Source: an optimization exercise on an open RTL-to-GDS flow (aim: small area). Production flows keep margins and buffers that such runs may drop.
Function was checked by simulation only, so behaviour that the tests miss may differ from the original.
The series may have gaps, and a smaller design here may also do less where the tests do not look.
The clock cells of run 8 come from the design's own scripts or RTL, not from TritonCTS.
The clock input has no modelled driver; a real chip could not lean on it and would need a root buffer or a full tree.
Power figures rest on the tool's default switching activity, not on a simulated workload.

### flow/design.v
`timescale 1ns / 1ps
module bin2dec (
    input clk,
    input rst,
    input start,
    input [15:0] din,
    output done,
    output reg [15:0] dout
);
    reg [2:0] state;
    reg [31:0] data;
    reg [31:0] div;
    reg [3:0] mod;
    reg [1:0] byte_count;
    assign done = (state == 0 || state == 1) ? 1 : 0;
    always@(posedge clk)
        if (rst) begin
            state <= 0;
            data <= 0;
            div <= 0;
            mod <= 0;
            byte_count <= 0;
            dout <= 0;
        end
        else
        case (state)
        0: begin
            if (start == 1) begin
                state <= 2;
                data <= ({16'b0, din} * 1000) >> 16;
                byte_count <= 0;
            end
        end
        1: begin
            if (start == 0)
                state <= 0;
        end
        2: begin
            div <= data / 10;
            mod <= data % 10;
            state <= 4;
        end
        3: begin
            if (byte_count == 3)
                state <= 1;
            else
                state <= 2;
            data <= div;
            byte_count <= byte_count + 1;
        end
        4: begin
            dout[11:0] <= dout[15:4];
            dout[15:12] <= mod[3:0];
            state <= 3;
        end
        default: begin
            state <= 0;
        end
        endcase
endmodule
`timescale 1ns / 1ps
module current_sensor(
    input CLK100MHZ,
    input rst,
    input [15:0] adc_data,
    output [15:0] sseg_data_out
);
    localparam SAMPLE_COUNT = 1000;
    wire [15:0] data;
    reg [32:0] count;
    reg [1:0] state;
    reg [15:0] sseg_data;
    reg b2d_start;
    reg [15:0] b2d_din;
    wire [15:0] b2d_dout;
    wire b2d_done;
    assign data = adc_data;
    always @ (posedge(CLK100MHZ)) begin
        if (rst) begin
            state <= 0;
            count <= 0;
            sseg_data <= 0;
            b2d_start <= 1'b0;
            b2d_din <= 0;
        end
        else
        case (state)
        0: begin
            state <= 1;
            count <= 0;
        end
        1: begin
            if (count >= SAMPLE_COUNT) begin
                if (data > 16'hFFD0) begin
                    sseg_data <= 16'h1000;
                    state <= 0;
                end 
                else begin
                    b2d_start <= 1'b1;
                    b2d_din <= data;
                    state <= 2;
                end
            end else
            count <= count + 1'b1;
        end
        2: begin
            b2d_start <= 1'b0;
            if (b2d_done == 1'b1) begin
                sseg_data <= b2d_dout;
                state <= 0;
            end
        end
        endcase
    end
    bin2dec m_b2d (
        .clk(CLK100MHZ),
        .rst(rst),
        .start(b2d_start),
        .din(b2d_din),
        .done(b2d_done),
        .dout(b2d_dout)
    );
    assign sseg_data_out = sseg_data;
endmodule
`timescale 1ns/1ps
module comparator(
    input [15:0] current_num,
    input clk,
    input rst,
    output reg reset_out
);
    always @(posedge clk) begin
        if (rst)
            reset_out <= 0;
        else
            reset_out <= (current_num >= 900) ? 1 : 0;
    end
endmodule
`timescale 1ns / 1ps
module sevenseg_controller(
        input clk,             
        input rst,             
        input SW7,             
        input [15:0] current_num,  
        output [6:0] SEG,  
        output [3:0] AN    
    );
    reg [3:0] an_temp;
    reg [19:0] counter;  
    reg [3:0] LED_BCD;   
    reg [6:0] seg_temp;
    always @(posedge clk) begin
        if (rst)
            counter <= 0;
        else
            counter <= counter + 1;
    end
    always @(*) begin
        case(counter[19:18])
            2'b00: begin  
                an_temp = 4'b0111;
                if (SW7 == 1'b1) begin
                    LED_BCD = 4'b1010;  
                end
                else begin
                    LED_BCD = 4'b1011;  
                end
            end
            2'b01: begin  
                an_temp = 4'b1011;
                LED_BCD = ((current_num % 1000) / 100);  
            end
            2'b10: begin
                an_temp = 4'b1101;
                LED_BCD = ((current_num % 1000) % 100) / 10;  
            end
            2'b11: begin
                an_temp = 4'b1110;
                LED_BCD = ((current_num % 1000) % 100) % 10;  
            end
        endcase
    end
    assign AN = an_temp;
    always @(*) begin
        case(LED_BCD)             
            4'b0000: seg_temp = 7'b1000000;  
            4'b0001: seg_temp = 7'b1111001;  
            4'b0010: seg_temp = 7'b0100100;  
            4'b0011: seg_temp = 7'b0110000;  
            4'b0100: seg_temp = 7'b0011001;  
            4'b0101: seg_temp = 7'b0010010;  
            4'b0110: seg_temp = 7'b0000010;  
            4'b0111: seg_temp = 7'b1111000;  
            4'b1000: seg_temp = 7'b0000000;  
            4'b1001: seg_temp = 7'b0011000;  
            4'b1010: seg_temp = 7'b0101111;  
            4'b1011: seg_temp = 7'b0001110;  
            default: seg_temp = 7'b1000000;  
        endcase
    end
    assign SEG = seg_temp;
endmodule
`timescale 1ns/1ps
module motor_controller(
    input [7:0] SW,  
    input clk,
    input rst,
    input reset_in,
    output [3:0] IN
);
    reg [16:0] timer_counter;  
    reg [3:0] in_temp;
    reg [16:0] width;          
    reg [7:0] SW_out;
    always @(*) begin
        SW_out = SW;
        case (SW_out)
            8'b00000000: begin
                width = 17'd0;
            end
            8'b00000001: begin
                width = 17'd39321;   
            end
            8'b00000010: begin
                width = 17'd52428;  
            end
            8'b00000100: begin
                width = 17'd65536;  
            end
            8'b00001000: begin
                width = 17'd78643;  
            end
            8'b00010000: begin
                width = 17'd91750;  
            end
            8'b00100000: begin
                width = 17'd104858;  
            end
            8'b01000000: begin
                width = 17'd117965;  
            end
            8'b10000000: begin
                width = 17'd0;
            end
            8'b10000001: begin
                width = 17'd39321;  
            end
            8'b10000010: begin
                width = 17'd52428;  
            end
            8'b10000100: begin
                width = 17'd65536;  
            end
            8'b10001000: begin
                width = 17'd78643;  
            end
            8'b10010000: begin
                width = 17'd91750;  
            end
            8'b10100000: begin
                width = 17'd104858;  
            end
            8'b11000000: begin
                width = 17'd117965;  
            end
            default: begin
                width = 17'd0;  
            end
        endcase
    end
    always @(posedge clk) begin
        if (rst) begin
            timer_counter <= 0;
            in_temp <= 4'b0000;
        end
        else begin
        timer_counter <= timer_counter + 1;
        if ((timer_counter < width) && (SW[7] == 1) && (reset_in != 1)) begin
            in_temp <= 4'b1001;
        end
        else if ((timer_counter < width) && (SW[7] == 0) && (reset_in != 1)) begin
            in_temp <= 4'b0110;
        end
        else begin
            in_temp <= 4'b0000;
        end
        end
    end
    assign IN = in_temp;
endmodule
`timescale 1ns / 1ps
module motor_driver_top(
        input [7:0] SW,            
        input clk,                 
        input rst,                 
        input [15:0] adc_data,     
        output [7:0] LED,
        output [3:0] AN,
        output [6:0] SEG,
        output [3:0] IN
    );
    wire reset;               
    wire [15:0] current;  
    wire [3:0] in_temp;       
    wire [6:0] seg_temp;      
    wire [3:0] an_temp;       
    current_sensor u1 (.CLK100MHZ(clk),
                       .rst(rst),
                       .sseg_data_out(current),
                       .adc_data(adc_data)
                       );
    comparator u3 (.current_num(current),
                   .clk(clk),
                   .rst(rst),
                   .reset_out(reset)
                   );
    sevenseg_controller u2 (.clk(clk),
                            .rst(rst),
                            .SW7(SW[7]),
                            .current_num(current),
                            .SEG(seg_temp),
                            .AN(an_temp)
                            );
    motor_controller u0 (.SW(SW),         
                         .clk(clk),       
                         .rst(rst),
                         .reset_in(reset),
                         .IN(in_temp)
                         );
    assign SEG = seg_temp;
    assign AN = an_temp;
    assign IN = in_temp;
    assign LED = SW;
endmodule
### flow/run.sh
#!/bin/bash
# synth_recipe.tcl (not shown) runs the flow's synth.tcl, then flattens the netlist and writes it again
# the make line also repeats each setting of config.mk as NAME=value (left out here)
make -C /OpenROAD-flow-scripts/flow DESIGN_CONFIG=/design/flow/config.mk WORK_HOME=/design/flow/orfs CLKGATE_MAP_FILE= SYNTH_SCRIPT=/design/flow/synth_recipe.tcl finish
### flow/config.mk
export PLATFORM = sky130hd
export DESIGN_NAME = motor_driver_top
export DESIGN_NICKNAME = motor_driver_top
export VERILOG_FILES = /design/flow/design.v
export SDC_FILE = /design/flow/constraint.sdc
export NUM_CORES = 4
export LEC_CHECK = 0
export CAP_MARGIN = 20
export CORE_MARGIN = 2
export CORE_UTILIZATION = 40
export SLEW_MARGIN = 20
### flow/constraint.sdc
create_clock -name core_clock -period 100.0 [get_ports {clk}]
set_input_delay 20.0000 -clock core_clock [delete_from_list [all_inputs] [get_ports {clk}]]
set_output_delay 20.0000 -clock core_clock [all_outputs]
set_load 0.01 [all_outputs]
==> impl_metrics.csv, run 1 <==
group,metric,value,unit
run_status,outcome,"timing/DRC/antenna clean",
synth,async_flop_share,0,%
synth,ys_types,121,
power,pg_seq,0.0648,mW
synth,netlist_instances,1733,
power,sw_frac_of_total,27.98,%
synth,synth.most_common_cell,"nor2_1",
layout,drive_above_1_share,7.567,%
synth,yosysTopAreaCellShare,21.46,%
synth,synth_fa_ha_area_share,14.97,%
power,p_sw,0.04380,mW
placed_design,hpwl,24630,um
layout,clkbuf_count,21,
layout,top_area_cell_class,"multi-input gates",
worst_setup_path,crit_start,"SW[7]",
worst_setup_path,cpLargestDelayFamily,"buffers and inverters",
layout,design_area,15250,um^2
worst_setup_path,cp-end-kind,"output port",
layout,fin_util,44.25,%
power,maxPowerGroup,"clock",
worst_setup_path,cp.arrival,22320,ps
floorplan,placementRows,68,
floorplan,die_area,36500,um^2
route,drc,0,
worst_setup_path,r2r-start,"u1.m_b2d.data[8]",
power,power,0.1565,mW
layout,reg_top3,"u1.count x33, u2.counter x20, u0.timer_counter x17",
cts,clock_path_buffers,2,
route,vias_per_cell,5.734,
route,postRouteAntennaNets,0,
synth,syn_avg_cell_area,8.075,um^2
sta,hold_viol,0,
synth,yosys.area.top_type,"dfxtp_1",
cts,cts_buffers,17,
worst_setup_path,crit_path_max_incr_delay,580,ps
synth,synth_ff_type,"dfxtp_1",
route,highest_layer,"met4",
layout,fin_cells,2173,
power,seqPwrFrac,41.4,%
worst_setup_path,cp_data_required_time,80000,ps
global_route,grt-busiest-layer,"met2",
floorplan,taps,455,
route,wl_met3,982,um
synth,ys_warn_count,5,
layout,nonClkBufAreaFrac,3.430,%
layout,largest_reg_flops,33,
layout,final_cell_mix,"192 x nor2_1, 178 x nand2_1, 150 x dfxtp_1",
worst_setup_path,cp.depth,8,
hold_path,hold_end,"u1.sseg_data[0]",
worst_setup_path,rr_endpoint,"u1.m_b2d.mod[3]",
power,peakVddDrop,0.01098,mV
synth,synth_seq_cells,150,
layout,nets,1865,
worst_setup_path,r2r_cells,26,
worst_setup_path,crit_top_cell,"clkdlybuf4s50_1",
route,drtIter0Drc,775,
cts,cts.sinks,150,
route,first_pass_iters,5,
global_route,antenna_found_initial,0,
synth,synth_edf_count,0,
worst_setup_path,setup.worst_path.start_class,"primary input",
synth,synth_fp_nets,1893,
floorplan,die_y,191.0,um
floorplan,pin_count,49,
placed_design,io_buffer_count,48,
cts,holdBufCountCts,0,
layout,buffers,54,
cts,clock_latency,420,ps
hold_path,worstHoldPathType,"flip-flop to flip-flop",
Run 1, met2 routing:
Bar = 50 um.
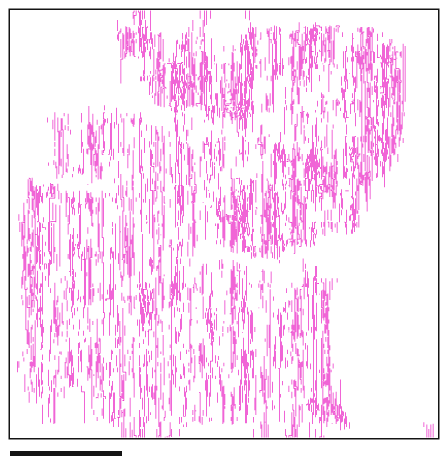
share of all routed wire: 46%
wire length on this layer: 15000 um
longest straight run: 62.9 um
nets with wire on the layer: 1522
via count: 12460
Global Route met2 Usage: 30.03%
final WL: 32730 um

Run 1, close-up of the layout:
Bar = 10 um. Window x 123 to 163, y 123 to 163 um. Cells in grey, sequential cells in the stronger grey; small squares are vias.
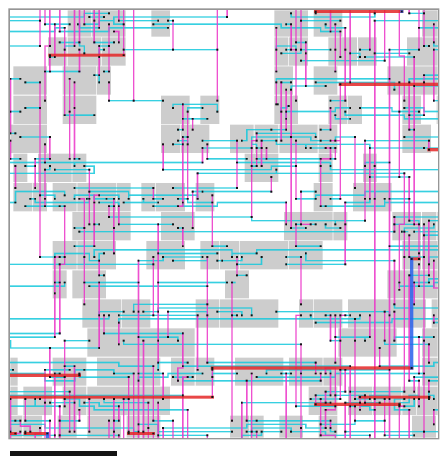
[cyan] M1
[magenta] M2
[blue] M4
[red] M3
sequential cells in the window: 0
cells with their middle in the window: 106
most frequent: nand2_1 (10), a21oi_1 (8), nor2_1 (8)

Run 1, M1 wires:
Bar = 50 um. Supply wires on this layer in grey. Cells faint in the background.
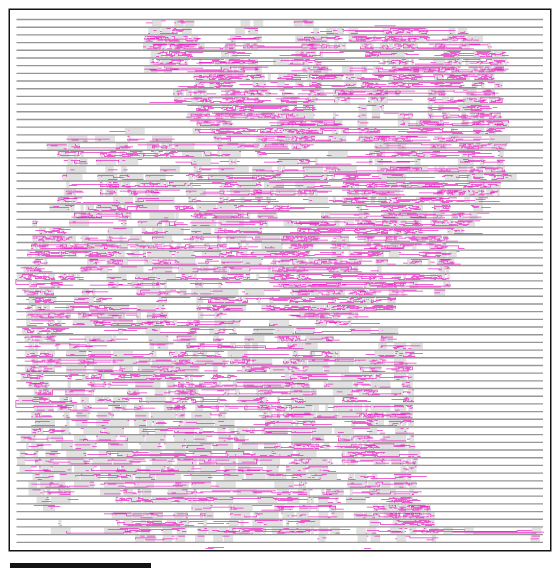
longest straight run: 48.3 um
nets with wire on the layer: 1759
met1 GRT Util: 25.00%

Run 1, clock tree branches:
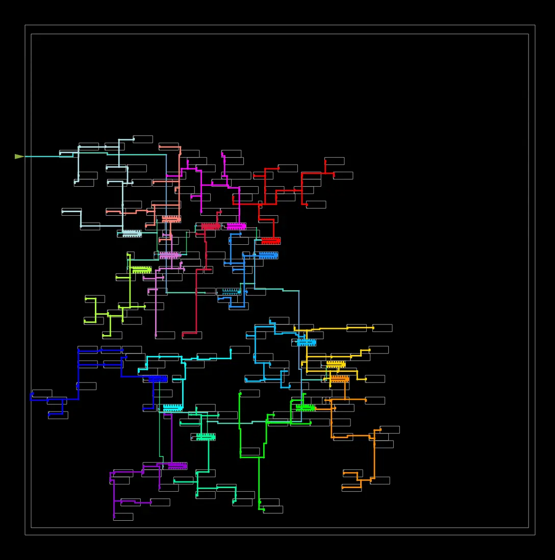

## Run 2: what changed since run 1
==> flow/design.v (replaced) <==
`timescale 1ns / 1ps
module motor_driver_top(
        input [7:0] SW,
        input clk,
        input rst,
        input [15:0] adc_data,
        output [7:0] LED,
        output [3:0] AN,
        output [6:0] SEG,
        output [3:0] IN
    );
    assign LED = SW;
    reg [19:0] cnt;
    always @(posedge clk)
        if (rst) cnt <= 0;
        else cnt <= cnt + 1'b1;
    reg [9:0] m;
    wire dec = (m[9:5] == 5'b11111) & m[3] & m[0];    
    wire s2  = (m[9:5] == 5'b11111) & m[3] & m[1];    
    wire ovf = (&adc_data[15:6]) & (adc_data[5] | (adc_data[4] & |adc_data[3:0]));
    always @(posedge clk)
        if (rst | s2 | (dec & ovf)) m <= 0;
        else m <= m + 1'b1;
    reg busy;
    wire last = (m == 10'd81);
    always @(posedge clk)
        if (rst) busy <= 0;
        else if (s2) busy <= 1;
        else if (last) busy <= 0;
    wire lo = (m[9:7] == 3'b000);
    wire [6:0] ml = m[6:0];
    wire pass = lo & ((ml <= 7'd15) | (ml >= 7'd31 && ml <= 7'd46) | (ml >= 7'd62 && ml <= 7'd77));
    wire mask = lo & ((ml == 7'd31) | (ml == 7'd62));
    wire st16 = lo & ((ml == 7'd16) | (ml == 7'd47) | (ml == 7'd78));
    wire st17 = lo & ((ml == 7'd17) | (ml == 7'd48) | (ml == 7'd79));
    wire st18 = lo & ((ml == 7'd18) | (ml == 7'd49) | (ml == 7'd80));
    wire st19 = lo & ((ml == 7'd19) | (ml == 7'd50) | (ml == 7'd81));
    wire dab = busy & (st16 | st17 | st18 | st19);
    reg [15:0] W;
    reg d1, d2, cy;
    wire in = pass & ~mask & W[0];
    wire s0 = in ^ d2 ^ cy;
    wire s1 = (in & d2) | (in & cy) | (d2 & cy);
    always @(posedge clk) begin
        if (dec) W <= {adc_data[14:0], adc_data[15]};
        else W <= {pass ? s0 : W[0], W[15:1]};
        d1 <= pass ? in : ((st16 | st17) & s0);
        d2 <= d1;
        cy <= s1;
    end
    wire dbit = st16 ? (d1 & d2 & cy) :
                st17 ? (d2 ^ cy) :
                st18 ? d2 : W[12];
    reg [3:0] YH, YT, YO;
    reg YS;
    function [2:0] mod5;
        input [3:0] n;
        begin
            mod5[2] = (n[2] & ~n[1] & ~n[0]) | (n[3] & n[0]);
            mod5[1] = (~n[2] & n[1]) | (n[2] & n[1] & n[0]) | (n[3] & ~n[0]);
            mod5[0] = (~n[3] & ~n[2] & n[0]) | (n[2] & n[1] & ~n[0]) | (n[3] & ~n[0]);
        end
    endfunction
    function ge5;
        input [3:0] n;
        ge5 = n[3] | (n[2] & (n[1] | n[0]));
    endfunction
    always @(posedge clk)
        if (rst | s2) begin
            YH <= 0; YT <= 0; YO <= 0; YS <= 0;
        end else if (dab) begin
            YS <= YS | ge5(YH);
            YH <= {mod5(YH), ge5(YT)};
            YT <= {mod5(YT), ge5(YO)};
            YO <= {mod5(YO), dbit};
        end
    reg [3:0] VH, VT, VO;
    reg VG;
    always @(posedge clk)
        if (rst) begin
            VH <= 0; VT <= 0; VO <= 0; VG <= 0;
        end else if (dec & ovf) begin
            VH <= 0; VT <= 4'd9; VO <= 4'd6; VG <= 1;     
        end else if (s2) begin
            VH <= YH; VT <= YT; VO <= YO; VG <= YS | (YH == 4'd9);
        end
    reg flag;
    always @(posedge clk)
        if (rst) flag <= 0;
        else flag <= VG;
    wire [1:0] sel = cnt[19:18];
    reg [3:0] dig;
    reg [6:0] seg;
    always @(*) begin
        case (sel)
            2'd0: dig = SW[7] ? 4'd10 : 4'd11;
            2'd1: dig = VH;
            2'd2: dig = VT;
            default: dig = VO;
        endcase
        case (dig)
            4'd0: seg = 7'b1000000;
            4'd1: seg = 7'b1111001;
            4'd2: seg = 7'b0100100;
            4'd3: seg = 7'b0110000;
            4'd4: seg = 7'b0011001;
            4'd5: seg = 7'b0010010;
            4'd6: seg = 7'b0000010;
            4'd7: seg = 7'b1111000;
            4'd8: seg = 7'b0000000;
            4'd9: seg = 7'b0011000;
            4'd10: seg = 7'b0101111;
            4'd11: seg = 7'b0001110;
            default: seg = 7'b1000000;
        endcase
    end
    assign SEG = seg;
    assign AN = ~(4'b1000 >> sel);
    wire [16:0] t = cnt[16:0];
    reg p;
    always @(*)
        case (SW[6:0])
            7'b0000001: p = t < 17'd39321;
            7'b0000010: p = t < 17'd52428;
            7'b0000100: p = t < 17'd65536;
            7'b0001000: p = t < 17'd78643;
            7'b0010000: p = t < 17'd91750;
            7'b0100000: p = t < 17'd104858;
            7'b1000000: p = t < 17'd117965;
            default: p = 1'b0;
        endcase
    reg inA, inB;
    always @(posedge clk)
        if (rst) begin
            inA <= 0; inB <= 0;
        end else begin
            inA <= p & SW[7] & ~flag;
            inB <= p & ~SW[7] & ~flag;
        end
    assign IN = {inA, inB, inB, inA};
endmodule
Run 2, clock tree branches:
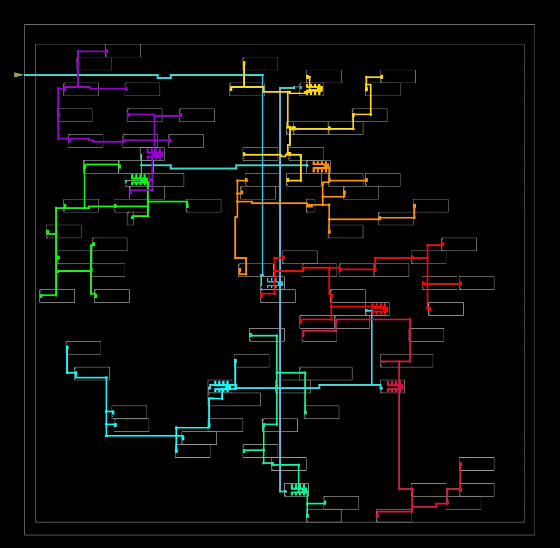
CTS H-Tree Depth: 3
clock root buffer: clkbuf_8
CTS Buf Count: 9
num sequential: 79

Run 2, close-up of the layout:
Bar = 10 um. Window x 61 to 101, y 61 to 101 um. Cells in grey, sequential cells in the stronger grey; small squares are vias.
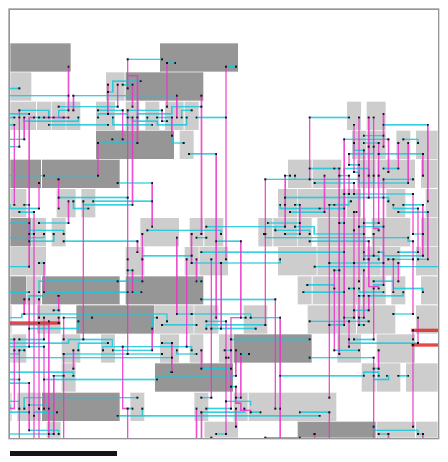
[magenta] M2
[cyan] M1
[red] M3
netlist names of flops here include: `VH` (4), `VT` (3), `VO` (2)
sequential cells in the window: 12
cells with their middle in the window: 92
most frequent: nand2_1 (23), dfxtp_1 (12), a21oi_1 (9)

Run 2, where the registers sit:
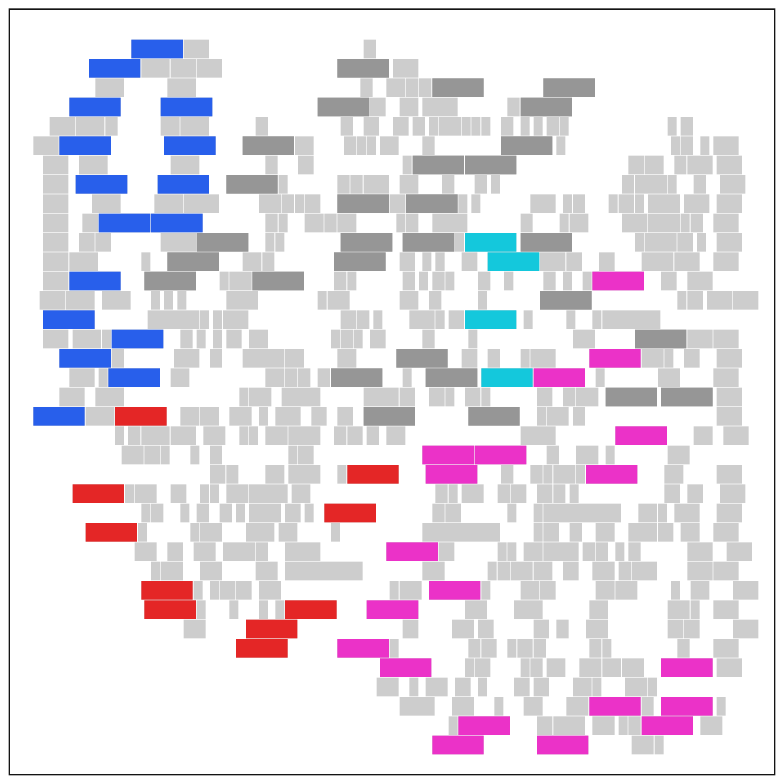
[blue] `W` | placed flops: 16
[cyan] `VT` | placed flops: 4
[magenta] `cnt` | placed flops: 20
[red] `m` | placed flops: 10
not coloured: 29
post-route core utilization: 47.96%
Seq/total area: 31.80%

Run 2, met2 routing:
Bar = 20 um.
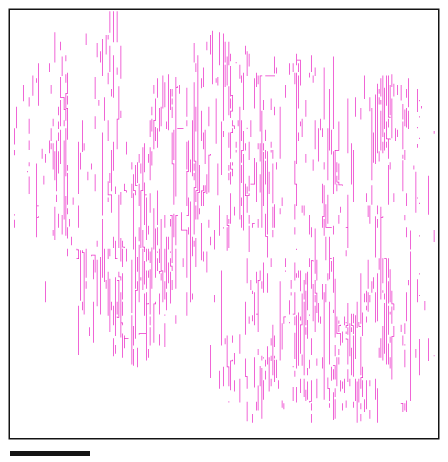
Global Route met2 Usage: 28.07%
via count: 3623
final WL: 9068 um

==> run 2 against run 1 <==
Net effect: combinational power decreased by 83%; cell area decreased by 67%; sequential cell count decreased by 71; maximum frequency is 0.16% higher; clock-buffer cell count fell by 10; via count is 71% lower; synthesized cell count shrank 70%; sequential power is 49% lower; synthesized area down 69%; clock skew increased by 2.1 ps; final cell count fell by 69%; wire length shrank 72%.
==> impl_metrics.csv, run 2 <==
group,metric,value,unit
worst_setup_path,r2r_cells,9,
route,highest_layer,"met4",
hold_path,hold_end,"d2",
placed_design,hpwl,6426,um
power,power_density,12.97,nW/um^2
worst_setup_path,cpMaxStageDelayCell,"clkdlybuf4s50_1",
run_status,outcome,"timing/DRC/antenna clean",
synth,synth_edf_count,0,
worst_setup_path,setup.worst_path.start_class,"primary input",
synth,synth_mux_area_share,6.339,%
layout,nonClkBufAreaFrac,10.26,%
sta,fin_tns_setup,0,ps
hold_path,hp-start,"d1",
power,power_frac_comb,6.4,%
worst_setup_path,cpLargestDelayFamily,"buffers and inverters",
hold_path,worstHoldPathType,"flip-flop to flip-flop",
layout,nMultiInputCombCells,376,
route,wl_met3,421,um
floorplan,die_area,11550,um^2
cts,clk_pin_slew,70,ps
cts,cts.sinks,79,
power,pg_seq,0.0328,mW
route,first_pass_iters,4,
synth,synth_seq_cells,79,
layout,n_fill_cell,1032,
synth,synth_area_leaders,"dfxtp_1 37%, nand2_1 5.4%, mux2_2 3.9%",
cts,clock_latency,350,ps
synth,syn_avg_cell_area,8.300,um^2
power,maxPowerGroup,"registers",
synth,ys_warn_count,1,
synth,synth_simple_gate_area_share,24.63,%
cts,cts_resized,0,
synth,netlist_area,4283,um^2
route,vias_per_cell,5.367,
worst_setup_path,crit_start,"SW[7]",
synth,yosysTopAreaCellShare,36.93,%
power,peakVddDrop,0.006503,mV
power,pg_comb,0.00412,mW
layout,nets,573,
power,powerClk,0.0275,mW
layout,final_cell_mix,"79 x dfxtp_1, 62 x nand2_1, 48 x clkdlybuf4s50_1",
global_route,grt_max_degree,33,
global_route,met1_usage,21.34,%
route,wl_per_cell,13.43,um
cts,clock_path_buffers,2,
sta,finalWorstSetupSlack,57750,ps
route,postRouteAntennaNets,0,
synth,synth_fa_ha_area_share,3.681,%
worst_setup_path,rrSetupSlack,97400,ps
placed_design,place_ws,57720,ps
layout,top_area_cell_class,"multi-input gates",
layout,fin_cells,675,
worst_setup_path,cp.depth,8,
layout,drive_above_1_share,7.792,%
floorplan,placementRows,37,
synth,seq_area_frac_synth,36.93,%
sta,setup_violations,0,
floorplan,die_y,107.5,um
synth,synth_fp_nets,554,
synth,ys_types,64,
worst_setup_path,crit_path_max_incr_delay,560,ps
layout,nNonClkInverters,17,
worst_setup_path,cp_data_required_time,80000,ps
layout,diodes,0,
layout,design_area,4974,um^2
sta,max_freq,0.02367,GHz
placed_design,io_buffer_count,48,
route,drc,0,
worst_setup_path,r2r-start,"m[0]",
power,pwr-share-clk,42.7,%
worst_setup_path,crit_chain,"clkdlybuf4s50_1 > inv_1 > mux4_2 > inv_1 > ha_1 > mux2i_1 > o21ai_0 > clkdlybuf4s50_1",
power,p_sw,0.01345,mW
worst_setup_path,critPathKind,"primary input to output port",
worst_setup_path,cp.arrival,22250,ps
synth,synth_ff_type,"dfxtp_1",
placed_design,dp.cells,660,
route,drtIter0Drc,166,
synth,yosys.area.top_type,"dfxtp_1",
layout,clkbuf_count,11,
sta,hold_viol,0,
cts,holdBufCountCts,0,
global_route,antenna_found_initial,0,
global_route,grt-busiest-layer,"met2",
worst_setup_path,cp_max_fo,4,
synth,synth.most_common_cell,"dfxtp_1",
global_route,gr-total-overflow,0,
worst_setup_path,cp-end-kind,"output port",
job,cap_violations,0,
layout,regArea,1582,um^2
layout,reg_top3,"cnt x20, W x16, m x10",
synth,async_flop_share,0,%
layout,largest_reg_flops,20,
floorplan,taps,136,
synth,netlist_instances,516,
global_route,grt_usage,16.80,%
power,sw_frac_of_total,20.85,%
placed_design,gp_congestion,0.8981,
floorplan,pin_count,49,
layout,final_common_cell,"dfxtp_1",
floorplan,start_util,41.30,%
route,wl_met2,4019,um
layout,multi_input_area_share,48.68,%
power,power,0.06449,mW
power,seqPwrFrac,50.9,%
sta,min_period,42250,ps
synth,yosys-top-cells-count,"79 x dfxtp_1, 62 x nand2_1, 45 x nor2_1, 33 x a21oi_1, 26 x clkbuf_1",
layout,buffers,52,
Run 2, M1 wires:
Bar = 20 um. Supply wires on this layer in grey. Cells faint in the background.
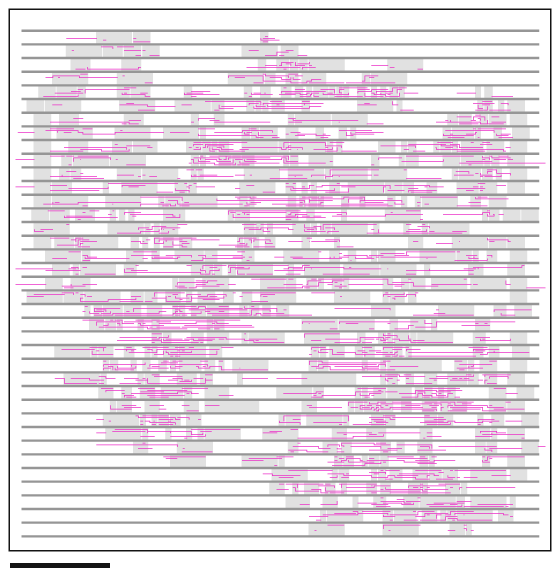

## Run 3: what changed since run 2
==> flow/flow/run.sh (new file) <==
#!/bin/bash
# standard ORFS layout with smaller port buffers / clock tree settings
bash standard.sh "BUFFER_PORTS_ARGS=-buffer_cell sky130_fd_sc_hd__buf_1" finish > standard.log 2>&1
==> flow/standard.sh (new file) <==
#!/bin/bash
# synth_recipe.tcl (not shown) runs the flow's synth.tcl, then flattens the netlist and writes it again
# the make line also repeats each setting of config.mk as NAME=value (left out here)
make -C /OpenROAD-flow-scripts/flow DESIGN_CONFIG=/design/flow/config.mk WORK_HOME=/design/flow/orfs CLKGATE_MAP_FILE= SYNTH_SCRIPT=/design/flow/synth_recipe.tcl "${@:-finish}"
removed: flow/run.sh
Run 3, M1 wires:
Bar = 20 um. Supply wires on this layer in grey. Cells faint in the background.
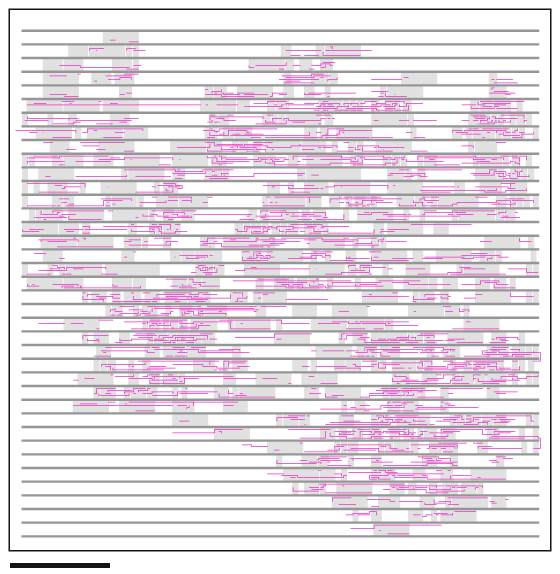
wire length on this layer: 4400 um
nets with wire on the layer: 498
longest straight run: 34.5 um
final WL: 8880 um
via count: 3576
met1 GRT Util: 21.23%

Run 3, close-up of the layout:
Bar = 10 um. Window x 61 to 101, y 61 to 101 um. Cells in grey, sequential cells in the stronger grey; small squares are vias.
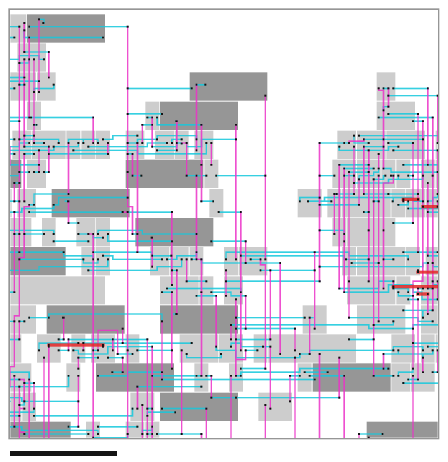
[magenta] M2
[cyan] M1
[red] M3
most frequent: nand2_1 (25), dfxtp_1 (14), a21oi_1 (11)
netlist names of flops here include: `VH` (4), `VO` (3), `VT` (2)
cells with their middle in the window: 98
sequential cells in the window: 14

Run 3, met2 routing:
Bar = 20 um.
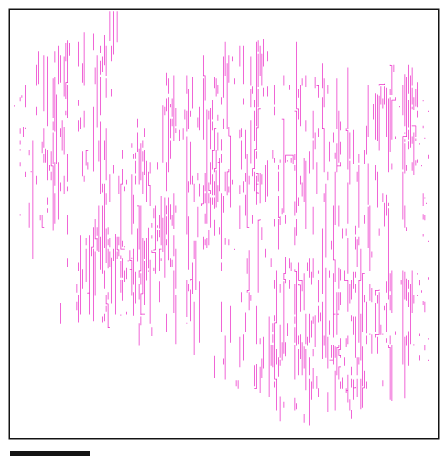
main direction: vertical
longest straight run: 29.6 um
share of all routed wire: 45%
nets with wire on the layer: 461
Global Route met2 Usage: 27.94%

Run 3, clock tree branches:
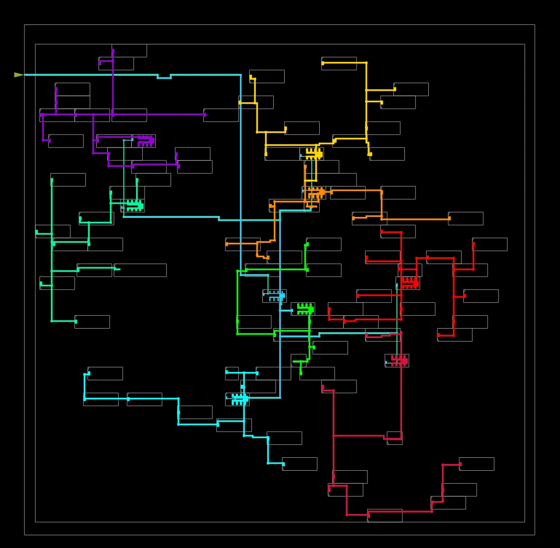
number of sinks on the clock net: 79

==> run 3 against run 2 <==
Net effect: critical path type unchanged; largest cell class unchanged; wire length decreased by 2.1%; die area unchanged; cell area fell by 5.9%; highest routed layer unchanged; combinational power fell by 22%; synthesized cell count stayed put; clock-buffer cell count down 1; still clean; via count is 1.3% lower; maximum frequency rose by 1.8%; non-clock buffer count unchanged; register-to-register slack worse by 130 ps; utilization is 2.8 points lower.
==> impl_metrics.csv, run 3 <==
group,metric,value,unit
run_status,outcome,"timing/DRC/antenna clean",
floorplan,die_area,11550,um^2
synth,yosysTopAreaCellShare,36.93,%
power,power,0.06288,mW
synth,synth_fa_ha_area_share,3.681,%
global_route,grt_usage,16.56,%
power,seqPwrFrac,52.2,%
synth,netlist_instances,516,
cts,clock_latency,350,ps
power,powerClk,0.0268,mW
synth,synth.most_common_cell,"dfxtp_1",
layout,seq_cell_count,79,
synth,ys_warn_count,1,
route,drc,0,
power,pwr-share-clk,42.7,%
hold_path,hold_end,"d2",
worst_setup_path,critPathKind,"primary input to output port",
layout,nonClkBufAreaFrac,4.493,%
placed_design,hpwl,6313,um
worst_setup_path,crit_start,"SW[7]",
layout,reg_top3,"cnt x20, W x16, m x10",
synth,synth_edf_count,0,
layout,regArea,1582,um^2
layout,multi_input_area_share,51.75,%
global_route,grt-busiest-layer,"met2",
floorplan,placementRows,37,
layout,fin_util,45.11,%
synth,synth_simple_gate_area_share,24.63,%
route,wl_met3,383,um
layout,n_fill_cell,1057,
sta,tightest_slew,788.1,ps
worst_setup_path,cpLargestDelayFamily,"multiplexers",
layout,design_area,4678,um^2
synth,synth_seq_cells,79,
worst_setup_path,cp.arrival,21490,ps
layout,clkbuf_count,10,
power,sw_frac_of_total,22.79,%
worst_setup_path,cp.depth,8,
synth,synth_mux_area_share,6.339,%
power,peakVddDrop,0.007520,mV
hold_path,hp-start,"d1",
worst_setup_path,cp_max_fo,4,
power,pg_comb,0.00320,mW
layout,fin_cells,676,
synth,yosys-top-cells-count,"79 x dfxtp_1, 62 x nand2_1, 45 x nor2_1, 33 x a21oi_1, 26 x clkbuf_1",
worst_setup_path,r2r-start,"m[0]",
placed_design,place_ws,58510,ps
floorplan,start_util,41.30,%
route,highest_layer,"met4",
cts,holdBufCountCts,0,
floorplan,taps,136,
sta,fin_tns_setup,0,ps
worst_setup_path,r2r_cells,9,
sta,hold_viol,0,
power,power_density,13.44,nW/um^2
power,pg_seq,0.0328,mW
layout,top_area_cell_class,"multi-input gates",
placed_design,dp.cells,660,
sta,fin_crit_sh,41.49,%
sta,maxSlewViolCount,0,
route,postRouteAntennaNets,0,
global_route,gr-total-overflow,0,
sta,setup_violations,0,
floorplan,die_y,107.5,um
route,first_pass_iters,4,
placed_design,gp_congestion,0.8634,
power,maxPowerGroup,"registers",
placed_design,io_buffer_count,48,
synth,netlist_area,4283,um^2
route,vias_per_cell,5.290,
worst_setup_path,cp_data_required_time,80000,ps
worst_setup_path,setup.worst_path.start_class,"primary input",
sta,finalWorstSetupSlack,58510,ps
synth,synth_ff_type,"dfxtp_1",
cts,cts_resized,0,
job,cap_violations,0,
global_route,grt_pass1_vias,3429,
worst_setup_path,cp-end-kind,"output port",
cts,root_buffer,"clkbuf_8",
synth,syn_avg_cell_area,8.300,um^2
worst_setup_path,crit_chain,"buf_1 > inv_1 > mux4_2 > inv_1 > ha_1 > mux2i_1 > o21ai_0 > buf_1",
layout,final_cell_mix,"79 x dfxtp_1, 62 x nand2_1, 48 x buf_1",
layout,nets,573,
route,wl_met2,4015,um
layout,diodes,0,
route,wl_per_cell,13.14,um
worst_setup_path,crit_path_max_incr_delay,500,ps
floorplan,die_width,107.5,um
cts,clock_path_buffers,2,
sta,max_freq,0.02410,GHz
floorplan,pin_count,49,
synth,seq_area_frac_synth,36.93,%
power,p_sw,0.01433,mW
global_route,antenna_found_initial,0,
synth,yosys.area.top_type,"dfxtp_1",
cts,htreeDepth,3,
route,drtIter0Drc,212,
cts,cts_buffers,9,
sta,min_period,41490,ps
layout,final_common_cell,"dfxtp_1",
power,power_frac_comb,5.1,%
hold_path,worstHoldPathType,"flip-flop to flip-flop",
cts,clk_pin_slew,80,ps
worst_setup_path,rrSetupSlack,97270,ps
synth,async_flop_share,0,%
synth,ys_types,64,
layout,drive_above_1_share,8.333,%
layout,seq_share,33.81,%
synth,synth_area_leaders,"dfxtp_1 37%, nand2_1 5.4%, mux2_2 3.9%",
Run 3, the whole layout, all layers:
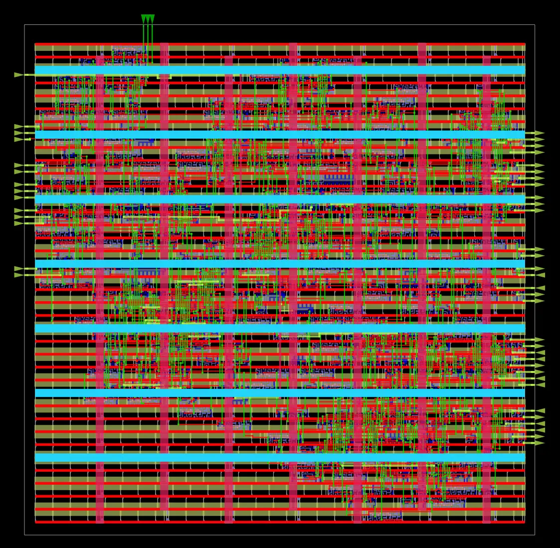

## Run 4: what changed since run 3
==> flow/flow/run.sh (replaced) <==
#!/bin/bash
# standard ORFS layout with smaller port buffers / clock tree settings
bash standard.sh "BUFFER_PORTS_ARGS=-buffer_cell sky130_fd_sc_hd__buf_1" "CTS_ARGS=-sink_clustering_enable -repair_clock_nets -dont_use_dummy_load" finish > standard.log 2>&1
Run 4, the whole layout, all layers:
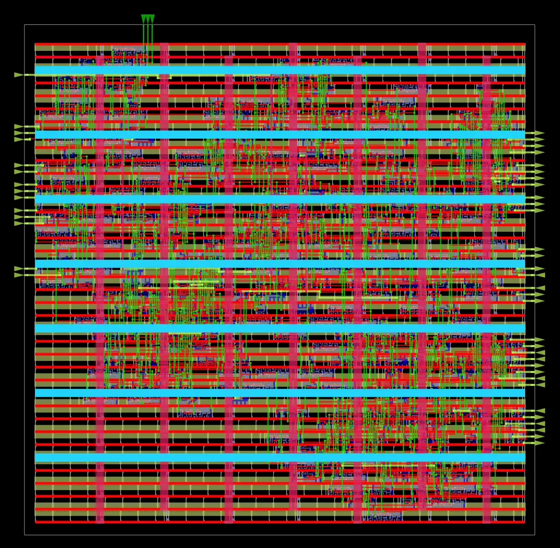
I/O pins: 49
post-route core utilization: 44.08%
fin area: 4571 um^2
Die H: 107.5 um
Die ar.: 11550 um^2

Run 4, where the registers sit:
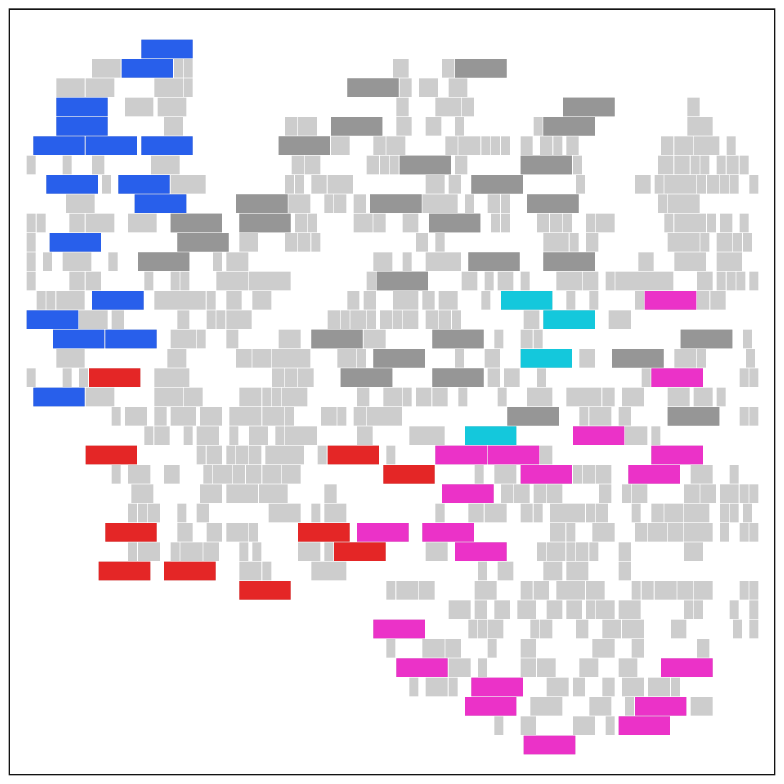
Seq/total area: 34.60%
Seq group: 0.0329 mW
register area: 1582 um^2

Run 4, close-up of the layout:
Bar = 10 um. Window x 61 to 101, y 61 to 101 um. Cells in grey, sequential cells in the stronger grey; small squares are vias.
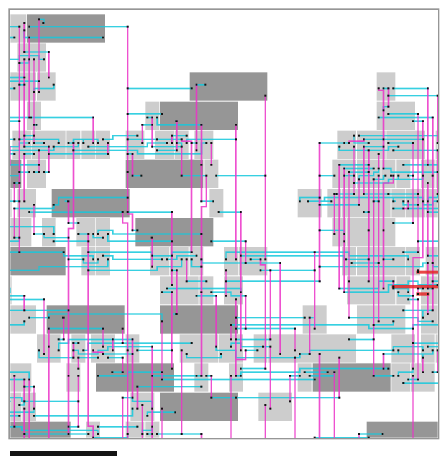

Run 4, met2 routing:
Bar = 20 um.
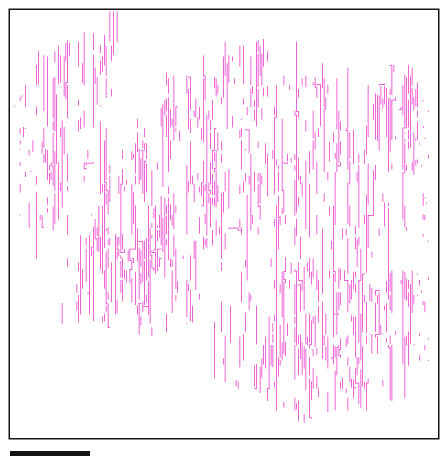
final WL: 8817 um
Global Route met2 Usage: 27.67%
via count: 3547

==> run 4 against run 3 <==
Net effect: still clean on timing, DRC and antenna; utilization decreased by 1.0 points; sequential cell count unchanged; cell area decreased by 2.3%; critical endpoint unchanged.
==> impl_metrics.csv, run 4 <==
group,metric,value,unit
route,wl_per_cell,13.18,um
route,highest_layer,"met4",
route,first_pass_iters,4,
cts,clk_pin_slew,80,ps
cts,clock_latency,350,ps
synth,netlist_area,4283,um^2
power,power_density,11.82,nW/um^2
route,drtIter0Drc,192,
synth,yosysTopAreaCellShare,36.93,%
layout,nets,573,
sta,maxSlewViolCount,0,
cts,htreeDepth,3,
layout,seq_cell_count,79,
route,postRouteAntennaNets,0,
route,wl_met3,346,um
global_route,gr-total-overflow,0,
layout,drive_above_1_share,7.129,%
power,powerClk,0.0179,mW
cts,cts_resized,0,
worst_setup_path,crit_start,"SW[7]",
worst_setup_path,cp.arrival,21490,ps
sta,fin_tns_setup,0,ps
sta,setup_violations,0,
layout,diodes,0,
layout,multi_input_area_share,52.97,%
cts,holdBufCountCts,0,
synth,synth_area_leaders,"dfxtp_1 37%, nand2_1 5.4%, mux2_2 3.9%",
placed_design,dp.cells,660,
sta,min_period,41490,ps
power,power,0.05403,mW
synth,yosys-top-cells-count,"79 x dfxtp_1, 62 x nand2_1, 45 x nor2_1, 33 x a21oi_1, 26 x clkbuf_1",
synth,synth.most_common_cell,"dfxtp_1",
synth,netlist_instances,516,
worst_setup_path,rrSetupSlack,97280,ps
cts,clock_path_buffers,2,
layout,fin_cells,669,
global_route,grt_usage,16.49,%
power,power_frac_comb,5.9,%
layout,top_area_cell_class,"multi-input gates",
worst_setup_path,critPathKind,"primary input to output port",
hold_path,worstHoldPathType,"flip-flop to flip-flop",
sta,max_freq,0.02410,GHz
synth,synth_edf_count,0,
placed_design,place_ws,58510,ps
sta,tightest_slew,787.4,ps
synth,seq_area_frac_synth,36.93,%
sta,fin_crit_sh,41.49,%
job,cap_violations,0,
placed_design,gp_congestion,0.8634,
power,sw_frac_of_total,22.71,%
synth,synth_fa_ha_area_share,3.681,%
layout,n_fill_cell,1066,
global_route,met1_usage,21.12,%
layout,final_cell_mix,"79 x dfxtp_1, 62 x nand2_1, 48 x buf_1",
run_status,outcome,"timing/DRC/antenna clean",
power,peakVddDrop,0.007081,mV
power,p_sw,0.01227,mW
sta,hold_viol,0,
floorplan,placementRows,37,
worst_setup_path,cp_data_required_time,80000,ps
layout,reg_top3,"cnt x20, W x16, m x10",
synth,yosys.area.top_type,"dfxtp_1",
worst_setup_path,crit_path_max_incr_delay,500,ps
synth,synth_seq_cells,79,
worst_setup_path,setup.worst_path.start_class,"primary input",
power,seqPwrFrac,60.9,%
cts,root_buffer,"clkbuf_8",
worst_setup_path,r2r-start,"m[0]",
route,drc,0,
synth,syn_avg_cell_area,8.300,um^2
synth,synth_simple_gate_area_share,24.63,%
synth,synth_ff_type,"dfxtp_1",
power,maxPowerGroup,"registers",
synth,ys_warn_count,1,
worst_setup_path,cp.depth,8,
layout,final_common_cell,"dfxtp_1",
## Run 5: what changed since run 4
==> flow/flow/run.sh (replaced) <==
#!/bin/bash
# standard ORFS layout with smaller port buffers / clock tree settings
bash standard.sh "BUFFER_PORTS_ARGS=-buffer_cell sky130_fd_sc_hd__buf_1" "CTS_ARGS=-sink_clustering_enable -repair_clock_nets -dont_use_dummy_load -sink_clustering_size 40 -sink_clustering_max_diameter 150" finish > standard.log 2>&1
Run 5, M1 wires:
Bar = 20 um. Supply wires on this layer in grey. Cells faint in the background.
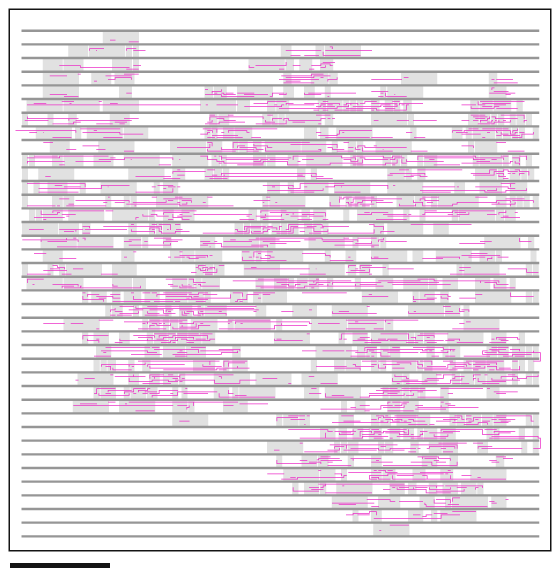
wire length on this layer: 4430 um
share of all routed wire: 50%
nets with wire on the layer: 498
main direction: horizontal
met1 GRT Util: 21.12%

==> run 5 against run 4 <==
Net effect: sequential power hardly changed; combinational power hardly changed; wire length stayed put; global-route usage stayed put; non-clock buffer count stayed put; clock power hardly changed.
==> impl_metrics.csv, run 5 <==
group,metric,value,unit
placed_design,place_ws,58510,ps
global_route,grt_use_met2,27.67,%
layout,top_area_cell_class,"multi-input gates",
route,wl_per_cell,13.18,um
synth,synth.most_common_cell,"dfxtp_1",
worst_setup_path,rrSetupSlack,97280,ps
power,powerClk,0.0179,mW
synth,synth_simple_gate_area_share,24.63,%
floorplan,placementRows,37,
layout,drive_above_1_share,7.129,%
layout,final_cell_mix,"79 x dfxtp_1, 62 x nand2_1, 48 x buf_1",
layout,nets,573,
synth,seq_area_frac_synth,36.93,%
sta,setup_violations,0,
floorplan,die_area,11550,um^2
layout,seq_cell_count,79,
power,p_sw,0.01227,mW
synth,synth_fa_ha_area_share,3.681,%
sta,hold_viol,0,
worst_setup_path,critPathKind,"primary input to output port",
sta,tightest_slew,787.4,ps
worst_setup_path,cp.depth,8,
synth,syn_avg_cell_area,8.300,um^2
synth,synth_edf_count,0,
power,maxPowerGroup,"registers",
power,sw_frac_of_total,22.71,%
sta,maxSlewViolCount,0,
power,power_density,11.82,nW/um^2
cts,holdBufCountCts,0,
cts,cts_resized,0,
route,drc,0,
synth,netlist_instances,516,
worst_setup_path,setup.worst_path.start_class,"primary input",
cts,clock_path_buffers,2,
sta,min_period,41490,ps
layout,final_common_cell,"dfxtp_1",
layout,reg_top3,"cnt x20, W x16, m x10",
layout,seq_share,34.60,%
layout,fin_cells,669,
hold_path,hp-start,"d1",
cts,htreeDepth,3,
global_route,gr-total-overflow,0,
layout,regArea,1582,um^2
power,seqPwrFrac,60.9,%
synth,synth_area_leaders,"dfxtp_1 37%, nand2_1 5.4%, mux2_2 3.9%",
synth,netlist_area,4283,um^2
synth,synth_ff_type,"dfxtp_1",
power,power,0.05403,mW
route,first_pass_iters,4,
floorplan,die_y,107.5,um
job,cap_violations,0,
placed_design,gp_congestion,0.8634,
route,highest_layer,"met4",
synth,synth_seq_cells,79,
layout,design_area,4571,um^2
power,pg_seq,0.0329,mW
cts,clock_latency,350,ps
layout,diodes,0,
sta,fin_crit_sh,41.49,%
worst_setup_path,crit_chain,"buf_1 > inv_1 > mux4_2 > inv_1 > ha_1 > mux2i_1 > o21ai_0 > buf_1",
worst_setup_path,cp.arrival,21490,ps
worst_setup_path,crit_path_max_incr_delay,500,ps
layout,fin_util,44.08,%
power,power_frac_comb,5.9,%
route,wl_met3,346,um
cts,clk_pin_slew,80,ps
placed_design,dp.cells,660,
sta,max_freq,0.02410,GHz
sta,fin_tns_setup,0,ps
hold_path,worstHoldPathType,"flip-flop to flip-flop",
layout,n_fill_cell,1066,
route,drtIter0Drc,192,
cts,root_buffer,"clkbuf_8",
route,via_count,3547,
route,wl,8817,um
run_status,outcome,"timing/DRC/antenna clean",
layout,multi_input_area_share,52.97,%
synth,ys_warn_count,1,
worst_setup_path,cp_data_required_time,80000,ps
floorplan,pin_count,49,
power,peakVddDrop,0.007081,mV
global_route,grt_usage,16.49,%
synth,yosys.area.top_type,"dfxtp_1",
Run 5, clock tree branches:
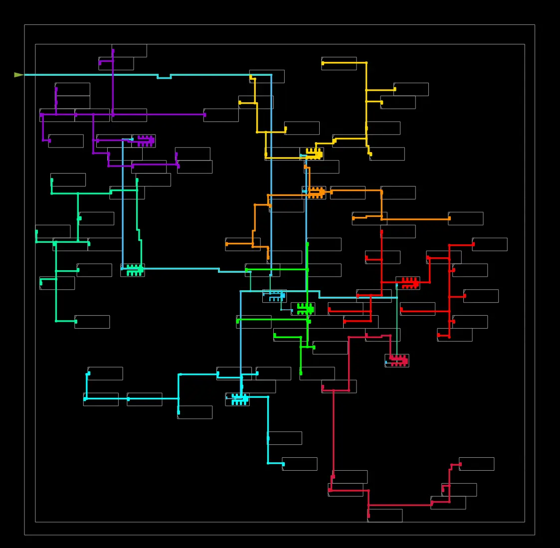

## Run 6: what changed since run 5
==> flow/flow/run.sh (replaced) <==
#!/bin/bash
# standard ORFS layout with smaller port buffers / clock tree settings
bash standard.sh "BUFFER_PORTS_ARGS=-buffer_cell sky130_fd_sc_hd__buf_1" "CTS_ARGS=-sink_clustering_enable -repair_clock_nets -dont_use_dummy_load -sink_clustering_size 80 -sink_clustering_max_diameter 300 -buf_list sky130_fd_sc_hd__clkbuf_16" finish > standard.log 2>&1
Run 6, where the registers sit:
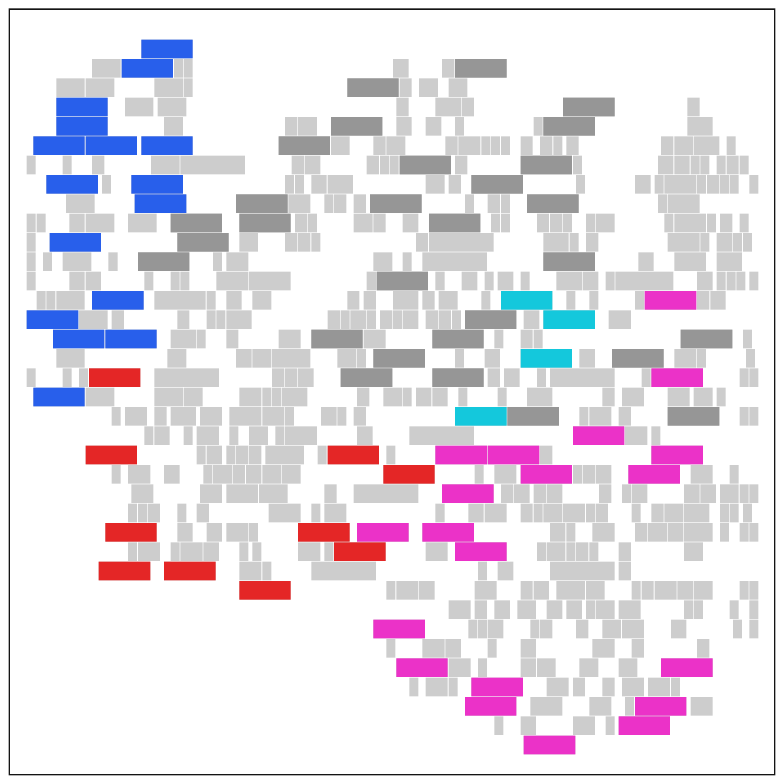
post-route core utilization: 45.05%
Seq/total area: 33.85%

Run 6, close-up of the layout:
Bar = 10 um. Window x 61 to 101, y 61 to 101 um. Cells in grey, sequential cells in the stronger grey; small squares are vias.
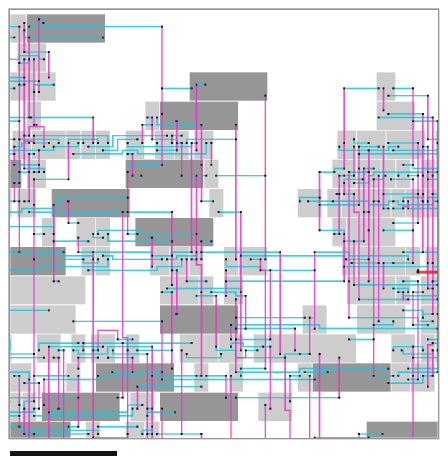

==> run 6 against run 5 <==
Net effect: cell area increased by 2.2%; non-clock buffer count unchanged; power increased by 16%; utilization increased by 0.98 points; synthesized area stayed put; clock-buffer cell count unchanged; register-to-register slack about the same; first-iteration DRC count grew 8.9%; hold slack worse by 12 ps; clock power is 49% higher.
==> impl_metrics.csv, run 6 <==
group,metric,value,unit
run_status,outcome,"timing/DRC/antenna clean",
worst_setup_path,crit_start,"SW[7]",
power,pg_comb,0.00320,mW
synth,synth_fa_ha_area_share,3.681,%
layout,top_area_cell_class,"multi-input gates",
worst_setup_path,cp.depth,8,
layout,largest_reg_flops,20,
power,powerClk,0.0266,mW
global_route,gr-total-overflow,0,
sta,fin_crit_sh,41.50,%
hold_path,hold_end,"d2",
sta,min_period,41500,ps
worst_setup_path,crit_path_max_incr_delay,500,ps
sta,finalWorstSetupSlack,58500,ps
floorplan,die_y,107.5,um
global_route,met1_usage,21.08,%
cts,clock_path_buffers,2,
power,peakVddDrop,0.008658,mV
synth,yosys.area.top_type,"dfxtp_1",
worst_setup_path,rrSetupSlack,97270,ps
cts,htreeDepth,3,
synth,synth_ff_type,"dfxtp_1",
worst_setup_path,crit_chain,"buf_1 > inv_1 > mux4_2 > inv_1 > ha_1 > mux2i_1 > o22ai_1 > buf_1",
cts,root_buffer,"clkbuf_16",
layout,reg_top3,"cnt x20, W x16, m x10",
worst_setup_path,critPathKind,"primary input to output port",
power,maxPowerGroup,"registers",
sta,setup_violations,0,
synth,synth_seq_cells,79,
power,power_frac_comb,5.1,%
placed_design,dp.cells,660,
global_route,grt_use_met2,28.03,%
sta,maxSlewViolCount,0,
sta,tightest_slew,817.3,ps
floorplan,die_area,11550,um^2
synth,netlist_instances,516,
route,wl_met3,345,um
global_route,grt_pass1_wl,15680,um
sta,fin_tns_setup,0,ps
synth,ys_warn_count,1,
worst_setup_path,setup.worst_path.start_class,"primary input",
layout,clkCellAreaFrac,4.821,%
cts,holdBufCountCts,0,
global_route,antenna_found_initial,0,
synth,netlist_area,4283,um^2
route,first_pass_iters,4,
layout,multi_input_area_share,51.82,%
cts,cts_resized,0,
synth,synth.most_common_cell,"dfxtp_1",
power,sw_frac_of_total,21.00,%
worst_setup_path,cpMaxStageDelayCell,"mux4_2",
global_route,grt_usage,16.77,%
worst_setup_path,cp.arrival,21500,ps
power,power,0.06272,mW
sta,max_freq,0.02410,GHz
layout,nMultiInputCombCells,376,
cts,postCtsSetupBuffers,0,
layout,n_fill_cell,1055,
floorplan,placementRows,37,
layout,final_common_cell,"dfxtp_1",
worst_setup_path,cp_data_required_time,80000,ps
worst_setup_path,cpLargestDelayFamily,"multiplexers",
layout,regMostFlops,"cnt",
synth,synth_area_leaders,"dfxtp_1 37%, nand2_1 5.4%, mux2_2 3.9%",
layout,regArea,1582,um^2
placed_design,place_ws,58510,ps
cts,clk_pin_slew,60,ps
synth,synth_edf_count,0,
route,drc,0,
cts,clock_latency,330,ps
synth,seq_area_frac_synth,36.93,%
job,cap_violations,0,
worst_setup_path,critPathCapture,"SEG[3]",
layout,nets,573,
layout,drive_above_1_share,7.129,%
power,p_sw,0.01317,mW
layout,seq_cell_count,79,
synth,syn_avg_cell_area,8.300,um^2
route,wl_met2,4070,um
layout,syn_to_final_growth,9.086,%
layout,diodes,0,
synth,synth_fp_nets,554,
floorplan,pin_count,49,
route,wl_per_cell,13.22,um
route,postRouteAntennaNets,0,
route,vias_per_cell,5.297,
route,drtIter0Drc,209,
synth,synth_compound_area_share,16.77,%
cts,cts_buffers,9,
sta,hold_viol,0,
power,power_leakage,1.576,nW
synth,synth_simple_gate_area_share,24.63,%
power,pwr-share-clk,42.4,%
placed_design,gp_congestion,0.8634,
hold_path,worstHoldPathType,"flip-flop to flip-flop",
power,pg_seq,0.0329,mW
power,power_density,13.42,nW/um^2
placed_design,dpl_cell_area,4447,um^2
worst_setup_path,cp_max_fo,4,
hold_path,hp-start,"d1",
route,highest_layer,"met4",
power,seqPwrFrac,52.5,%
power,p_int,0.04954,mW
layout,final_cell_mix,"79 x dfxtp_1, 62 x nand2_1, 48 x buf_1",
Run 6, the whole layout, all layers:
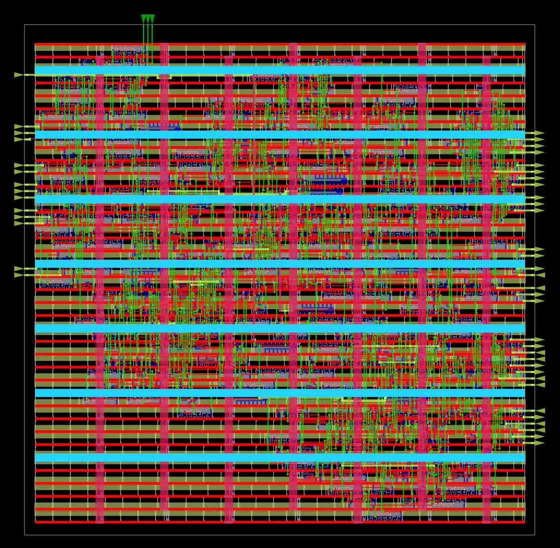
Cell Count, Final, Fillers Out: 669
fin area: 4672 um^2

Run 6, M1 wires:
Bar = 20 um. Supply wires on this layer in grey. Cells faint in the background.
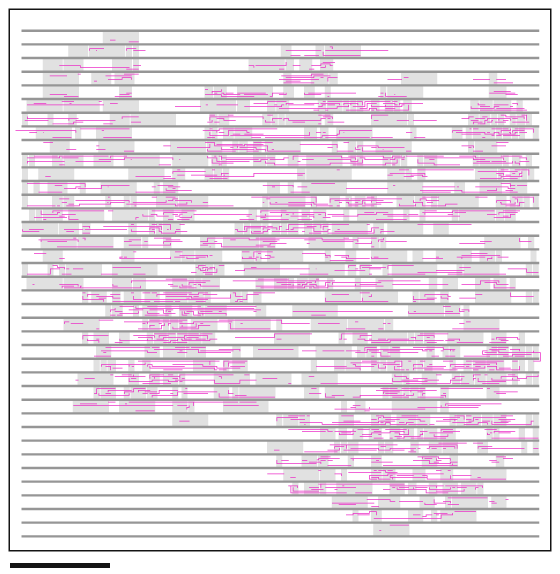
nets with wire on the layer: 495
longest straight run: 23.5 um
share of all routed wire: 49%
wire length on this layer: 4350 um
final WL: 8846 um
via count: 3544

Run 6, clock tree branches:
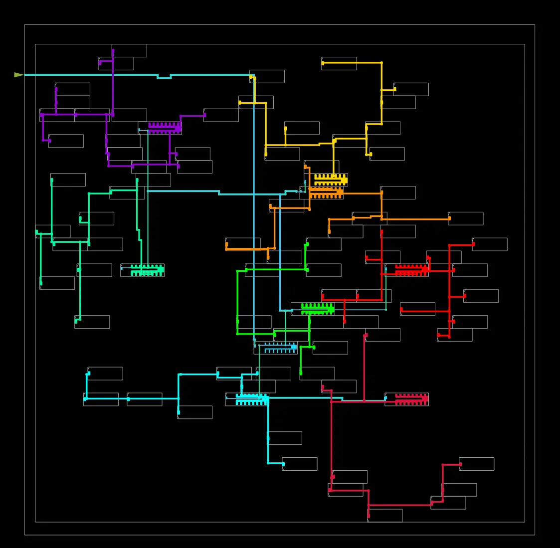

## Run 7: what changed since run 6
--- a/flow/design.v
+++ b/flow/design.v
@@ -22,11 +22,10 @@
         if (rst | s2 | (dec & ovf)) m <= 0;
         else m <= m + 1'b1;
     reg busy;
-    wire last = (m == 10'd81);
     always @(posedge clk)
         if (rst) busy <= 0;
-        else if (s2) busy <= 1;
-        else if (last) busy <= 0;
+        else if (dec & ~ovf) busy <= 1;
+        else if (m[7] & ~m[9]) busy <= 0;
     wire lo = (m[9:7] == 3'b000);
     wire [6:0] ml = m[6:0];
     wire pass = lo & ((ml <= 7'd15) | (ml >= 7'd31 && ml <= 7'd46) | (ml >= 7'd62 && ml <= 7'd77));
@@ -42,8 +41,7 @@
     wire s0 = in ^ d2 ^ cy;
     wire s1 = (in & d2) | (in & cy) | (d2 & cy);
     always @(posedge clk) begin
-        if (dec) W <= {adc_data[14:0], adc_data[15]};
-        else W <= {pass ? s0 : W[0], W[15:1]};
+        W <= {pass ? s0 : (busy & W[0]), W[15:1]} | ({16{dec}} & {adc_data[14:0], adc_data[15]});
         d1 <= pass ? in : ((st16 | st17) & s0);
         d2 <= d1;
         cy <= s1;
==> flow/flow/run.sh (replaced) <==
#!/bin/bash
# standard ORFS layout with smaller port buffers / clock tree settings
bash standard.sh "BUFFER_PORTS_ARGS=-buffer_cell sky130_fd_sc_hd__buf_1" "CTS_ARGS=-sink_clustering_enable -repair_clock_nets -dont_use_dummy_load" finish > standard.log 2>&1
Run 7, clock tree branches:
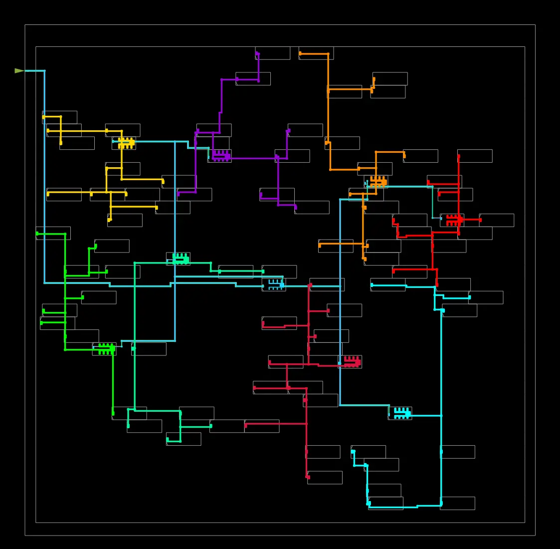

Run 7, where the registers sit:
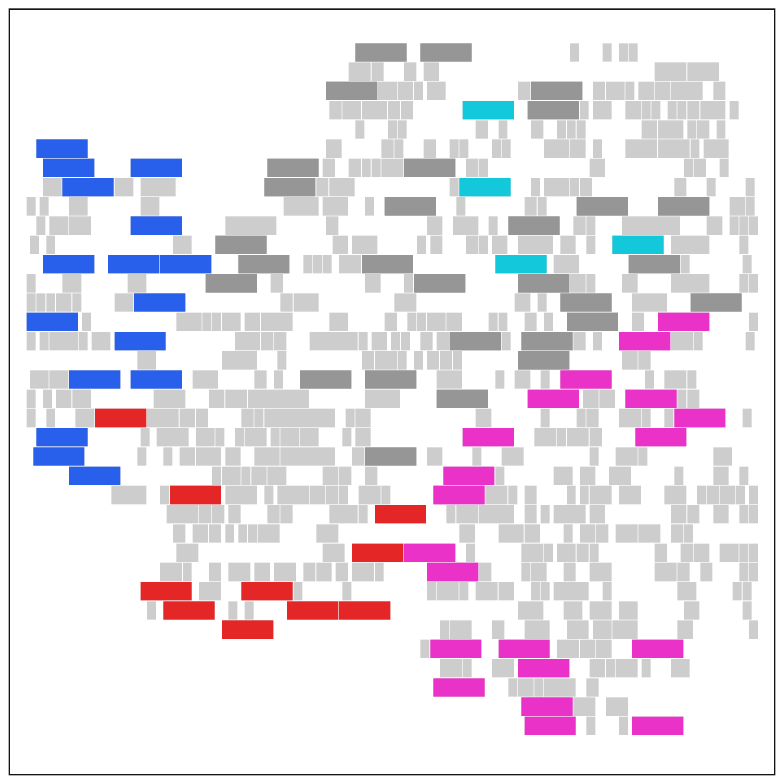
[magenta] `cnt` | placed flops: 20
[cyan] `VT` | placed flops: 4
[blue] `W` | placed flops: 16
[red] `m` | placed flops: 10
not coloured: 29
post-route core utilization: 43.90%
Seq/total area: 34.58%
Seq group: 0.0321 mW

==> run 7 against run 6 <==
Net effect: still clean; clock power down 31%; clock-buffer cell count unchanged; synthesized area is 1.0% higher; maximum frequency is essentially flat.
==> impl_metrics.csv, run 7 <==
group,metric,value,unit
layout,largest_reg_flops,20,
layout,clkCellAreaFrac,2.709,%
hold_path,worstHoldPathType,"flip-flop to flip-flop",
synth,synth_fp_nets,557,
route,drtIter0Drc,261,
worst_setup_path,cp.depth,8,
worst_setup_path,critPathKind,"primary input to output port",
layout,drive_above_1_share,4.315,%
synth,synth.most_common_cell,"dfxtp_1",
synth,ys_warn_count,1,
layout,design_area,4573,um^2
worst_setup_path,rrSetupSlack,97290,ps
power,seqPwrFrac,60.2,%
route,wl_per_cell,13.39,um
hold_path,hold_end,"d2",
cts,clock_path_buffers,2,
worst_setup_path,cp.arrival,21500,ps
worst_setup_path,cp_data_required_time,80000,ps
worst_setup_path,cpMaxStageDelayCell,"mux4_2",
layout,final_cell_mix,"79 x dfxtp_1, 59 x nand2_1, 52 x nor2_1",
synth,synth_area_leaders,"dfxtp_1 37%, nand2_1 5.1%, nor2_1 4.6%",
power,peakVddDrop,0.006946,mV
global_route,grt_usage,16.49,%
worst_setup_path,cp_max_fo,4,
cts,clock_latency,360,ps
placed_design,dp.cells,660,
worst_setup_path,crit_chain,"buf_1 > inv_1 > mux4_2 > inv_1 > ha_1 > mux2i_1 > o22ai_1 > buf_1",
route,highest_layer,"met4",
worst_setup_path,critPathCapture,"SEG[3]",
sta,fin_crit_sh,41.50,%
floorplan,die_area,11660,um^2
layout,reg_top3,"cnt x20, W x16, m x10",
power,powerClk,0.0183,mW
floorplan,placementRows,37,
layout,fin_cells,669,
floorplan,pin_count,49,
layout,final_common_cell,"dfxtp_1",
layout,seq_cell_count,79,
global_route,antenna_found_initial,0,
power,pg_comb,0.00291,mW
cts,cts_buffers,9,
route,postRouteAntennaNets,0,
synth,synth_simple_gate_area_share,25.91,%
cts,clk_pin_slew,70,ps
cts,htreeDepth,3,
run_status,outcome,"timing/DRC/antenna clean",
synth,netlist_area,4327,um^2
worst_setup_path,crit_start,"SW[7]",
layout,syn_to_final_growth,5.697,%
route,first_pass_iters,7,
layout,regArea,1582,um^2
power,sw_frac_of_total,23.39,%
cts,root_buffer,"clkbuf_8",
global_route,grt_pass1_wl,15530,um
sta,min_period,41500,ps
synth,seq_area_frac_synth,36.55,%
sta,finalWorstSetupSlack,58500,ps
worst_setup_path,cpLargestDelayFamily,"multiplexers",
Run 7, M1 wires:
Bar = 20 um. Supply wires on this layer in grey. Cells faint in the background.
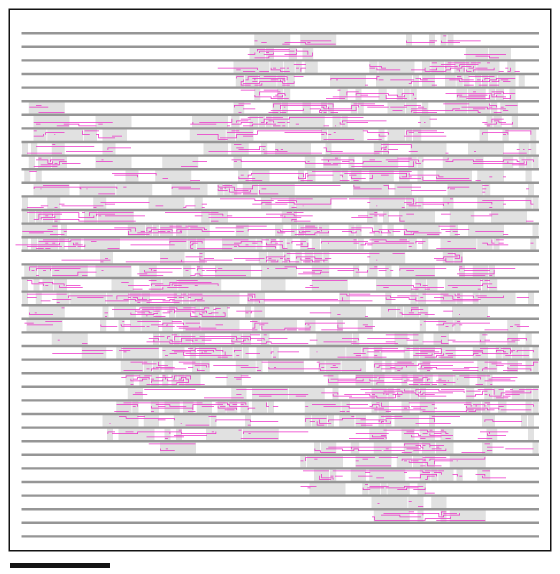
share of all routed wire: 49%
main direction: horizontal
met1 GRT Util: 21.57%
via count: 3582
final WL: 8959 um

Run 7, met2 routing:
Bar = 20 um.
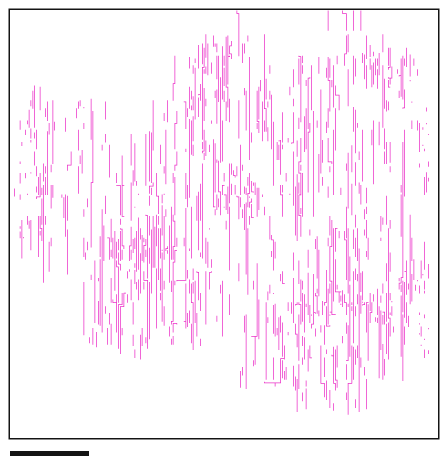
longest straight run: 41.1 um
main direction: vertical
wire length on this layer: 4080 um
nets with wire on the layer: 465
share of all routed wire: 46%
Global Route met2 Usage: 26.24%

Run 7, close-up of the layout:
Bar = 10 um. Window x 61 to 101, y 61 to 101 um. Cells in grey, sequential cells in the stronger grey; small squares are vias.
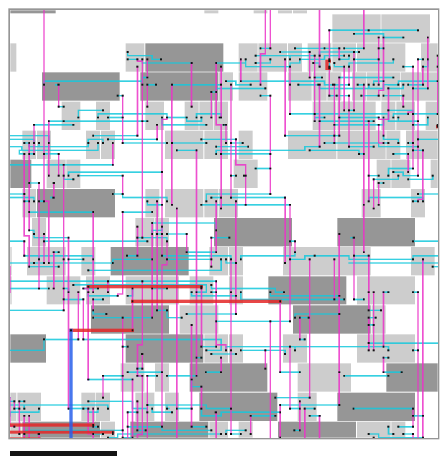

## Run 8: what changed since run 7
==> flow/flow/run.sh (replaced) <==
#!/bin/bash
# Standard ORFS layout with two changes:
#  - port buffers are sky130_fd_sc_hd__buf_1 instead of the default cell;
#  - clock tree synthesis is replaced by a few clock buffers (clkbuf.tcl),
#    each driving one cluster of registers, fed straight from the clock port.
# Each tool's output goes to its own log file in this folder.
set -euo pipefail
source flow/params.sh
ARGS=("BUFFER_PORTS_ARGS=-buffer_cell sky130_fd_sc_hd__buf_1")
bash standard.sh "${ARGS[@]}" place > standard_place.log 2>&1
R=$PWD/orfs/results/$FLOW_PLATFORM/motor_driver_top/base
PLAT=$FLOW_HOME/platforms/$FLOW_PLATFORM IN_ODB=$R/3_place.odb IN_SDC=$R/3_place.sdc \
  OUT_ODB=$R/4_1_cts.odb OUT_SDC=$R/4_cts.sdc CLKBUF_CELL=$CLKBUF_CELL CLKBUF_K=$CLKBUF_K \
  openroad -no_init -exit flow/clkbuf.tcl > clkbuf.log 2>&1
cp $R/4_1_cts.odb $R/4_cts.odb
touch $R/4_cts.sdc
bash standard.sh "${ARGS[@]}" finish > standard_finish.log 2>&1
==> flow/flow/clkbuf.tcl (new file) <==
# Replace clock tree synthesis by K clock buffers, each driving one
# cluster of registers and placed at its centre; the clock port drives
# the K buffers directly.
# env: PLAT IN_ODB IN_SDC OUT_ODB OUT_SDC CLKBUF_CELL CLKBUF_K
read_lef $::env(PLAT)/lef/sky130_fd_sc_hd.tlef
read_lef $::env(PLAT)/lef/sky130_fd_sc_hd_merged.lef
read_liberty $::env(PLAT)/lib/sky130_fd_sc_hd__tt_025C_1v80.lib
read_db $::env(IN_ODB)
read_sdc $::env(IN_SDC)
source $::env(PLAT)/setRC.tcl
set block [ord::get_db_block]
set db [ord::get_db]
set clknet [$block findNet clk]
set master [$db findMaster $::env(CLKBUF_CELL)]
set K $::env(CLKBUF_K)
set sinks {}
foreach iterm [$clknet getITerms] {
  set loc [[$iterm getInst] getLocation]
  lappend sinks [list $iterm [lindex $loc 0] [lindex $loc 1]]
}
set n [llength $sinks]
# k-means on sink locations, started from sinks sorted along x then y
set sorted [lsort -integer -index 1 $sinks]
set cx {}; set cy {}
for {set k 0} {$k < $K} {incr k} {
  set s [lindex $sorted [expr {int(($k + 0.5) * $n / $K)}]]
  lappend cx [lindex $s 1]; lappend cy [lindex $s 2]
}
for {set it 0} {$it < 50} {incr it} {
  set asg {}
  foreach s $sinks {
    set best 0; set bd 1e30
    for {set k 0} {$k < $K} {incr k} {
      set d [expr {abs([lindex $s 1] - [lindex $cx $k]) + abs([lindex $s 2] - [lindex $cy $k])}]
      if {$d < $bd} { set bd $d; set best $k }
    }
    lappend asg $best
  }
  set nx {}; set ny {}
  for {set k 0} {$k < $K} {incr k} {
    set sx 0; set sy 0; set c 0
    foreach s $sinks a $asg {
      if {$a == $k} { set sx [expr {$sx + [lindex $s 1]}]; set sy [expr {$sy + [lindex $s 2]}]; incr c }
    }
    if {$c > 0} { lappend nx [expr {$sx / $c}]; lappend ny [expr {$sy / $c}] } else { lappend nx [lindex $cx $k]; lappend ny [lindex $cy $k] }
  }
  set cx $nx; set cy $ny
}
for {set k 0} {$k < $K} {incr k} {
  set inst [odb::dbInst_create $block $master clkbuf_$k]
  set net [odb::dbNet_create $block clknet_$k]
  $net setSigType CLOCK
  set c 0
  foreach s $sinks a $asg {
    if {$a == $k} { set it [lindex $s 0]; $it disconnect; $it connect $net; incr c }
  }
  puts "clock buffer $k: $c sinks"
  [$inst findITerm A] connect $clknet
  [$inst findITerm X] connect $net
  $inst setLocation [lindex $cx $k] [lindex $cy $k]
  $inst setPlacementStatus PLACED
}
detailed_placement
check_placement
set_propagated_clock [all_clocks]
estimate_parasitics -placement
report_clock_skew
for {set k 0} {$k < $K} {incr k} { report_slews [get_pins clkbuf_$k/X] }
write_db $::env(OUT_ODB)
write_sdc $::env(OUT_SDC)
==> flow/flow/params.sh (new file) <==
CLKBUF_K=4
CLKBUF_CELL=sky130_fd_sc_hd__clkbuf_8
Run 8, close-up of the layout:
Bar = 10 um. Window x 61 to 101, y 61 to 101 um. Cells in grey, sequential cells in the stronger grey; small squares are vias.
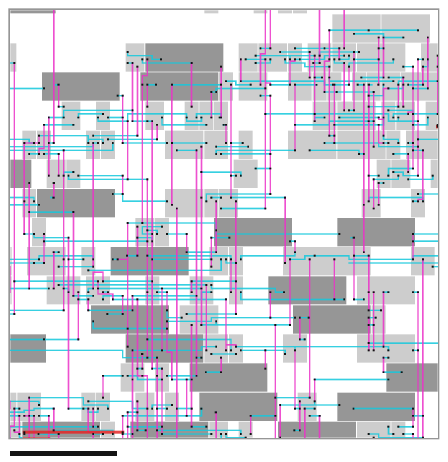
[red] M3
[cyan] M1
[magenta] M2
most frequent: nand2_1 (28), dfxtp_1 (18), a21oi_1 (12)
netlist names of flops here include: `VH` (4), `VT` (4), `VO` (3)
cells with their middle in the window: 107
sequential cells in the window: 18

Run 8, the whole layout, all layers:
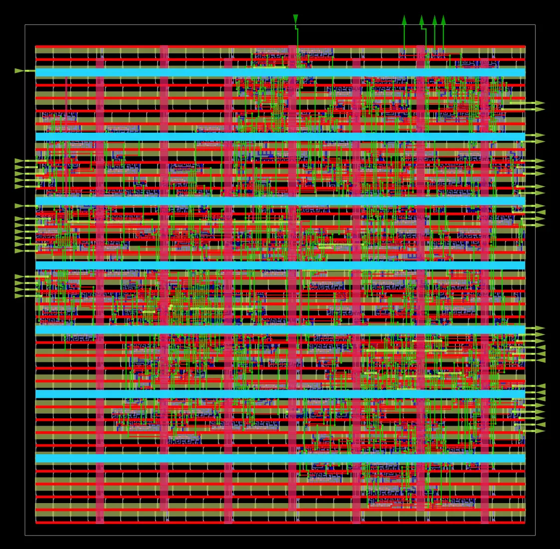
Die ar.: 11660 um^2
post-route core utilization: 43.24%
final WL: 8711 um

Run 8, M1 wires:
Bar = 20 um. Supply wires on this layer in grey. Cells faint in the background.
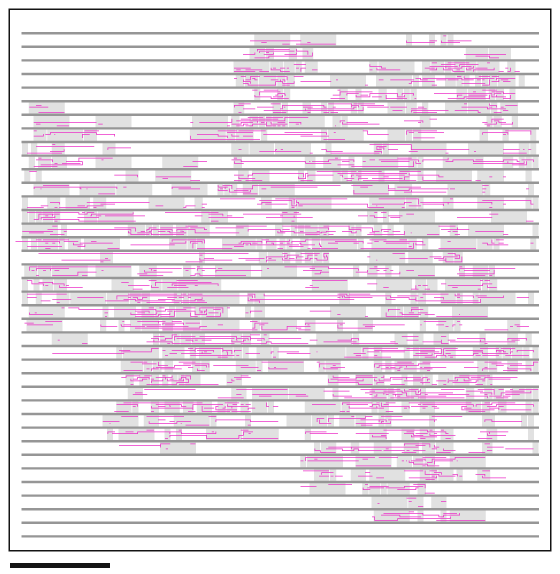
share of all routed wire: 50%
longest straight run: 41.9 um
nets with wire on the layer: 501
via count: 3572
met1 GRT Util: 21.76%

Run 8, met2 routing:
Bar = 20 um.
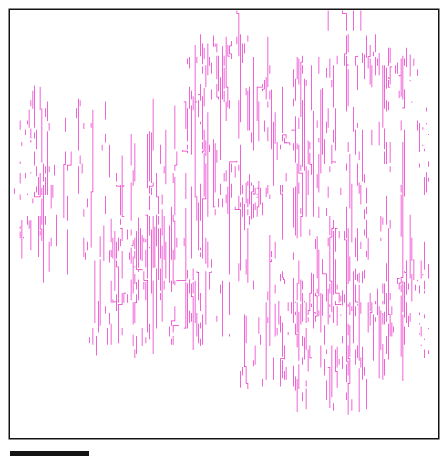
main direction: vertical
share of all routed wire: 46%
longest straight run: 38.4 um
wire length on this layer: 4000 um
nets with wire on the layer: 459
Global Route met2 Usage: 25.65%

==> run 8 against run 7 <==
Net effect: via count shrank 0.28%; hold slack gained 0.97 ps; global-route usage shrank 1.5 points; power shrank 13%; largest power group unchanged.
==> impl_metrics.csv, run 8 <==
group,metric,value,unit
hold_path,hp-start,"d1",
synth,synth.most_common_cell,"dfxtp_1",
floorplan,core,10420,um^2
layout,syn_to_final_growth,4.106,%
layout,drive_above_1_share,3.409,%
global_route,gr-total-overflow,0,
sta,finalWorstSetupSlack,58510,ps
power,peakVddDrop,0.01331,mV
layout,seq_cell_count,79,
route,drtIter0Drc,235,
layout,seq_share,35.11,%
worst_setup_path,cp.arrival,21490,ps
floorplan,pin_count,49,
sta,setup_violations,0,
placed_design,io_buffer_count,48,
worst_setup_path,critPathKind,"primary input to output port",
floorplan,die_width,108,um
sta,tightest_slew,732.3,ps
sta,holdWs,360.6,ps
worst_setup_path,crit_path_max_incr_delay,500,ps
worst_setup_path,cpLargestDelayFamily,"multiplexers",
synth,synth_fp_nets,557,
global_route,grt_usage,14.94,%
layout,final_cell_mix,"79 x dfxtp_1, 59 x nand2_1, 52 x nor2_1",
floorplan,die_y,108,um
worst_setup_path,crit_start,"SW[7]",
synth,yosys.area.top_type,"dfxtp_1",
cts,clk_pin_slew,100,ps
worst_setup_path,crit_buf_inv,4,
run_status,outcome,"timing/DRC/antenna clean",
global_route,grt_pass1_wl,15150,um
power,pg_comb,0.00291,mW
route,wl_met3,300,um
synth,seq_area_frac_synth,36.55,%
synth,synth_mux_area_share,3.528,%
worst_setup_path,cp.depth,8,
synth,yosysTopAreaCellShare,36.55,%
layout,fin_cells,664,
power,seqPwrFrac,69.0,%
placed_design,gp_congestion,0.8488,
worst_setup_path,r2r-start,"m[6]",
worst_setup_path,r2r_cells,5,
worst_setup_path,critPathCapture,"SEG[3]",
route,postRouteAntennaNets,0,
sta,min_period,41490,ps
route,highest_layer,"met4",
hold_path,whs_path_depth,0,
worst_setup_path,cp_max_fo,4,
power,p_sw,0.009961,mW
route,wl_per_cell,13.12,um
layout,top_area_cell_class,"multi-input gates",
route,first_pass_iters,5,
worst_setup_path,rrSetupSlack,97230,ps
power,pg_seq,0.0321,mW
synth,ys_warn_count,1,
worst_setup_path,cpMaxStageDelayCell,"mux4_2",
floorplan,placementRows,37,
sta,fin_crit_sh,41.49,%
global_route,antenna_found_initial,0,
placed_design,dpl_cell_area,4447,um^2
layout,regArea,1582,um^2
synth,synth_area_leaders,"dfxtp_1 37%, nand2_1 5.1%, nor2_1 4.6%",
worst_setup_path,crit_chain,"buf_1 > inv_1 > mux4_2 > inv_1 > ha_1 > mux2i_1 > o22ai_1 > buf_1",
synth,netlist_area,4327,um^2
hold_path,worstHoldPathType,"flip-flop to flip-flop",
power,powerClk,0.0115,mW
route,wl_met1,4327,um
sta,fin_tns_setup,0,ps
placed_design,dp.cells,660,
sta,hold_viol,0,
global_route,grt_max_degree,32,
hold_path,hold_end,"d2",
layout,final_common_cell,"dfxtp_1",
layout,reg_top3,"cnt x20, W x16, m x10",
global_route,grt_pass1_vias,3263,
layout,design_area,4504,um^2
worst_setup_path,cp_data_required_time,80000,ps
power,sw_frac_of_total,21.42,%
cts,clock_latency,180,ps
synth,synth_simple_gate_area_share,25.91,%
layout,multi_input_area_share,53.97,%
worst_setup_path,setup.worst_path.start_class,"primary input",
layout,largest_reg_flops,20,
Run 8, where the registers sit:
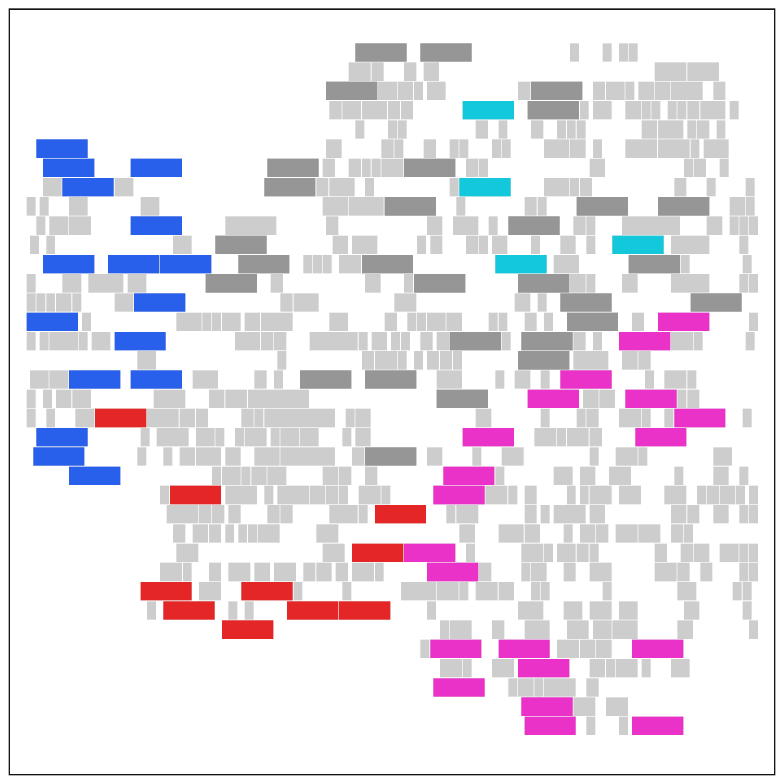

--- run 9 (changed files replaced; the others as in run 8) ---
removed: flow/flow/clkbuf.tcl
removed: flow/flow/params.sh
==> flow/design.v <==
`timescale 1ns / 1ps
module motor_driver_top(
        input [7:0] SW,
        input clk,
        input rst,
        input [15:0] adc_data,
        output [7:0] LED,
        output [3:0] AN,
        output [6:0] SEG,
        output [3:0] IN
    );
    assign LED = SW;
    reg [19:0] cnt;
    always @(posedge clk)
        if (rst) cnt <= 0;
        else cnt <= cnt + 1'b1;
    reg [9:0] m;
    wire dec = (m[9:5] == 5'b11111) & m[3] & m[0];    
    wire s2  = (m[9:5] == 5'b11111) & m[3] & m[1];    
    wire ovf = (&adc_data[15:6]) & (adc_data[5] | (adc_data[4] & |adc_data[3:0]));
    always @(posedge clk)
        if (rst | s2 | (dec & ovf)) m <= 0;
        else m <= m + 1'b1;
    reg busy;
    always @(posedge clk)
        if (rst) busy <= 0;
        else if (dec & ~ovf) busy <= 1;
        else if (m[7] & ~m[9]) busy <= 0;
    wire [1:0] k = m[6:5];
    wire [1:0] j = m[1:0];
    wire pass = ~m[4] & ~(k[1] & k[0]);
    wire mask = (k[0] & (m[3:0] == 4'd15)) | (k[1] & (m[3:1] == 3'd7));
    wire dw = m[4] & (m[3:2] == 2'b00) & ~(k[1] & k[0]);
    wire stash = dw & ~m[1];
    wire dab = busy & dw;
    reg [15:0] W;
    reg d1, d2, cy;
    wire in = pass & ~mask & W[0];
    wire s0 = in ^ d2 ^ cy;
    wire s1 = (in & d2) | (in & cy) | (d2 & cy);
    always @(posedge clk) begin
        W <= {pass ? s0 : (busy & W[0]), W[15:1]} | ({16{dec}} & {adc_data[14:0], adc_data[15]});
        d1 <= pass ? in : (stash & s0);
        d2 <= d1;
        cy <= s1;
    end
    reg dbit;
    always @(*)
        case ({k[1], j})
            3'b0_00: dbit = k[0] ? (d2 & cy) : (d1 & d2 & cy);
            3'b0_01: dbit = k[0] ? d1 : (d2 ^ cy);
            3'b0_10: dbit = k[0] ? W[13] : d2;
            3'b0_11: dbit = k[0] ? W[11] : W[12];
            3'b1_00: dbit = cy;
            3'b1_01: dbit = W[14];
            3'b1_10: dbit = W[12];
            default: dbit = W[10];
        endcase
    reg [3:0] YH, YT, YO;
    reg YS;
    function [2:0] mod5;
        input [3:0] n;
        begin
            mod5[2] = (n[2] & ~n[1] & ~n[0]) | (n[3] & n[0]);
            mod5[1] = (~n[2] & n[1]) | (n[2] & n[1] & n[0]) | (n[3] & ~n[0]);
            mod5[0] = (~n[3] & ~n[2] & n[0]) | (n[2] & n[1] & ~n[0]) | (n[3] & ~n[0]);
        end
    endfunction
    function ge5;
        input [3:0] n;
        ge5 = n[3] | (n[2] & (n[1] | n[0]));
    endfunction
    always @(posedge clk)
        if (rst | s2) begin
            YH <= 0; YT <= 0; YO <= 0; YS <= 0;
        end else if (dab) begin
            YS <= YS | ge5(YH);
            YH <= {mod5(YH), ge5(YT)};
            YT <= {mod5(YT), ge5(YO)};
            YO <= {mod5(YO), dbit};
        end
    reg [3:0] VH, VT, VO;
    reg VG;
    always @(posedge clk)
        if (rst) begin
            VH <= 0; VT <= 0; VO <= 0; VG <= 0;
        end else if (dec & ovf) begin
            VH <= 0; VT <= 4'd9; VO <= 4'd6; VG <= 1;     
        end else if (s2) begin
            VH <= YH; VT <= YT; VO <= YO; VG <= YS | (YH[3] & YH[0]);    
        end
    reg flag;
    always @(posedge clk)
        if (rst) flag <= 0;
        else flag <= VG;
    wire [1:0] sel = cnt[19:18];
    wire [3:0] dig = sel[1] ? (sel[0] ? VO : VT) : VH;
    reg [6:0] seg;
    always @(*)
        case (dig)
            4'd0: seg = 7'b1000000;
            4'd1: seg = 7'b1111001;
            4'd2: seg = 7'b0100100;
            4'd3: seg = 7'b0110000;
            4'd4: seg = 7'b0011001;
            4'd5: seg = 7'b0010010;
            4'd6: seg = 7'b0000010;
            4'd7: seg = 7'b1111000;
            default: seg = dig[0] ? 7'b0011000 : 7'b0000000;
        endcase
    assign SEG = (sel == 2'd0) ? {1'b0, SW[7], 3'b011, 1'b1, SW[7]} : seg;
    assign AN = ~(4'b1000 >> sel);
    wire [16:0] t = cnt[16:0];
    reg p;
    always @(*)
        case (SW[6:0])
            7'b0000001: p = t < 17'd39321;
            7'b0000010: p = t < 17'd52428;
            7'b0000100: p = t < 17'd65536;
            7'b0001000: p = t < 17'd78643;
            7'b0010000: p = t < 17'd91750;
            7'b0100000: p = t < 17'd104858;
            7'b1000000: p = t < 17'd117965;
            default: p = 1'b0;
        endcase
    reg inA, inB;
    always @(posedge clk)
        if (rst) begin
            inA <= 0; inB <= 0;
        end else begin
            inA <= p & SW[7] & ~flag;
            inB <= p & ~SW[7] & ~flag;
        end
    assign IN = {inA, inB, inB, inA};
endmodule
==> flow/flow/run.sh <==
#!/bin/bash
# ORFS layout of the standard synthesis, with three changes:
#  - after the standard synthesis, its combinational cells are mapped again
#    by ABC for area (remap.tcl); the registers, their cells and their names
#    are the standard synthesis's, untouched;
#  - port buffers are sky130_fd_sc_hd__buf_1 instead of the default cell;
#  - clock tree synthesis adds no dummy loads.
# Each tool's output goes to its own log file in this folder.
set -euo pipefail
ARGS=("BUFFER_PORTS_ARGS=-buffer_cell sky130_fd_sc_hd__buf_1"
      "CTS_ARGS=-sink_clustering_enable -repair_clock_nets -dont_use_dummy_load")
bash standard.sh "${ARGS[@]}" synth > standard_synth.log 2>&1
R=$PWD/orfs/results/$FLOW_PLATFORM/motor_driver_top/base
cp $R/1_2_yosys.v standard_netlist.v
LIB=$FLOW_HOME/platforms/$FLOW_PLATFORM/lib/sky130_fd_sc_hd__tt_025C_1v80.lib \
  IN_V=standard_netlist.v OUT_V=remapped_netlist.v ABC_SCRIPT=$PWD/flow/area.abc \
  yosys -c flow/remap.tcl > remap.log 2>&1
cp remapped_netlist.v $R/1_2_yosys.v
rm -f $R/1_synth.odb $R/1_synth.sdc
bash standard.sh "${ARGS[@]}" finish > standard_finish.log 2>&1
==> flow/flow/area.abc <==
strash
&get -n
&fraig -x
&put
scorr
dc2
strash
&get -n
&dch -f
&nf -R 1000
&put
mfs2
strash
&get -n
&dch -f
&nf -R 1000
&put
mfs2
strash
&get -n
&dch -f
&nf -R 1000
&put
mfs2
strash
&get -n
&dch -f
&nf -R 1000
&put
mfs2
strash
&get -n
&dch -f
&nf -R 1000
&put
mfs2
strash
&get -n
&dch -f
&nf -R 1000
&put
mfs2
strash
&get -n
&dch -f
&nf -R 1000
&put
mfs2
strash
&get -n
&dch -f
&nf -R 1000
&put
mfs2
strash
&get -n
&dch -f
&nf -R 1000
&put
==> flow/flow/remap.tcl <==
# Map the combinational logic of a synthesized netlist again, for area.
# The flip-flop instances are kept as they are (same cells, same names).
# env: LIB IN_V OUT_V ABC_SCRIPT
yosys read_liberty -ignore_miss_func $::env(LIB)
yosys read_verilog $::env(IN_V)
yosys hierarchy -top motor_driver_top
# registers stay cell instances; every other cell becomes plain logic
set seq {sky130_fd_sc_hd__df* sky130_fd_sc_hd__edf* sky130_fd_sc_hd__sdf* sky130_fd_sc_hd__sedf* sky130_fd_sc_hd__dl*}
yosys setattr -mod -set keep_hierarchy 1 {*}$seq
yosys flatten
yosys opt_clean -purge
# area.abc: ABC's default mapping followed by rounds of don't-care
# optimisation (mfs2) and area-recovering remapping
yosys abc -liberty $::env(LIB) -dont_use *lpflow* -dont_use *probe* -script $::env(ABC_SCRIPT)
yosys opt_clean -purge
yosys hilomap -singleton -hicell sky130_fd_sc_hd__conb_1 HI -locell sky130_fd_sc_hd__conb_1 LO
yosys insbuf -buf sky130_fd_sc_hd__buf_4 A X
yosys blackbox {*}$seq
yosys tee -o remap_stat.log stat -liberty $::env(LIB)
yosys write_verilog -noattr -noexpr -nohex -nodec -selected $::env(OUT_V)
Run 9, where the registers sit:
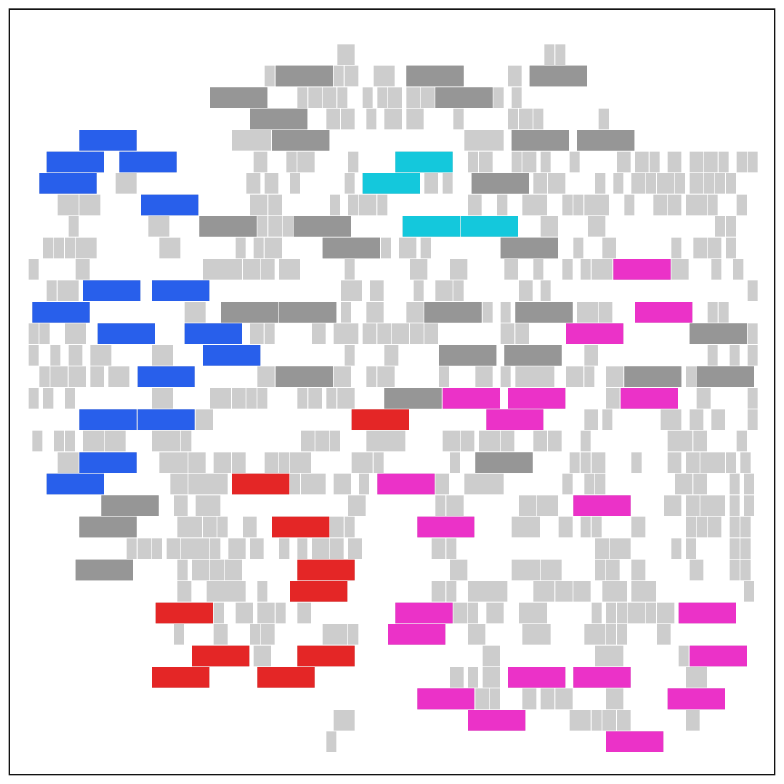
Seq/total area: 41.59%
Seq group: 0.0319 mW

Run 9, close-up of the layout:
Bar = 10 um. Window x 53 to 93, y 53 to 93 um. Cells in grey, sequential cells in the stronger grey; small squares are vias.
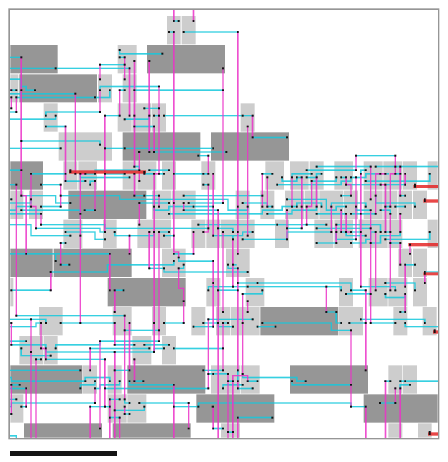

Run 9, the whole layout, all layers:
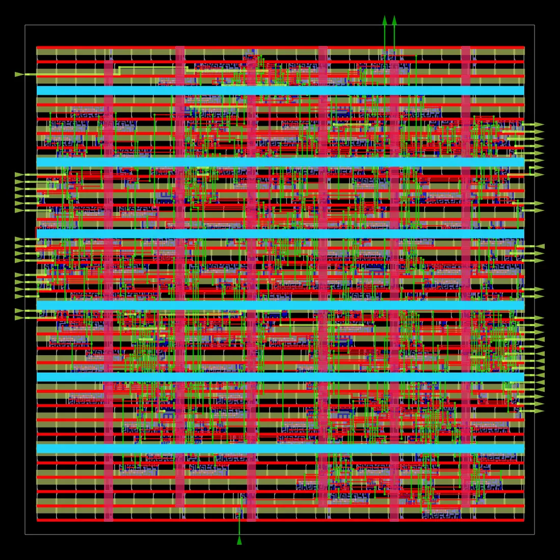
die width: 96.77 um
post-route core utilization: 45.82%

Run 9, M1 wires:
Bar = 20 um. Supply wires on this layer in grey. Cells faint in the background.
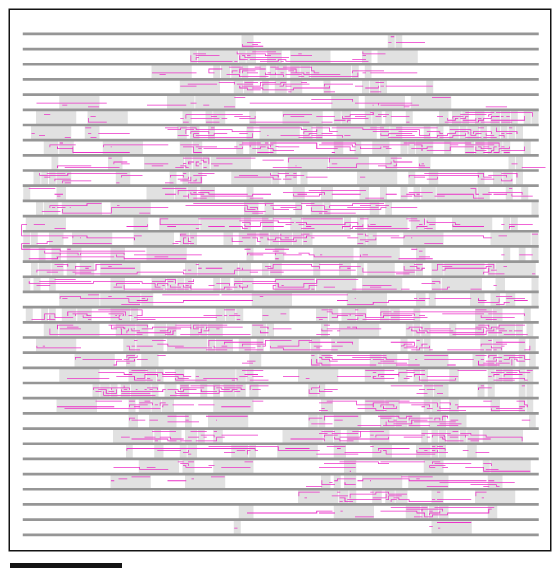
share of all routed wire: 53%
nets with wire on the layer: 443
wire length on this layer: 3870 um
via count: 3135
met1 GRT Util: 21.41%
final WL: 7352 um

==> run 9 against run 8 <==
Net effect: combinational power decreased by 27%; die area decreased by 20%; hold slack improved by 14 ps; sequential share of layout area increased by 6.5 points; critical endpoint is now SEG[0].
==> impl_metrics.csv, run 9 <==
group,metric,value,unit
sta,fin_tns_setup,0,ps
power,pg_comb,0.00211,mW
layout,buffers,50,
hold_path,hp-start,"d1",
power,sw_frac_of_total,21.97,%
run_status,outcome,"timing/DRC/antenna clean",
layout,regArea,1582,um^2
layout,final_cell_mix,"79 x dfxtp_1, 65 x nor2_1, 49 x nand2_1",
layout,top_area_cell_class,"multi-input gates",
cts,clock_latency,350,ps
layout,final_common_cell,"dfxtp_1",
route,highest_layer,"met4",
power,peakVddDrop,0.007018,mV
floorplan,placementRows,33,
layout,fin_cells,579,
global_route,grt_pass1_vias,2856,
worst_setup_path,crit_path_max_incr_delay,170,ps
sta,holdWs,374.4,ps
worst_setup_path,r2r-start,"cnt[1]",
floorplan,core,8299,um^2
global_route,grt_use_met2,25.43,%
layout,seq_cell_count,79,
global_route,gr-total-overflow,0,
floorplan,die_area,9363,um^2
sta,fin_crit_sh,40.47,%
worst_setup_path,cp.arrival,20470,ps
floorplan,pin_count,49,
worst_setup_path,crit_chain,"buf_1 > nand2_1 > o21ai_0 > buf_1",
route,drtIter0Drc,134,
worst_setup_path,rrSetupSlack,97300,ps
global_route,antenna_found_initial,0,
sta,setup_violations,0,
layout,multi_input_area_share,45.87,%
cts,clk_pin_slew,60,ps
power,seqPwrFrac,61.6,%
placed_design,gp_congestion,0.8812,
worst_setup_path,setup.worst_path.start_class,"primary input",
placed_design,io_buffer_count,48,
global_route,grt_usage,16.09,%
layout,largest_reg_flops,20,
placed_design,dp.cells,570,
layout,syn_to_final_growth,10.47,%
route,wl_per_cell,12.70,um
synth,netlist_area,3442,um^2
layout,diodes,0,
global_route,grt_max_degree,31,
sta,finalWorstSetupSlack,59530,ps
worst_setup_path,cpMaxStageDelayCell,"buf_1",
global_route,grt_pass1_wl,12780,um
synth,ys_warn_count,1,
route,postRouteAntennaNets,0,
worst_setup_path,r2r_cells,10,
worst_setup_path,cp_data_required_time,80000,ps
worst_setup_path,cpLargestDelayFamily,"buffers and inverters",
route,first_pass_iters,4,
sta,hold_viol,0,
power,p_sw,0.01138,mW
worst_setup_path,cp.depth,4,
hold_path,whs_path_depth,0,
worst_setup_path,crit_start,"SW[7]",
layout,design_area,3802,um^2
worst_setup_path,crit_buf_inv,2,
power,powerClk,0.0178,mW
sta,tightest_slew,843.5,ps
synth,synth_fp_nets,453,
placed_design,dpl_cell_area,3679,um^2
worst_setup_path,critPathKind,"primary input to output port",
route,wl_met3,293,um
sta,min_period,40470,ps
worst_setup_path,critPathCapture,"SEG[0]",
hold_path,worstHoldPathType,"flip-flop to flip-flop",
Run 9, met2 routing:
Bar = 20 um.
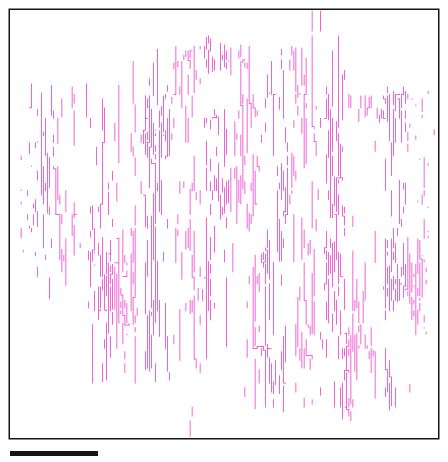

## Run 10: what changed since run 9
--- a/flow/flow/run.sh
+++ b/flow/flow/run.sh
@@ -13,7 +13,7 @@
 R=$PWD/orfs/results/$FLOW_PLATFORM/motor_driver_top/base
 cp $R/1_2_yosys.v standard_netlist.v
 LIB=$FLOW_HOME/platforms/$FLOW_PLATFORM/lib/sky130_fd_sc_hd__tt_025C_1v80.lib \
-  IN_V=standard_netlist.v OUT_V=remapped_netlist.v ABC_SCRIPT=$PWD/flow/area.abc \
+  IN_V=standard_netlist.v OUT_V=remapped_netlist.v \
   yosys -c flow/remap.tcl > remap.log 2>&1
 cp remapped_netlist.v $R/1_2_yosys.v
 rm -f $R/1_synth.odb $R/1_synth.sdc
==> flow/flow/remap.tcl (replaced) <==
# Map the combinational logic of a synthesized netlist again, for area.
# The flip-flop instances are kept as they are (same cells, same names).
# env: LIB IN_V OUT_V
yosys read_liberty -ignore_miss_func $::env(LIB)
yosys read_verilog $::env(IN_V)
yosys hierarchy -top motor_driver_top
# registers stay cell instances; every other cell becomes plain logic
set seq {sky130_fd_sc_hd__df* sky130_fd_sc_hd__edf* sky130_fd_sc_hd__sdf* sky130_fd_sc_hd__sedf* sky130_fd_sc_hd__dl*}
yosys setattr -mod -set keep_hierarchy 1 {*}$seq
yosys flatten
yosys opt_clean -purge
yosys abc -liberty $::env(LIB) -dont_use *lpflow* -dont_use *probe* -D 100000
yosys opt_clean -purge
yosys hilomap -singleton -hicell sky130_fd_sc_hd__conb_1 HI -locell sky130_fd_sc_hd__conb_1 LO
yosys insbuf -buf sky130_fd_sc_hd__buf_4 A X
yosys blackbox {*}$seq
yosys tee -o remap_stat.log stat -liberty $::env(LIB)
yosys write_verilog -noattr -noexpr -nohex -nodec -selected $::env(OUT_V)
removed: flow/flow/area.abc
Run 10, met2 routing:
Bar = 20 um.
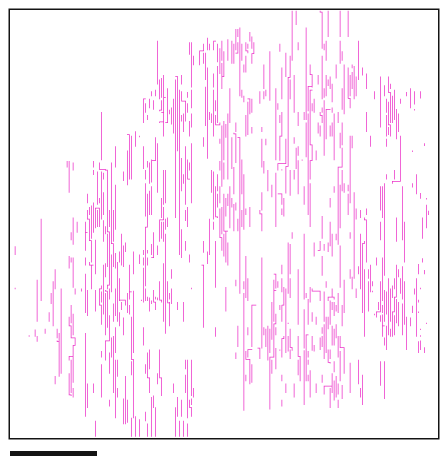
longest straight run: 37.7 um
nets with wire on the layer: 412
share of all routed wire: 45%
main direction: vertical
wire length on this layer: 3450 um
final WL: 7709 um
via count: 3201
Global Route met2 Usage: 25.97%

Run 10, M1 wires:
Bar = 20 um. Supply wires on this layer in grey. Cells faint in the background.
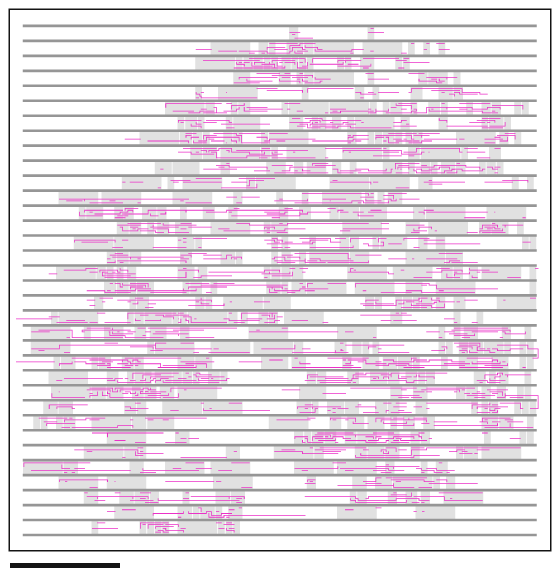
longest straight run: 23.5 um
main direction: horizontal
nets with wire on the layer: 454
met1 GRT Util: 22.17%

Run 10, where the registers sit:
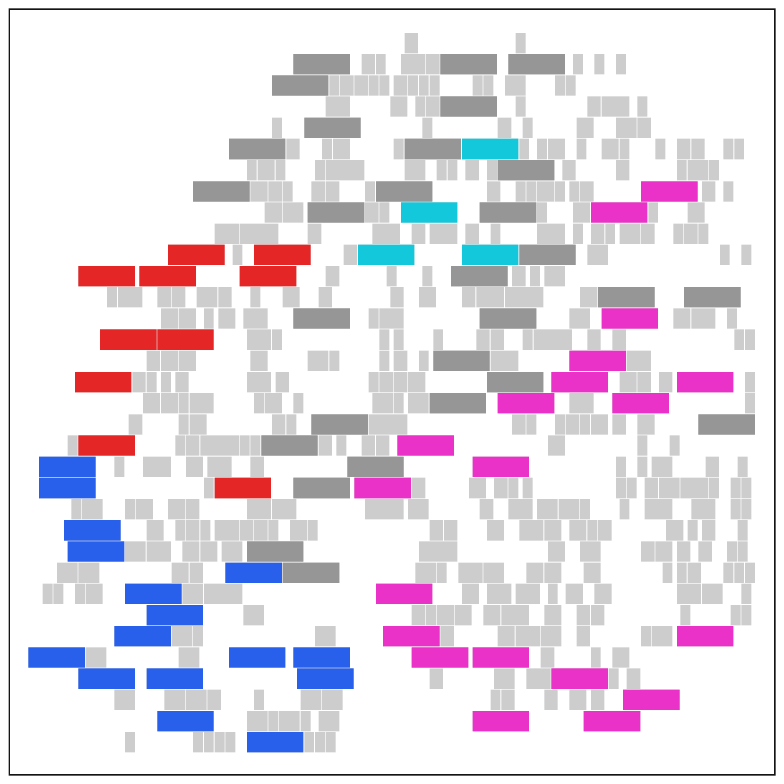
[cyan] `VT` | placed flops: 4
[red] `m` | placed flops: 10
[blue] `W` | placed flops: 16 | where: south-west
[magenta] `cnt` | placed flops: 20
post-route core utilization: 45.13%
Seq/total area: 40.58%
Seq group: 0.0320 mW

Run 10, close-up of the layout:
Bar = 10 um. Window x 54 to 94, y 54 to 94 um. Cells in grey, sequential cells in the stronger grey; small squares are vias.
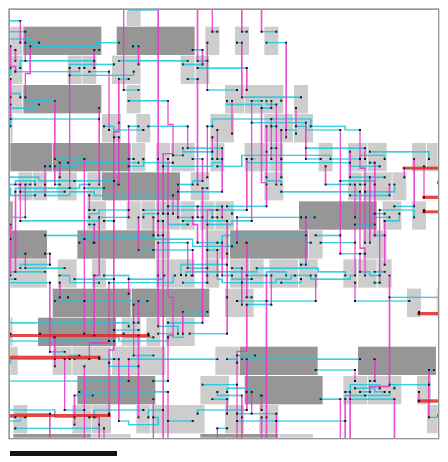
[cyan] M1
[magenta] M2
[red] M3
most frequent: nor2_1 (21), dfxtp_1 (16), buf_1 (13)
cells with their middle in the window: 103
sequential cells in the window: 16
netlist names of flops here include: `VH` (4), `VO` (3), `cnt` (3)

==> run 10 against run 9 <==
Net effect: still clean; worst setup slack lost 11 ps; clock-buffer cell count unchanged; power about the same; clock power barely moved; sequential power about the same; synthesized area up 2.9%; hold slack gained 17 ps; die area up 2.7%; wire length grew 4.9%; register-to-register slack better by 130 ps; maximum frequency hardly changed; critical endpoint unchanged.
==> impl_metrics.csv, run 10 <==
group,metric,value,unit
run_status,outcome,"timing/DRC/antenna clean",
hold_path,hp-start,"d1",
route,highest_layer,"met4",
layout,diodes,0,
worst_setup_path,critPathCapture,"SEG[0]",
sta,holdWs,391.2,ps
layout,clkbuf_count,9,
layout,multi_input_area_share,46.81,%
worst_setup_path,cp.arrival,20480,ps
floorplan,start_util,41.00,%
floorplan,pin_count,49,
global_route,gr-total-overflow,0,
sta,fin_tns_setup,0,ps
worst_setup_path,r2r_cells,6,
floorplan,core,8636,um^2
layout,regMostFlops,"cnt",
layout,reg_top3,"cnt x20, W x16, m x10",
sta,finalWorstSetupSlack,59520,ps
global_route,grt_pass1_vias,2952,
worst_setup_path,setup.worst_path.start_class,"primary input",
layout,seq_cell_count,79,
worst_setup_path,r2r-start,"m[5]",
floorplan,taps,108,
worst_setup_path,crit_chain,"buf_1 > nand2_1 > o21ai_0 > buf_1",
layout,nets,499,
global_route,antenna_found_initial,0,
sta,hold_viol,0,
worst_setup_path,crit_path_max_incr_delay,170,ps
worst_setup_path,critPathKind,"primary input to output port",
hold_path,worstHoldPathType,"flip-flop to flip-flop",
power,peakVddDrop,0.005611,mV
sta,fin_crit_sh,40.48,%
layout,design_area,3897,um^2
global_route,grt_max_degree,32,
layout,top_area_cell_class,"multi-input gates",
cts,clk_pin_slew,60,ps
placed_design,io_buffer_count,48,
layout,syn_to_final_growth,10.07,%
floorplan,die_area,9621,um^2
layout,fin_cells,579,
placed_design,hpwl,5567,um
route,drtIter0Drc,173,
floorplan,die_width,98.09,um
hold_path,whs_path_depth,0,
layout,regArea,1582,um^2
global_route,grt-busiest-layer,"met2",
cts,holdBufCountCts,0,
sta,tightest_slew,693.1,ps
worst_setup_path,cpMaxStageDelayCell,"buf_1",
worst_setup_path,cp.depth,4,
route,vias_per_cell,5.528,
synth,netlist_area,3541,um^2
worst_setup_path,crit_top_cell,"buf_1",
worst_setup_path,cp_data_required_time,80000,ps
cts,clock_latency,350,ps
route,first_pass_iters,4,
power,p_sw,0.01138,mW
sta,min_period,40480,ps
power,maxPowerGroup,"registers",
layout,final_common_cell,"dfxtp_1",
layout,buffers,49,
route,wl_met3,339,um
power,sw_frac_of_total,21.95,%
power,power,0.05185,mW
power,seqPwrFrac,61.8,%
cts,root_buffer,"clkbuf_8",
floorplan,die_y,98.09,um
floorplan,placementRows,34,
worst_setup_path,rrSetupSlack,97430,ps
power,power_frac_comb,4.1,%
sta,timing.slew.headroom,53.66,%
placed_design,gp_congestion,0.9488,
worst_setup_path,crit_start,"SW[7]",
cts,clock_path_buffers,2,
placed_design,place_ws,59510,ps
route,wl_met2,3453,um
worst_setup_path,cpLargestDelayFamily,"buffers and inverters",
worst_setup_path,rr_endpoint,"m[4]",
layout,largest_reg_flops,20,
power,p_int,0.04047,mW
route,wl_per_cell,13.31,um
route,postRouteAntennaNets,0,
synth,synth_fp_nets,451,
synth,syn_avg_cell_area,8.332,um^2
worst_setup_path,cp_max_fo,4,
placed_design,dpl_cell_area,3774,um^2
synth,ys_warn_count,1,
power,pg_comb,0.00213,mW
worst_setup_path,crit_buf_inv,2,
global_route,grt_usage,16.48,%
cts,cts_buffers,9,
layout,final_cell_mix,"79 x dfxtp_1, 64 x nor2_1, 48 x buf_1",
power,powerClk,0.0177,mW
global_route,grt_pass1_wl,13340,um
sta,setup_violations,0,
placed_design,dp.cells,570,
Run 10, clock tree branches:
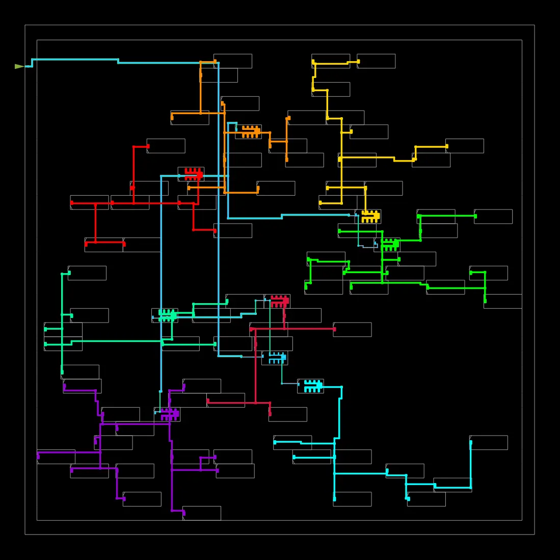

## Run 11: what changed since run 10
--- a/flow/design.v
+++ b/flow/design.v
@@ -10,10 +10,23 @@
         output [3:0] IN
     );
     assign LED = SW;
-    reg [19:0] cnt;
+    reg [13:0] r;       
+    reg [3:0] q;        
+    reg [2:0] hi;       
+    wire long = q[2] & ~(q[1] ^ q[0]);                             
+    wire wrap = (r[13:1] == 13'b1100110011001) & (r[0] == long);   
     always @(posedge clk)
-        if (rst) cnt <= 0;
-        else cnt <= cnt + 1'b1;
+        if (rst) begin
+            r <= 0; q <= 0; hi <= 0;
+        end else if (wrap) begin
+            r <= 0;
+            if (q[3] & q[0]) begin           
+                q <= 0;
+                hi <= hi + 1'b1;
+            end else
+                q <= q + 1'b1;
+        end else
+            r <= r + 1'b1;
     reg [9:0] m;
     wire dec = (m[9:5] == 5'b11111) & m[3] & m[0];    
     wire s2  = (m[9:5] == 5'b11111) & m[3] & m[1];    
@@ -93,7 +106,7 @@
     always @(posedge clk)
         if (rst) flag <= 0;
         else flag <= VG;
-    wire [1:0] sel = cnt[19:18];
+    wire [1:0] sel = hi[2:1];
     wire [3:0] dig = sel[1] ? (sel[0] ? VO : VT) : VH;
     reg [6:0] seg;
     always @(*)
@@ -110,17 +123,16 @@
         endcase
     assign SEG = (sel == 2'd0) ? {1'b0, SW[7], 3'b011, 1'b1, SW[7]} : seg;
     assign AN = ~(4'b1000 >> sel);
-    wire [16:0] t = cnt[16:0];
     reg p;
     always @(*)
         case (SW[6:0])
-            7'b0000001: p = t < 17'd39321;
-            7'b0000010: p = t < 17'd52428;
-            7'b0000100: p = t < 17'd65536;
-            7'b0001000: p = t < 17'd78643;
-            7'b0010000: p = t < 17'd91750;
-            7'b0100000: p = t < 17'd104858;
-            7'b1000000: p = t < 17'd117965;
+            7'b0000001: p = q < 4'd3;
+            7'b0000010: p = q < 4'd4;
+            7'b0000100: p = q < 4'd5;
+            7'b0001000: p = q < 4'd6;
+            7'b0010000: p = q < 4'd7;
+            7'b0100000: p = q < 4'd8;
+            7'b1000000: p = q < 4'd9;
             default: p = 1'b0;
         endcase
     reg inA, inB;
--- a/flow/flow/run.sh
+++ b/flow/flow/run.sh
@@ -13,7 +13,7 @@
 R=$PWD/orfs/results/$FLOW_PLATFORM/motor_driver_top/base
 cp $R/1_2_yosys.v standard_netlist.v
 LIB=$FLOW_HOME/platforms/$FLOW_PLATFORM/lib/sky130_fd_sc_hd__tt_025C_1v80.lib \
-  IN_V=standard_netlist.v OUT_V=remapped_netlist.v \
+  IN_V=standard_netlist.v OUT_V=remapped_netlist.v ABC_SCRIPT=$PWD/flow/area.abc \
   yosys -c flow/remap.tcl > remap.log 2>&1
 cp remapped_netlist.v $R/1_2_yosys.v
 rm -f $R/1_synth.odb $R/1_synth.sdc
==> flow/flow/area.abc (new file) <==
strash
&get -n
&fraig -x
&put
scorr
dc2
strash
&get -n
&dch -f
&nf -R 1000
&put
mfs2
strash
&get -n
&dch -f
&nf -R 1000
&put
mfs2
strash
&get -n
&dch -f
&nf -R 1000
&put
mfs2
strash
&get -n
&dch -f
&nf -R 1000
&put
mfs2
strash
&get -n
&dch -f
&nf -R 1000
&put
mfs2
strash
&get -n
&dch -f
&nf -R 1000
&put
mfs2
strash
&get -n
&dch -f
&nf -R 1000
&put
mfs2
strash
&get -n
&dch -f
&nf -R 1000
&put
mfs2
strash
&get -n
&dch -f
&nf -R 1000
&put
--- a/flow/flow/remap.tcl
+++ b/flow/flow/remap.tcl
@@ -1,6 +1,6 @@
 # Map the combinational logic of a synthesized netlist again, for area.
 # The flip-flop instances are kept as they are (same cells, same names).
-# env: LIB IN_V OUT_V
+# env: LIB IN_V OUT_V ABC_SCRIPT
 yosys read_liberty -ignore_miss_func $::env(LIB)
 yosys read_verilog $::env(IN_V)
 yosys hierarchy -top motor_driver_top
@@ -9,7 +9,9 @@
 yosys setattr -mod -set keep_hierarchy 1 {*}$seq
 yosys flatten
 yosys opt_clean -purge
-yosys abc -liberty $::env(LIB) -dont_use *lpflow* -dont_use *probe* -D 100000
+# area.abc: ABC's default mapping followed by rounds of don't-care
+# optimisation (mfs2) and area-recovering remapping
+yosys abc -liberty $::env(LIB) -dont_use *lpflow* -dont_use *probe* -script $::env(ABC_SCRIPT)
 yosys opt_clean -purge
 yosys hilomap -singleton -hicell sky130_fd_sc_hd__conb_1 HI -locell sky130_fd_sc_hd__conb_1 LO
 yosys insbuf -buf sky130_fd_sc_hd__buf_4 A X
Run 11, clock tree branches:
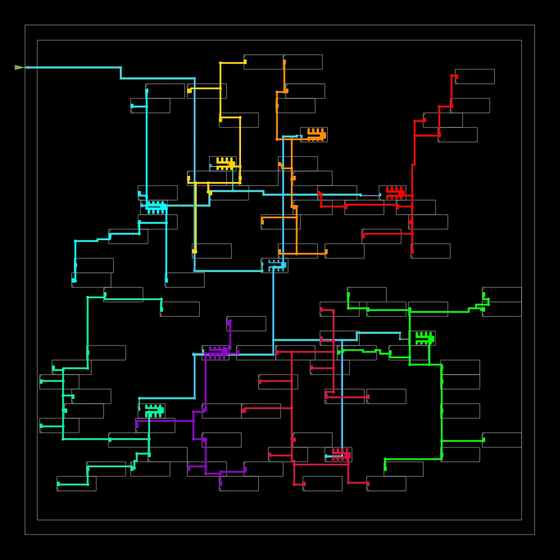
num sequential: 80
number of sinks on the clock net: 80

Run 11, the whole layout, all layers:
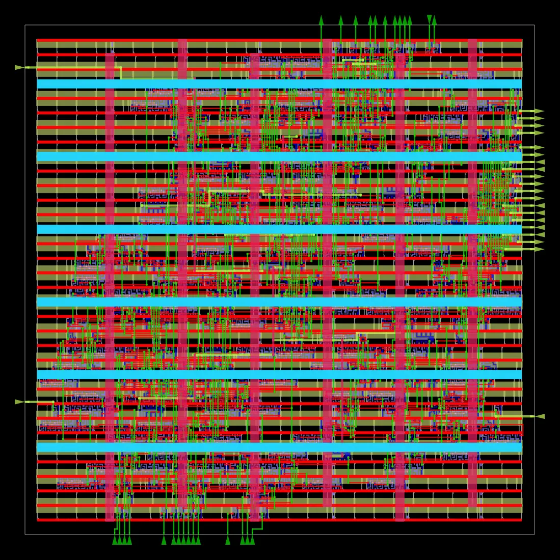
fin area: 3682 um^2
final WL: 6954 um

==> run 11 against run 10 <==
Net effect: synthesized area down 5.8%; die area fell by 5.5%; sequential share of layout area is 2.9 points higher; hold slack worse by 30 ps; global-route usage shrank 0.33 points; synthesized cell count fell by 8.7%; critical endpoint is now SEG[5]; utilization grew 0.14 points.
==> impl_metrics.csv, run 11 <==
group,metric,value,unit
worst_setup_path,r2r_cells,5,
layout,multi_input_area_share,43.66,%
power,sw_frac_of_total,22.29,%
layout,seq_share,43.49,%
power,powerClk,0.0180,mW
layout,final_cell_mix,"80 x dfxtp_1, 48 x buf_1, 43 x nor2_1",
worst_setup_path,crit_top_cell,"buf_1",
worst_setup_path,setup.worst_path.start_class,"primary input",
placed_design,gp_congestion,0.8417,
placed_design,hpwl,4996,um
global_route,grt_pass1_wl,11460,um
power,p_int,0.04248,mW
sta,setup_violations,0,
worst_setup_path,cp_max_fo,5,
global_route,gr-total-overflow,0,
sta,fin_tns_setup,0,ps
global_route,antenna_found_initial,0,
worst_setup_path,rrSetupSlack,97580,ps
sta,hold_viol,0,
worst_setup_path,cp.depth,4,
layout,final_common_cell,"dfxtp_1",
route,wl_per_cell,12.93,um
worst_setup_path,crit_buf_inv,2,
power,power_frac_comb,5.3,%
cts,clk_pin_slew,80,ps
route,wl_met2,3202,um
synth,netlist_area,3337,um^2
route,first_pass_iters,4,
worst_setup_path,critPathCapture,"SEG[5]",
hold_path,hp-start,"d1",
layout,regMostFlops,"W",
layout,diodes,0,
layout,regArea,1602,um^2
floorplan,placementRows,33,
sta,timing.slew.headroom,43.18,%
run_status,outcome,"timing/DRC/antenna clean",
worst_setup_path,crit_path_max_incr_delay,170,ps
layout,top_area_cell_class,"multi-input gates",
layout,reg_top3,"W x16, r x14, m x10",
synth,synth_fp_nets,414,
layout,fin_cells,538,
global_route,grt_usage,16.15,%
layout,fin_util,45.27,%
power,pg_comb,0.00288,mW
layout,clkbuf_count,9,
sta,tightest_slew,852.3,ps
cts,clock_latency,360,ps
cts,clock_path_buffers,2,
floorplan,start_util,41.02,%
hold_path,worstHoldPathType,"flip-flop to flip-flop",
placed_design,dp.cells,529,
power,peakVddDrop,0.008223,mV
worst_setup_path,rr_endpoint,"VH[1]",
sta,holdWs,361.4,ps
power,pg_seq,0.0338,mW
placed_design,dpl_cell_area,3558,um^2
floorplan,die_width,95.34,um
worst_setup_path,critPathKind,"primary input to output port",
worst_setup_path,crit_chain,"buf_1 > nand2_1 > o21ai_0 > buf_1",
worst_setup_path,r2r-start,"m[5]",
worst_setup_path,crit_start,"SW[7]",
layout,nets,461,
global_route,grt_max_degree,20,
placed_design,io_buffer_count,48,
global_route,grt_pass1_vias,2501,
worst_setup_path,cpMaxStageDelayCell,"buf_1",
floorplan,pin_count,49,
sta,min_period,40470,ps
floorplan,core,8134,um^2
layout,largest_reg_flops,16,
route,drtIter0Drc,126,
floorplan,die_area,9089,um^2
route,wl_met3,254,um
cts,holdBufCountCts,0,
power,seqPwrFrac,61.8,%
power,power,0.05467,mW
layout,syn_to_final_growth,10.35,%
route,vias_per_cell,5.320,
worst_setup_path,cpLargestDelayFamily,"buffers and inverters",
route,highest_layer,"met4",
synth,syn_avg_cell_area,8.600,um^2
cts,cts_buffers,9,
Run 11, M1 wires:
Bar = 20 um. Supply wires on this layer in grey. Cells faint in the background.
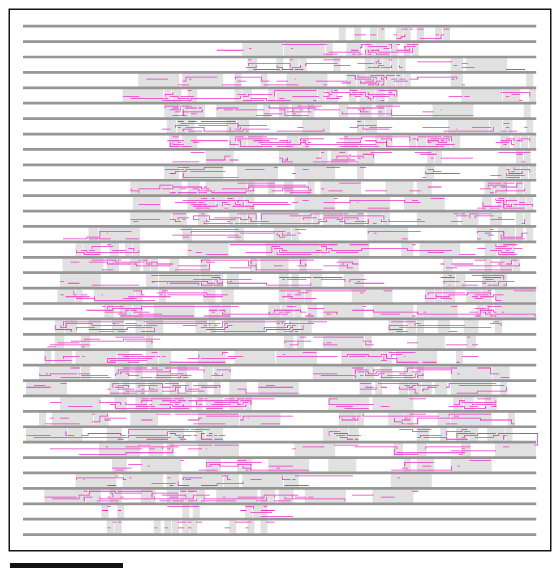
longest straight run: 18.9 um
nets with wire on the layer: 422
main direction: horizontal
wire length on this layer: 3390 um
share of all routed wire: 49%
via count: 2862
met1 GRT Util: 20.44%

Run 11, met2 routing:
Bar = 20 um.
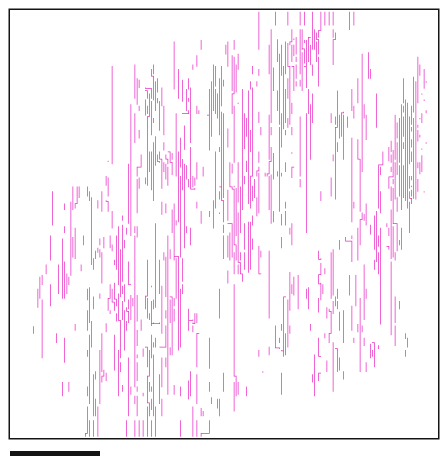
share of all routed wire: 46%
longest straight run: 35.4 um
main direction: vertical
wire length on this layer: 3200 um
Global Route met2 Usage: 26.06%


==> layout pictures side by side <==
Where the registers sit.
panel A
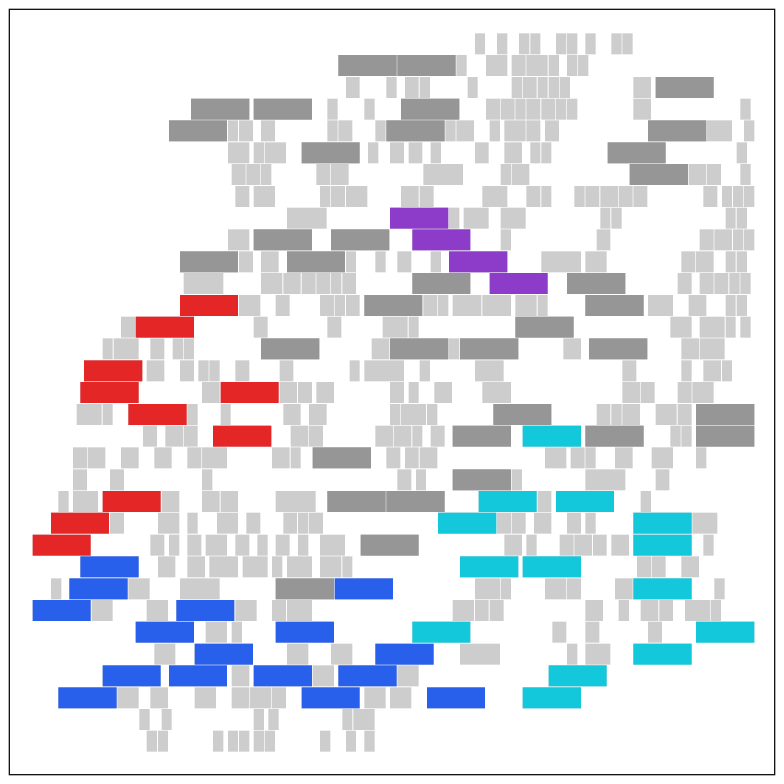
panel B
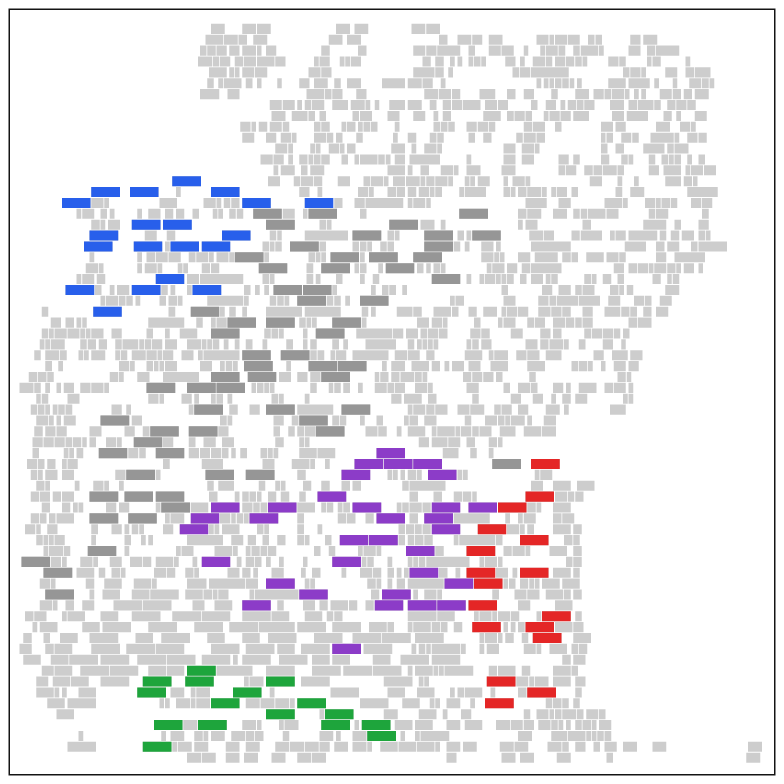
panel C
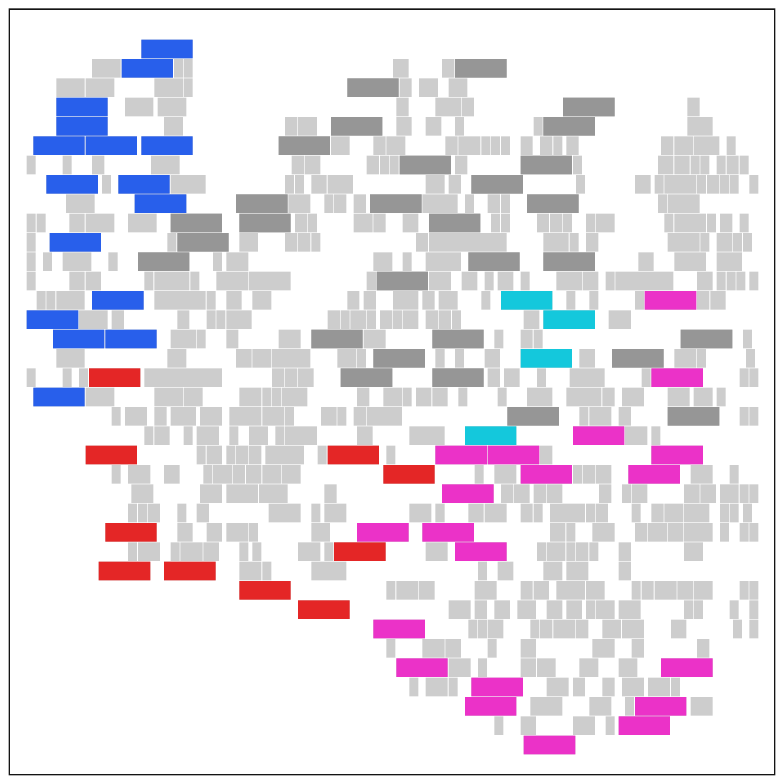
run 11 -> panel A
run 1 -> panel B
run 3 -> panel C


==> layout pictures side by side <==
The whole layout, all layers.
shot_01.png
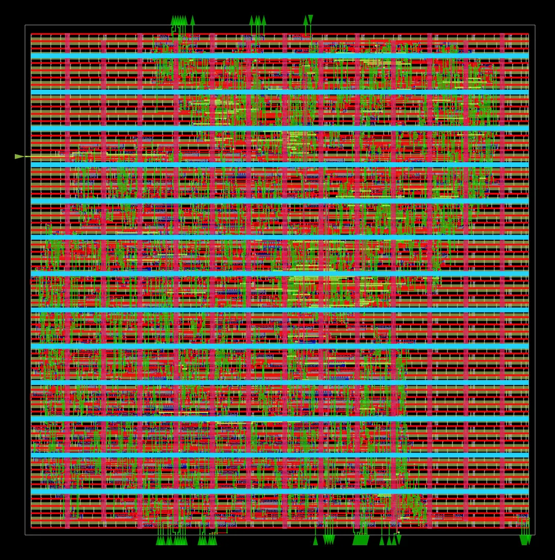
shot_02.png
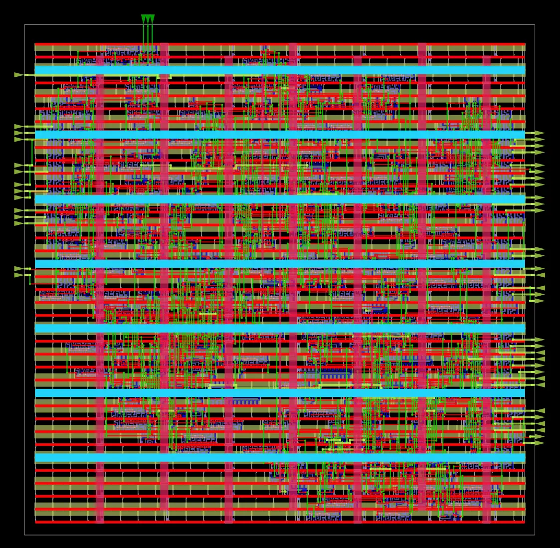
shot_03.png
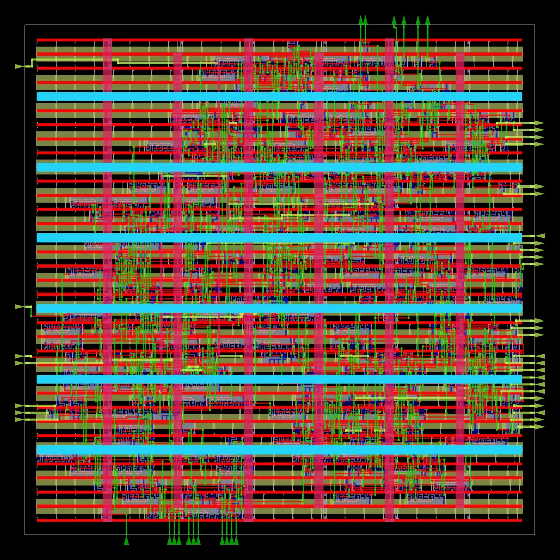
shot_02.png -> run 2
shot_01.png -> run 1
shot_03.png -> run 10
- smallest die: shot_03.png

[afterwards: timing with drivers on the ports]
The flow's constraints put no driver on any port. The routed layouts listed below were extracted and timed again, unchanged, in two steps. Step 1 sets driving cells, clkbuf_16 on the clock port and buf_2 on the other inputs (assumed; they add their load-dependent delay and slew). Step 2 moves the port delays by t, midway between the first and last clock arrival at a register: inputs arrive t later, outputs are due t later. That takes back most of the time a late clock gives input paths. a / b / c = ideal ports / drivers / drivers and shift; a / b = the first two.
run	shift t [ns]	setup slack, ns	worst setup path after step 2	clock arrival spread, ns	slew at the worst register clock pin (ns)
run 1	0.458	57.684 / 57.660 / 57.660	input to output	0.010 / 0.010	0.06 / 0.06
run 2	0.378	57.751 / 57.725 / 57.725	input to output	0.010 / 0.009	0.08 / 0.08
run 3	0.378	58.514 / 58.492 / 58.492	input to output	0.012 / 0.013	0.09 / 0.09
run 4	0.370	58.511 / 58.489 / 58.489	input to output	0.021 / 0.021	0.08 / 0.08
run 5	0.370	58.511 / 58.489 / 58.489	input to output	0.021 / 0.021	0.08 / 0.08
run 6	0.360	58.505 / 58.482 / 58.482	input to output	0.012 / 0.012	0.06 / 0.06
run 7	0.384	58.500 / 58.477 / 58.477	input to output	0.013 / 0.013	0.08 / 0.08
run 8	0.228	58.511 / 58.488 / 58.488	input to output	0.026 / 0.026	0.13 / 0.13
run 9	0.365	59.534 / 59.512 / 59.512	input to output	0.029 / 0.028	0.09 / 0.09
run 10	0.365	59.523 / 59.499 / 59.499	input to output	0.034 / 0.034	0.09 / 0.09
run 11	0.379	59.528 / 59.506 / 59.506	input to output	0.022 / 0.023	0.08 / 0.08
After both steps setup and hold are still met in every run listed. The setup slack of run 2, which loses most, moves by -0.026 ns with the drivers and by -0.026 ns with both steps.
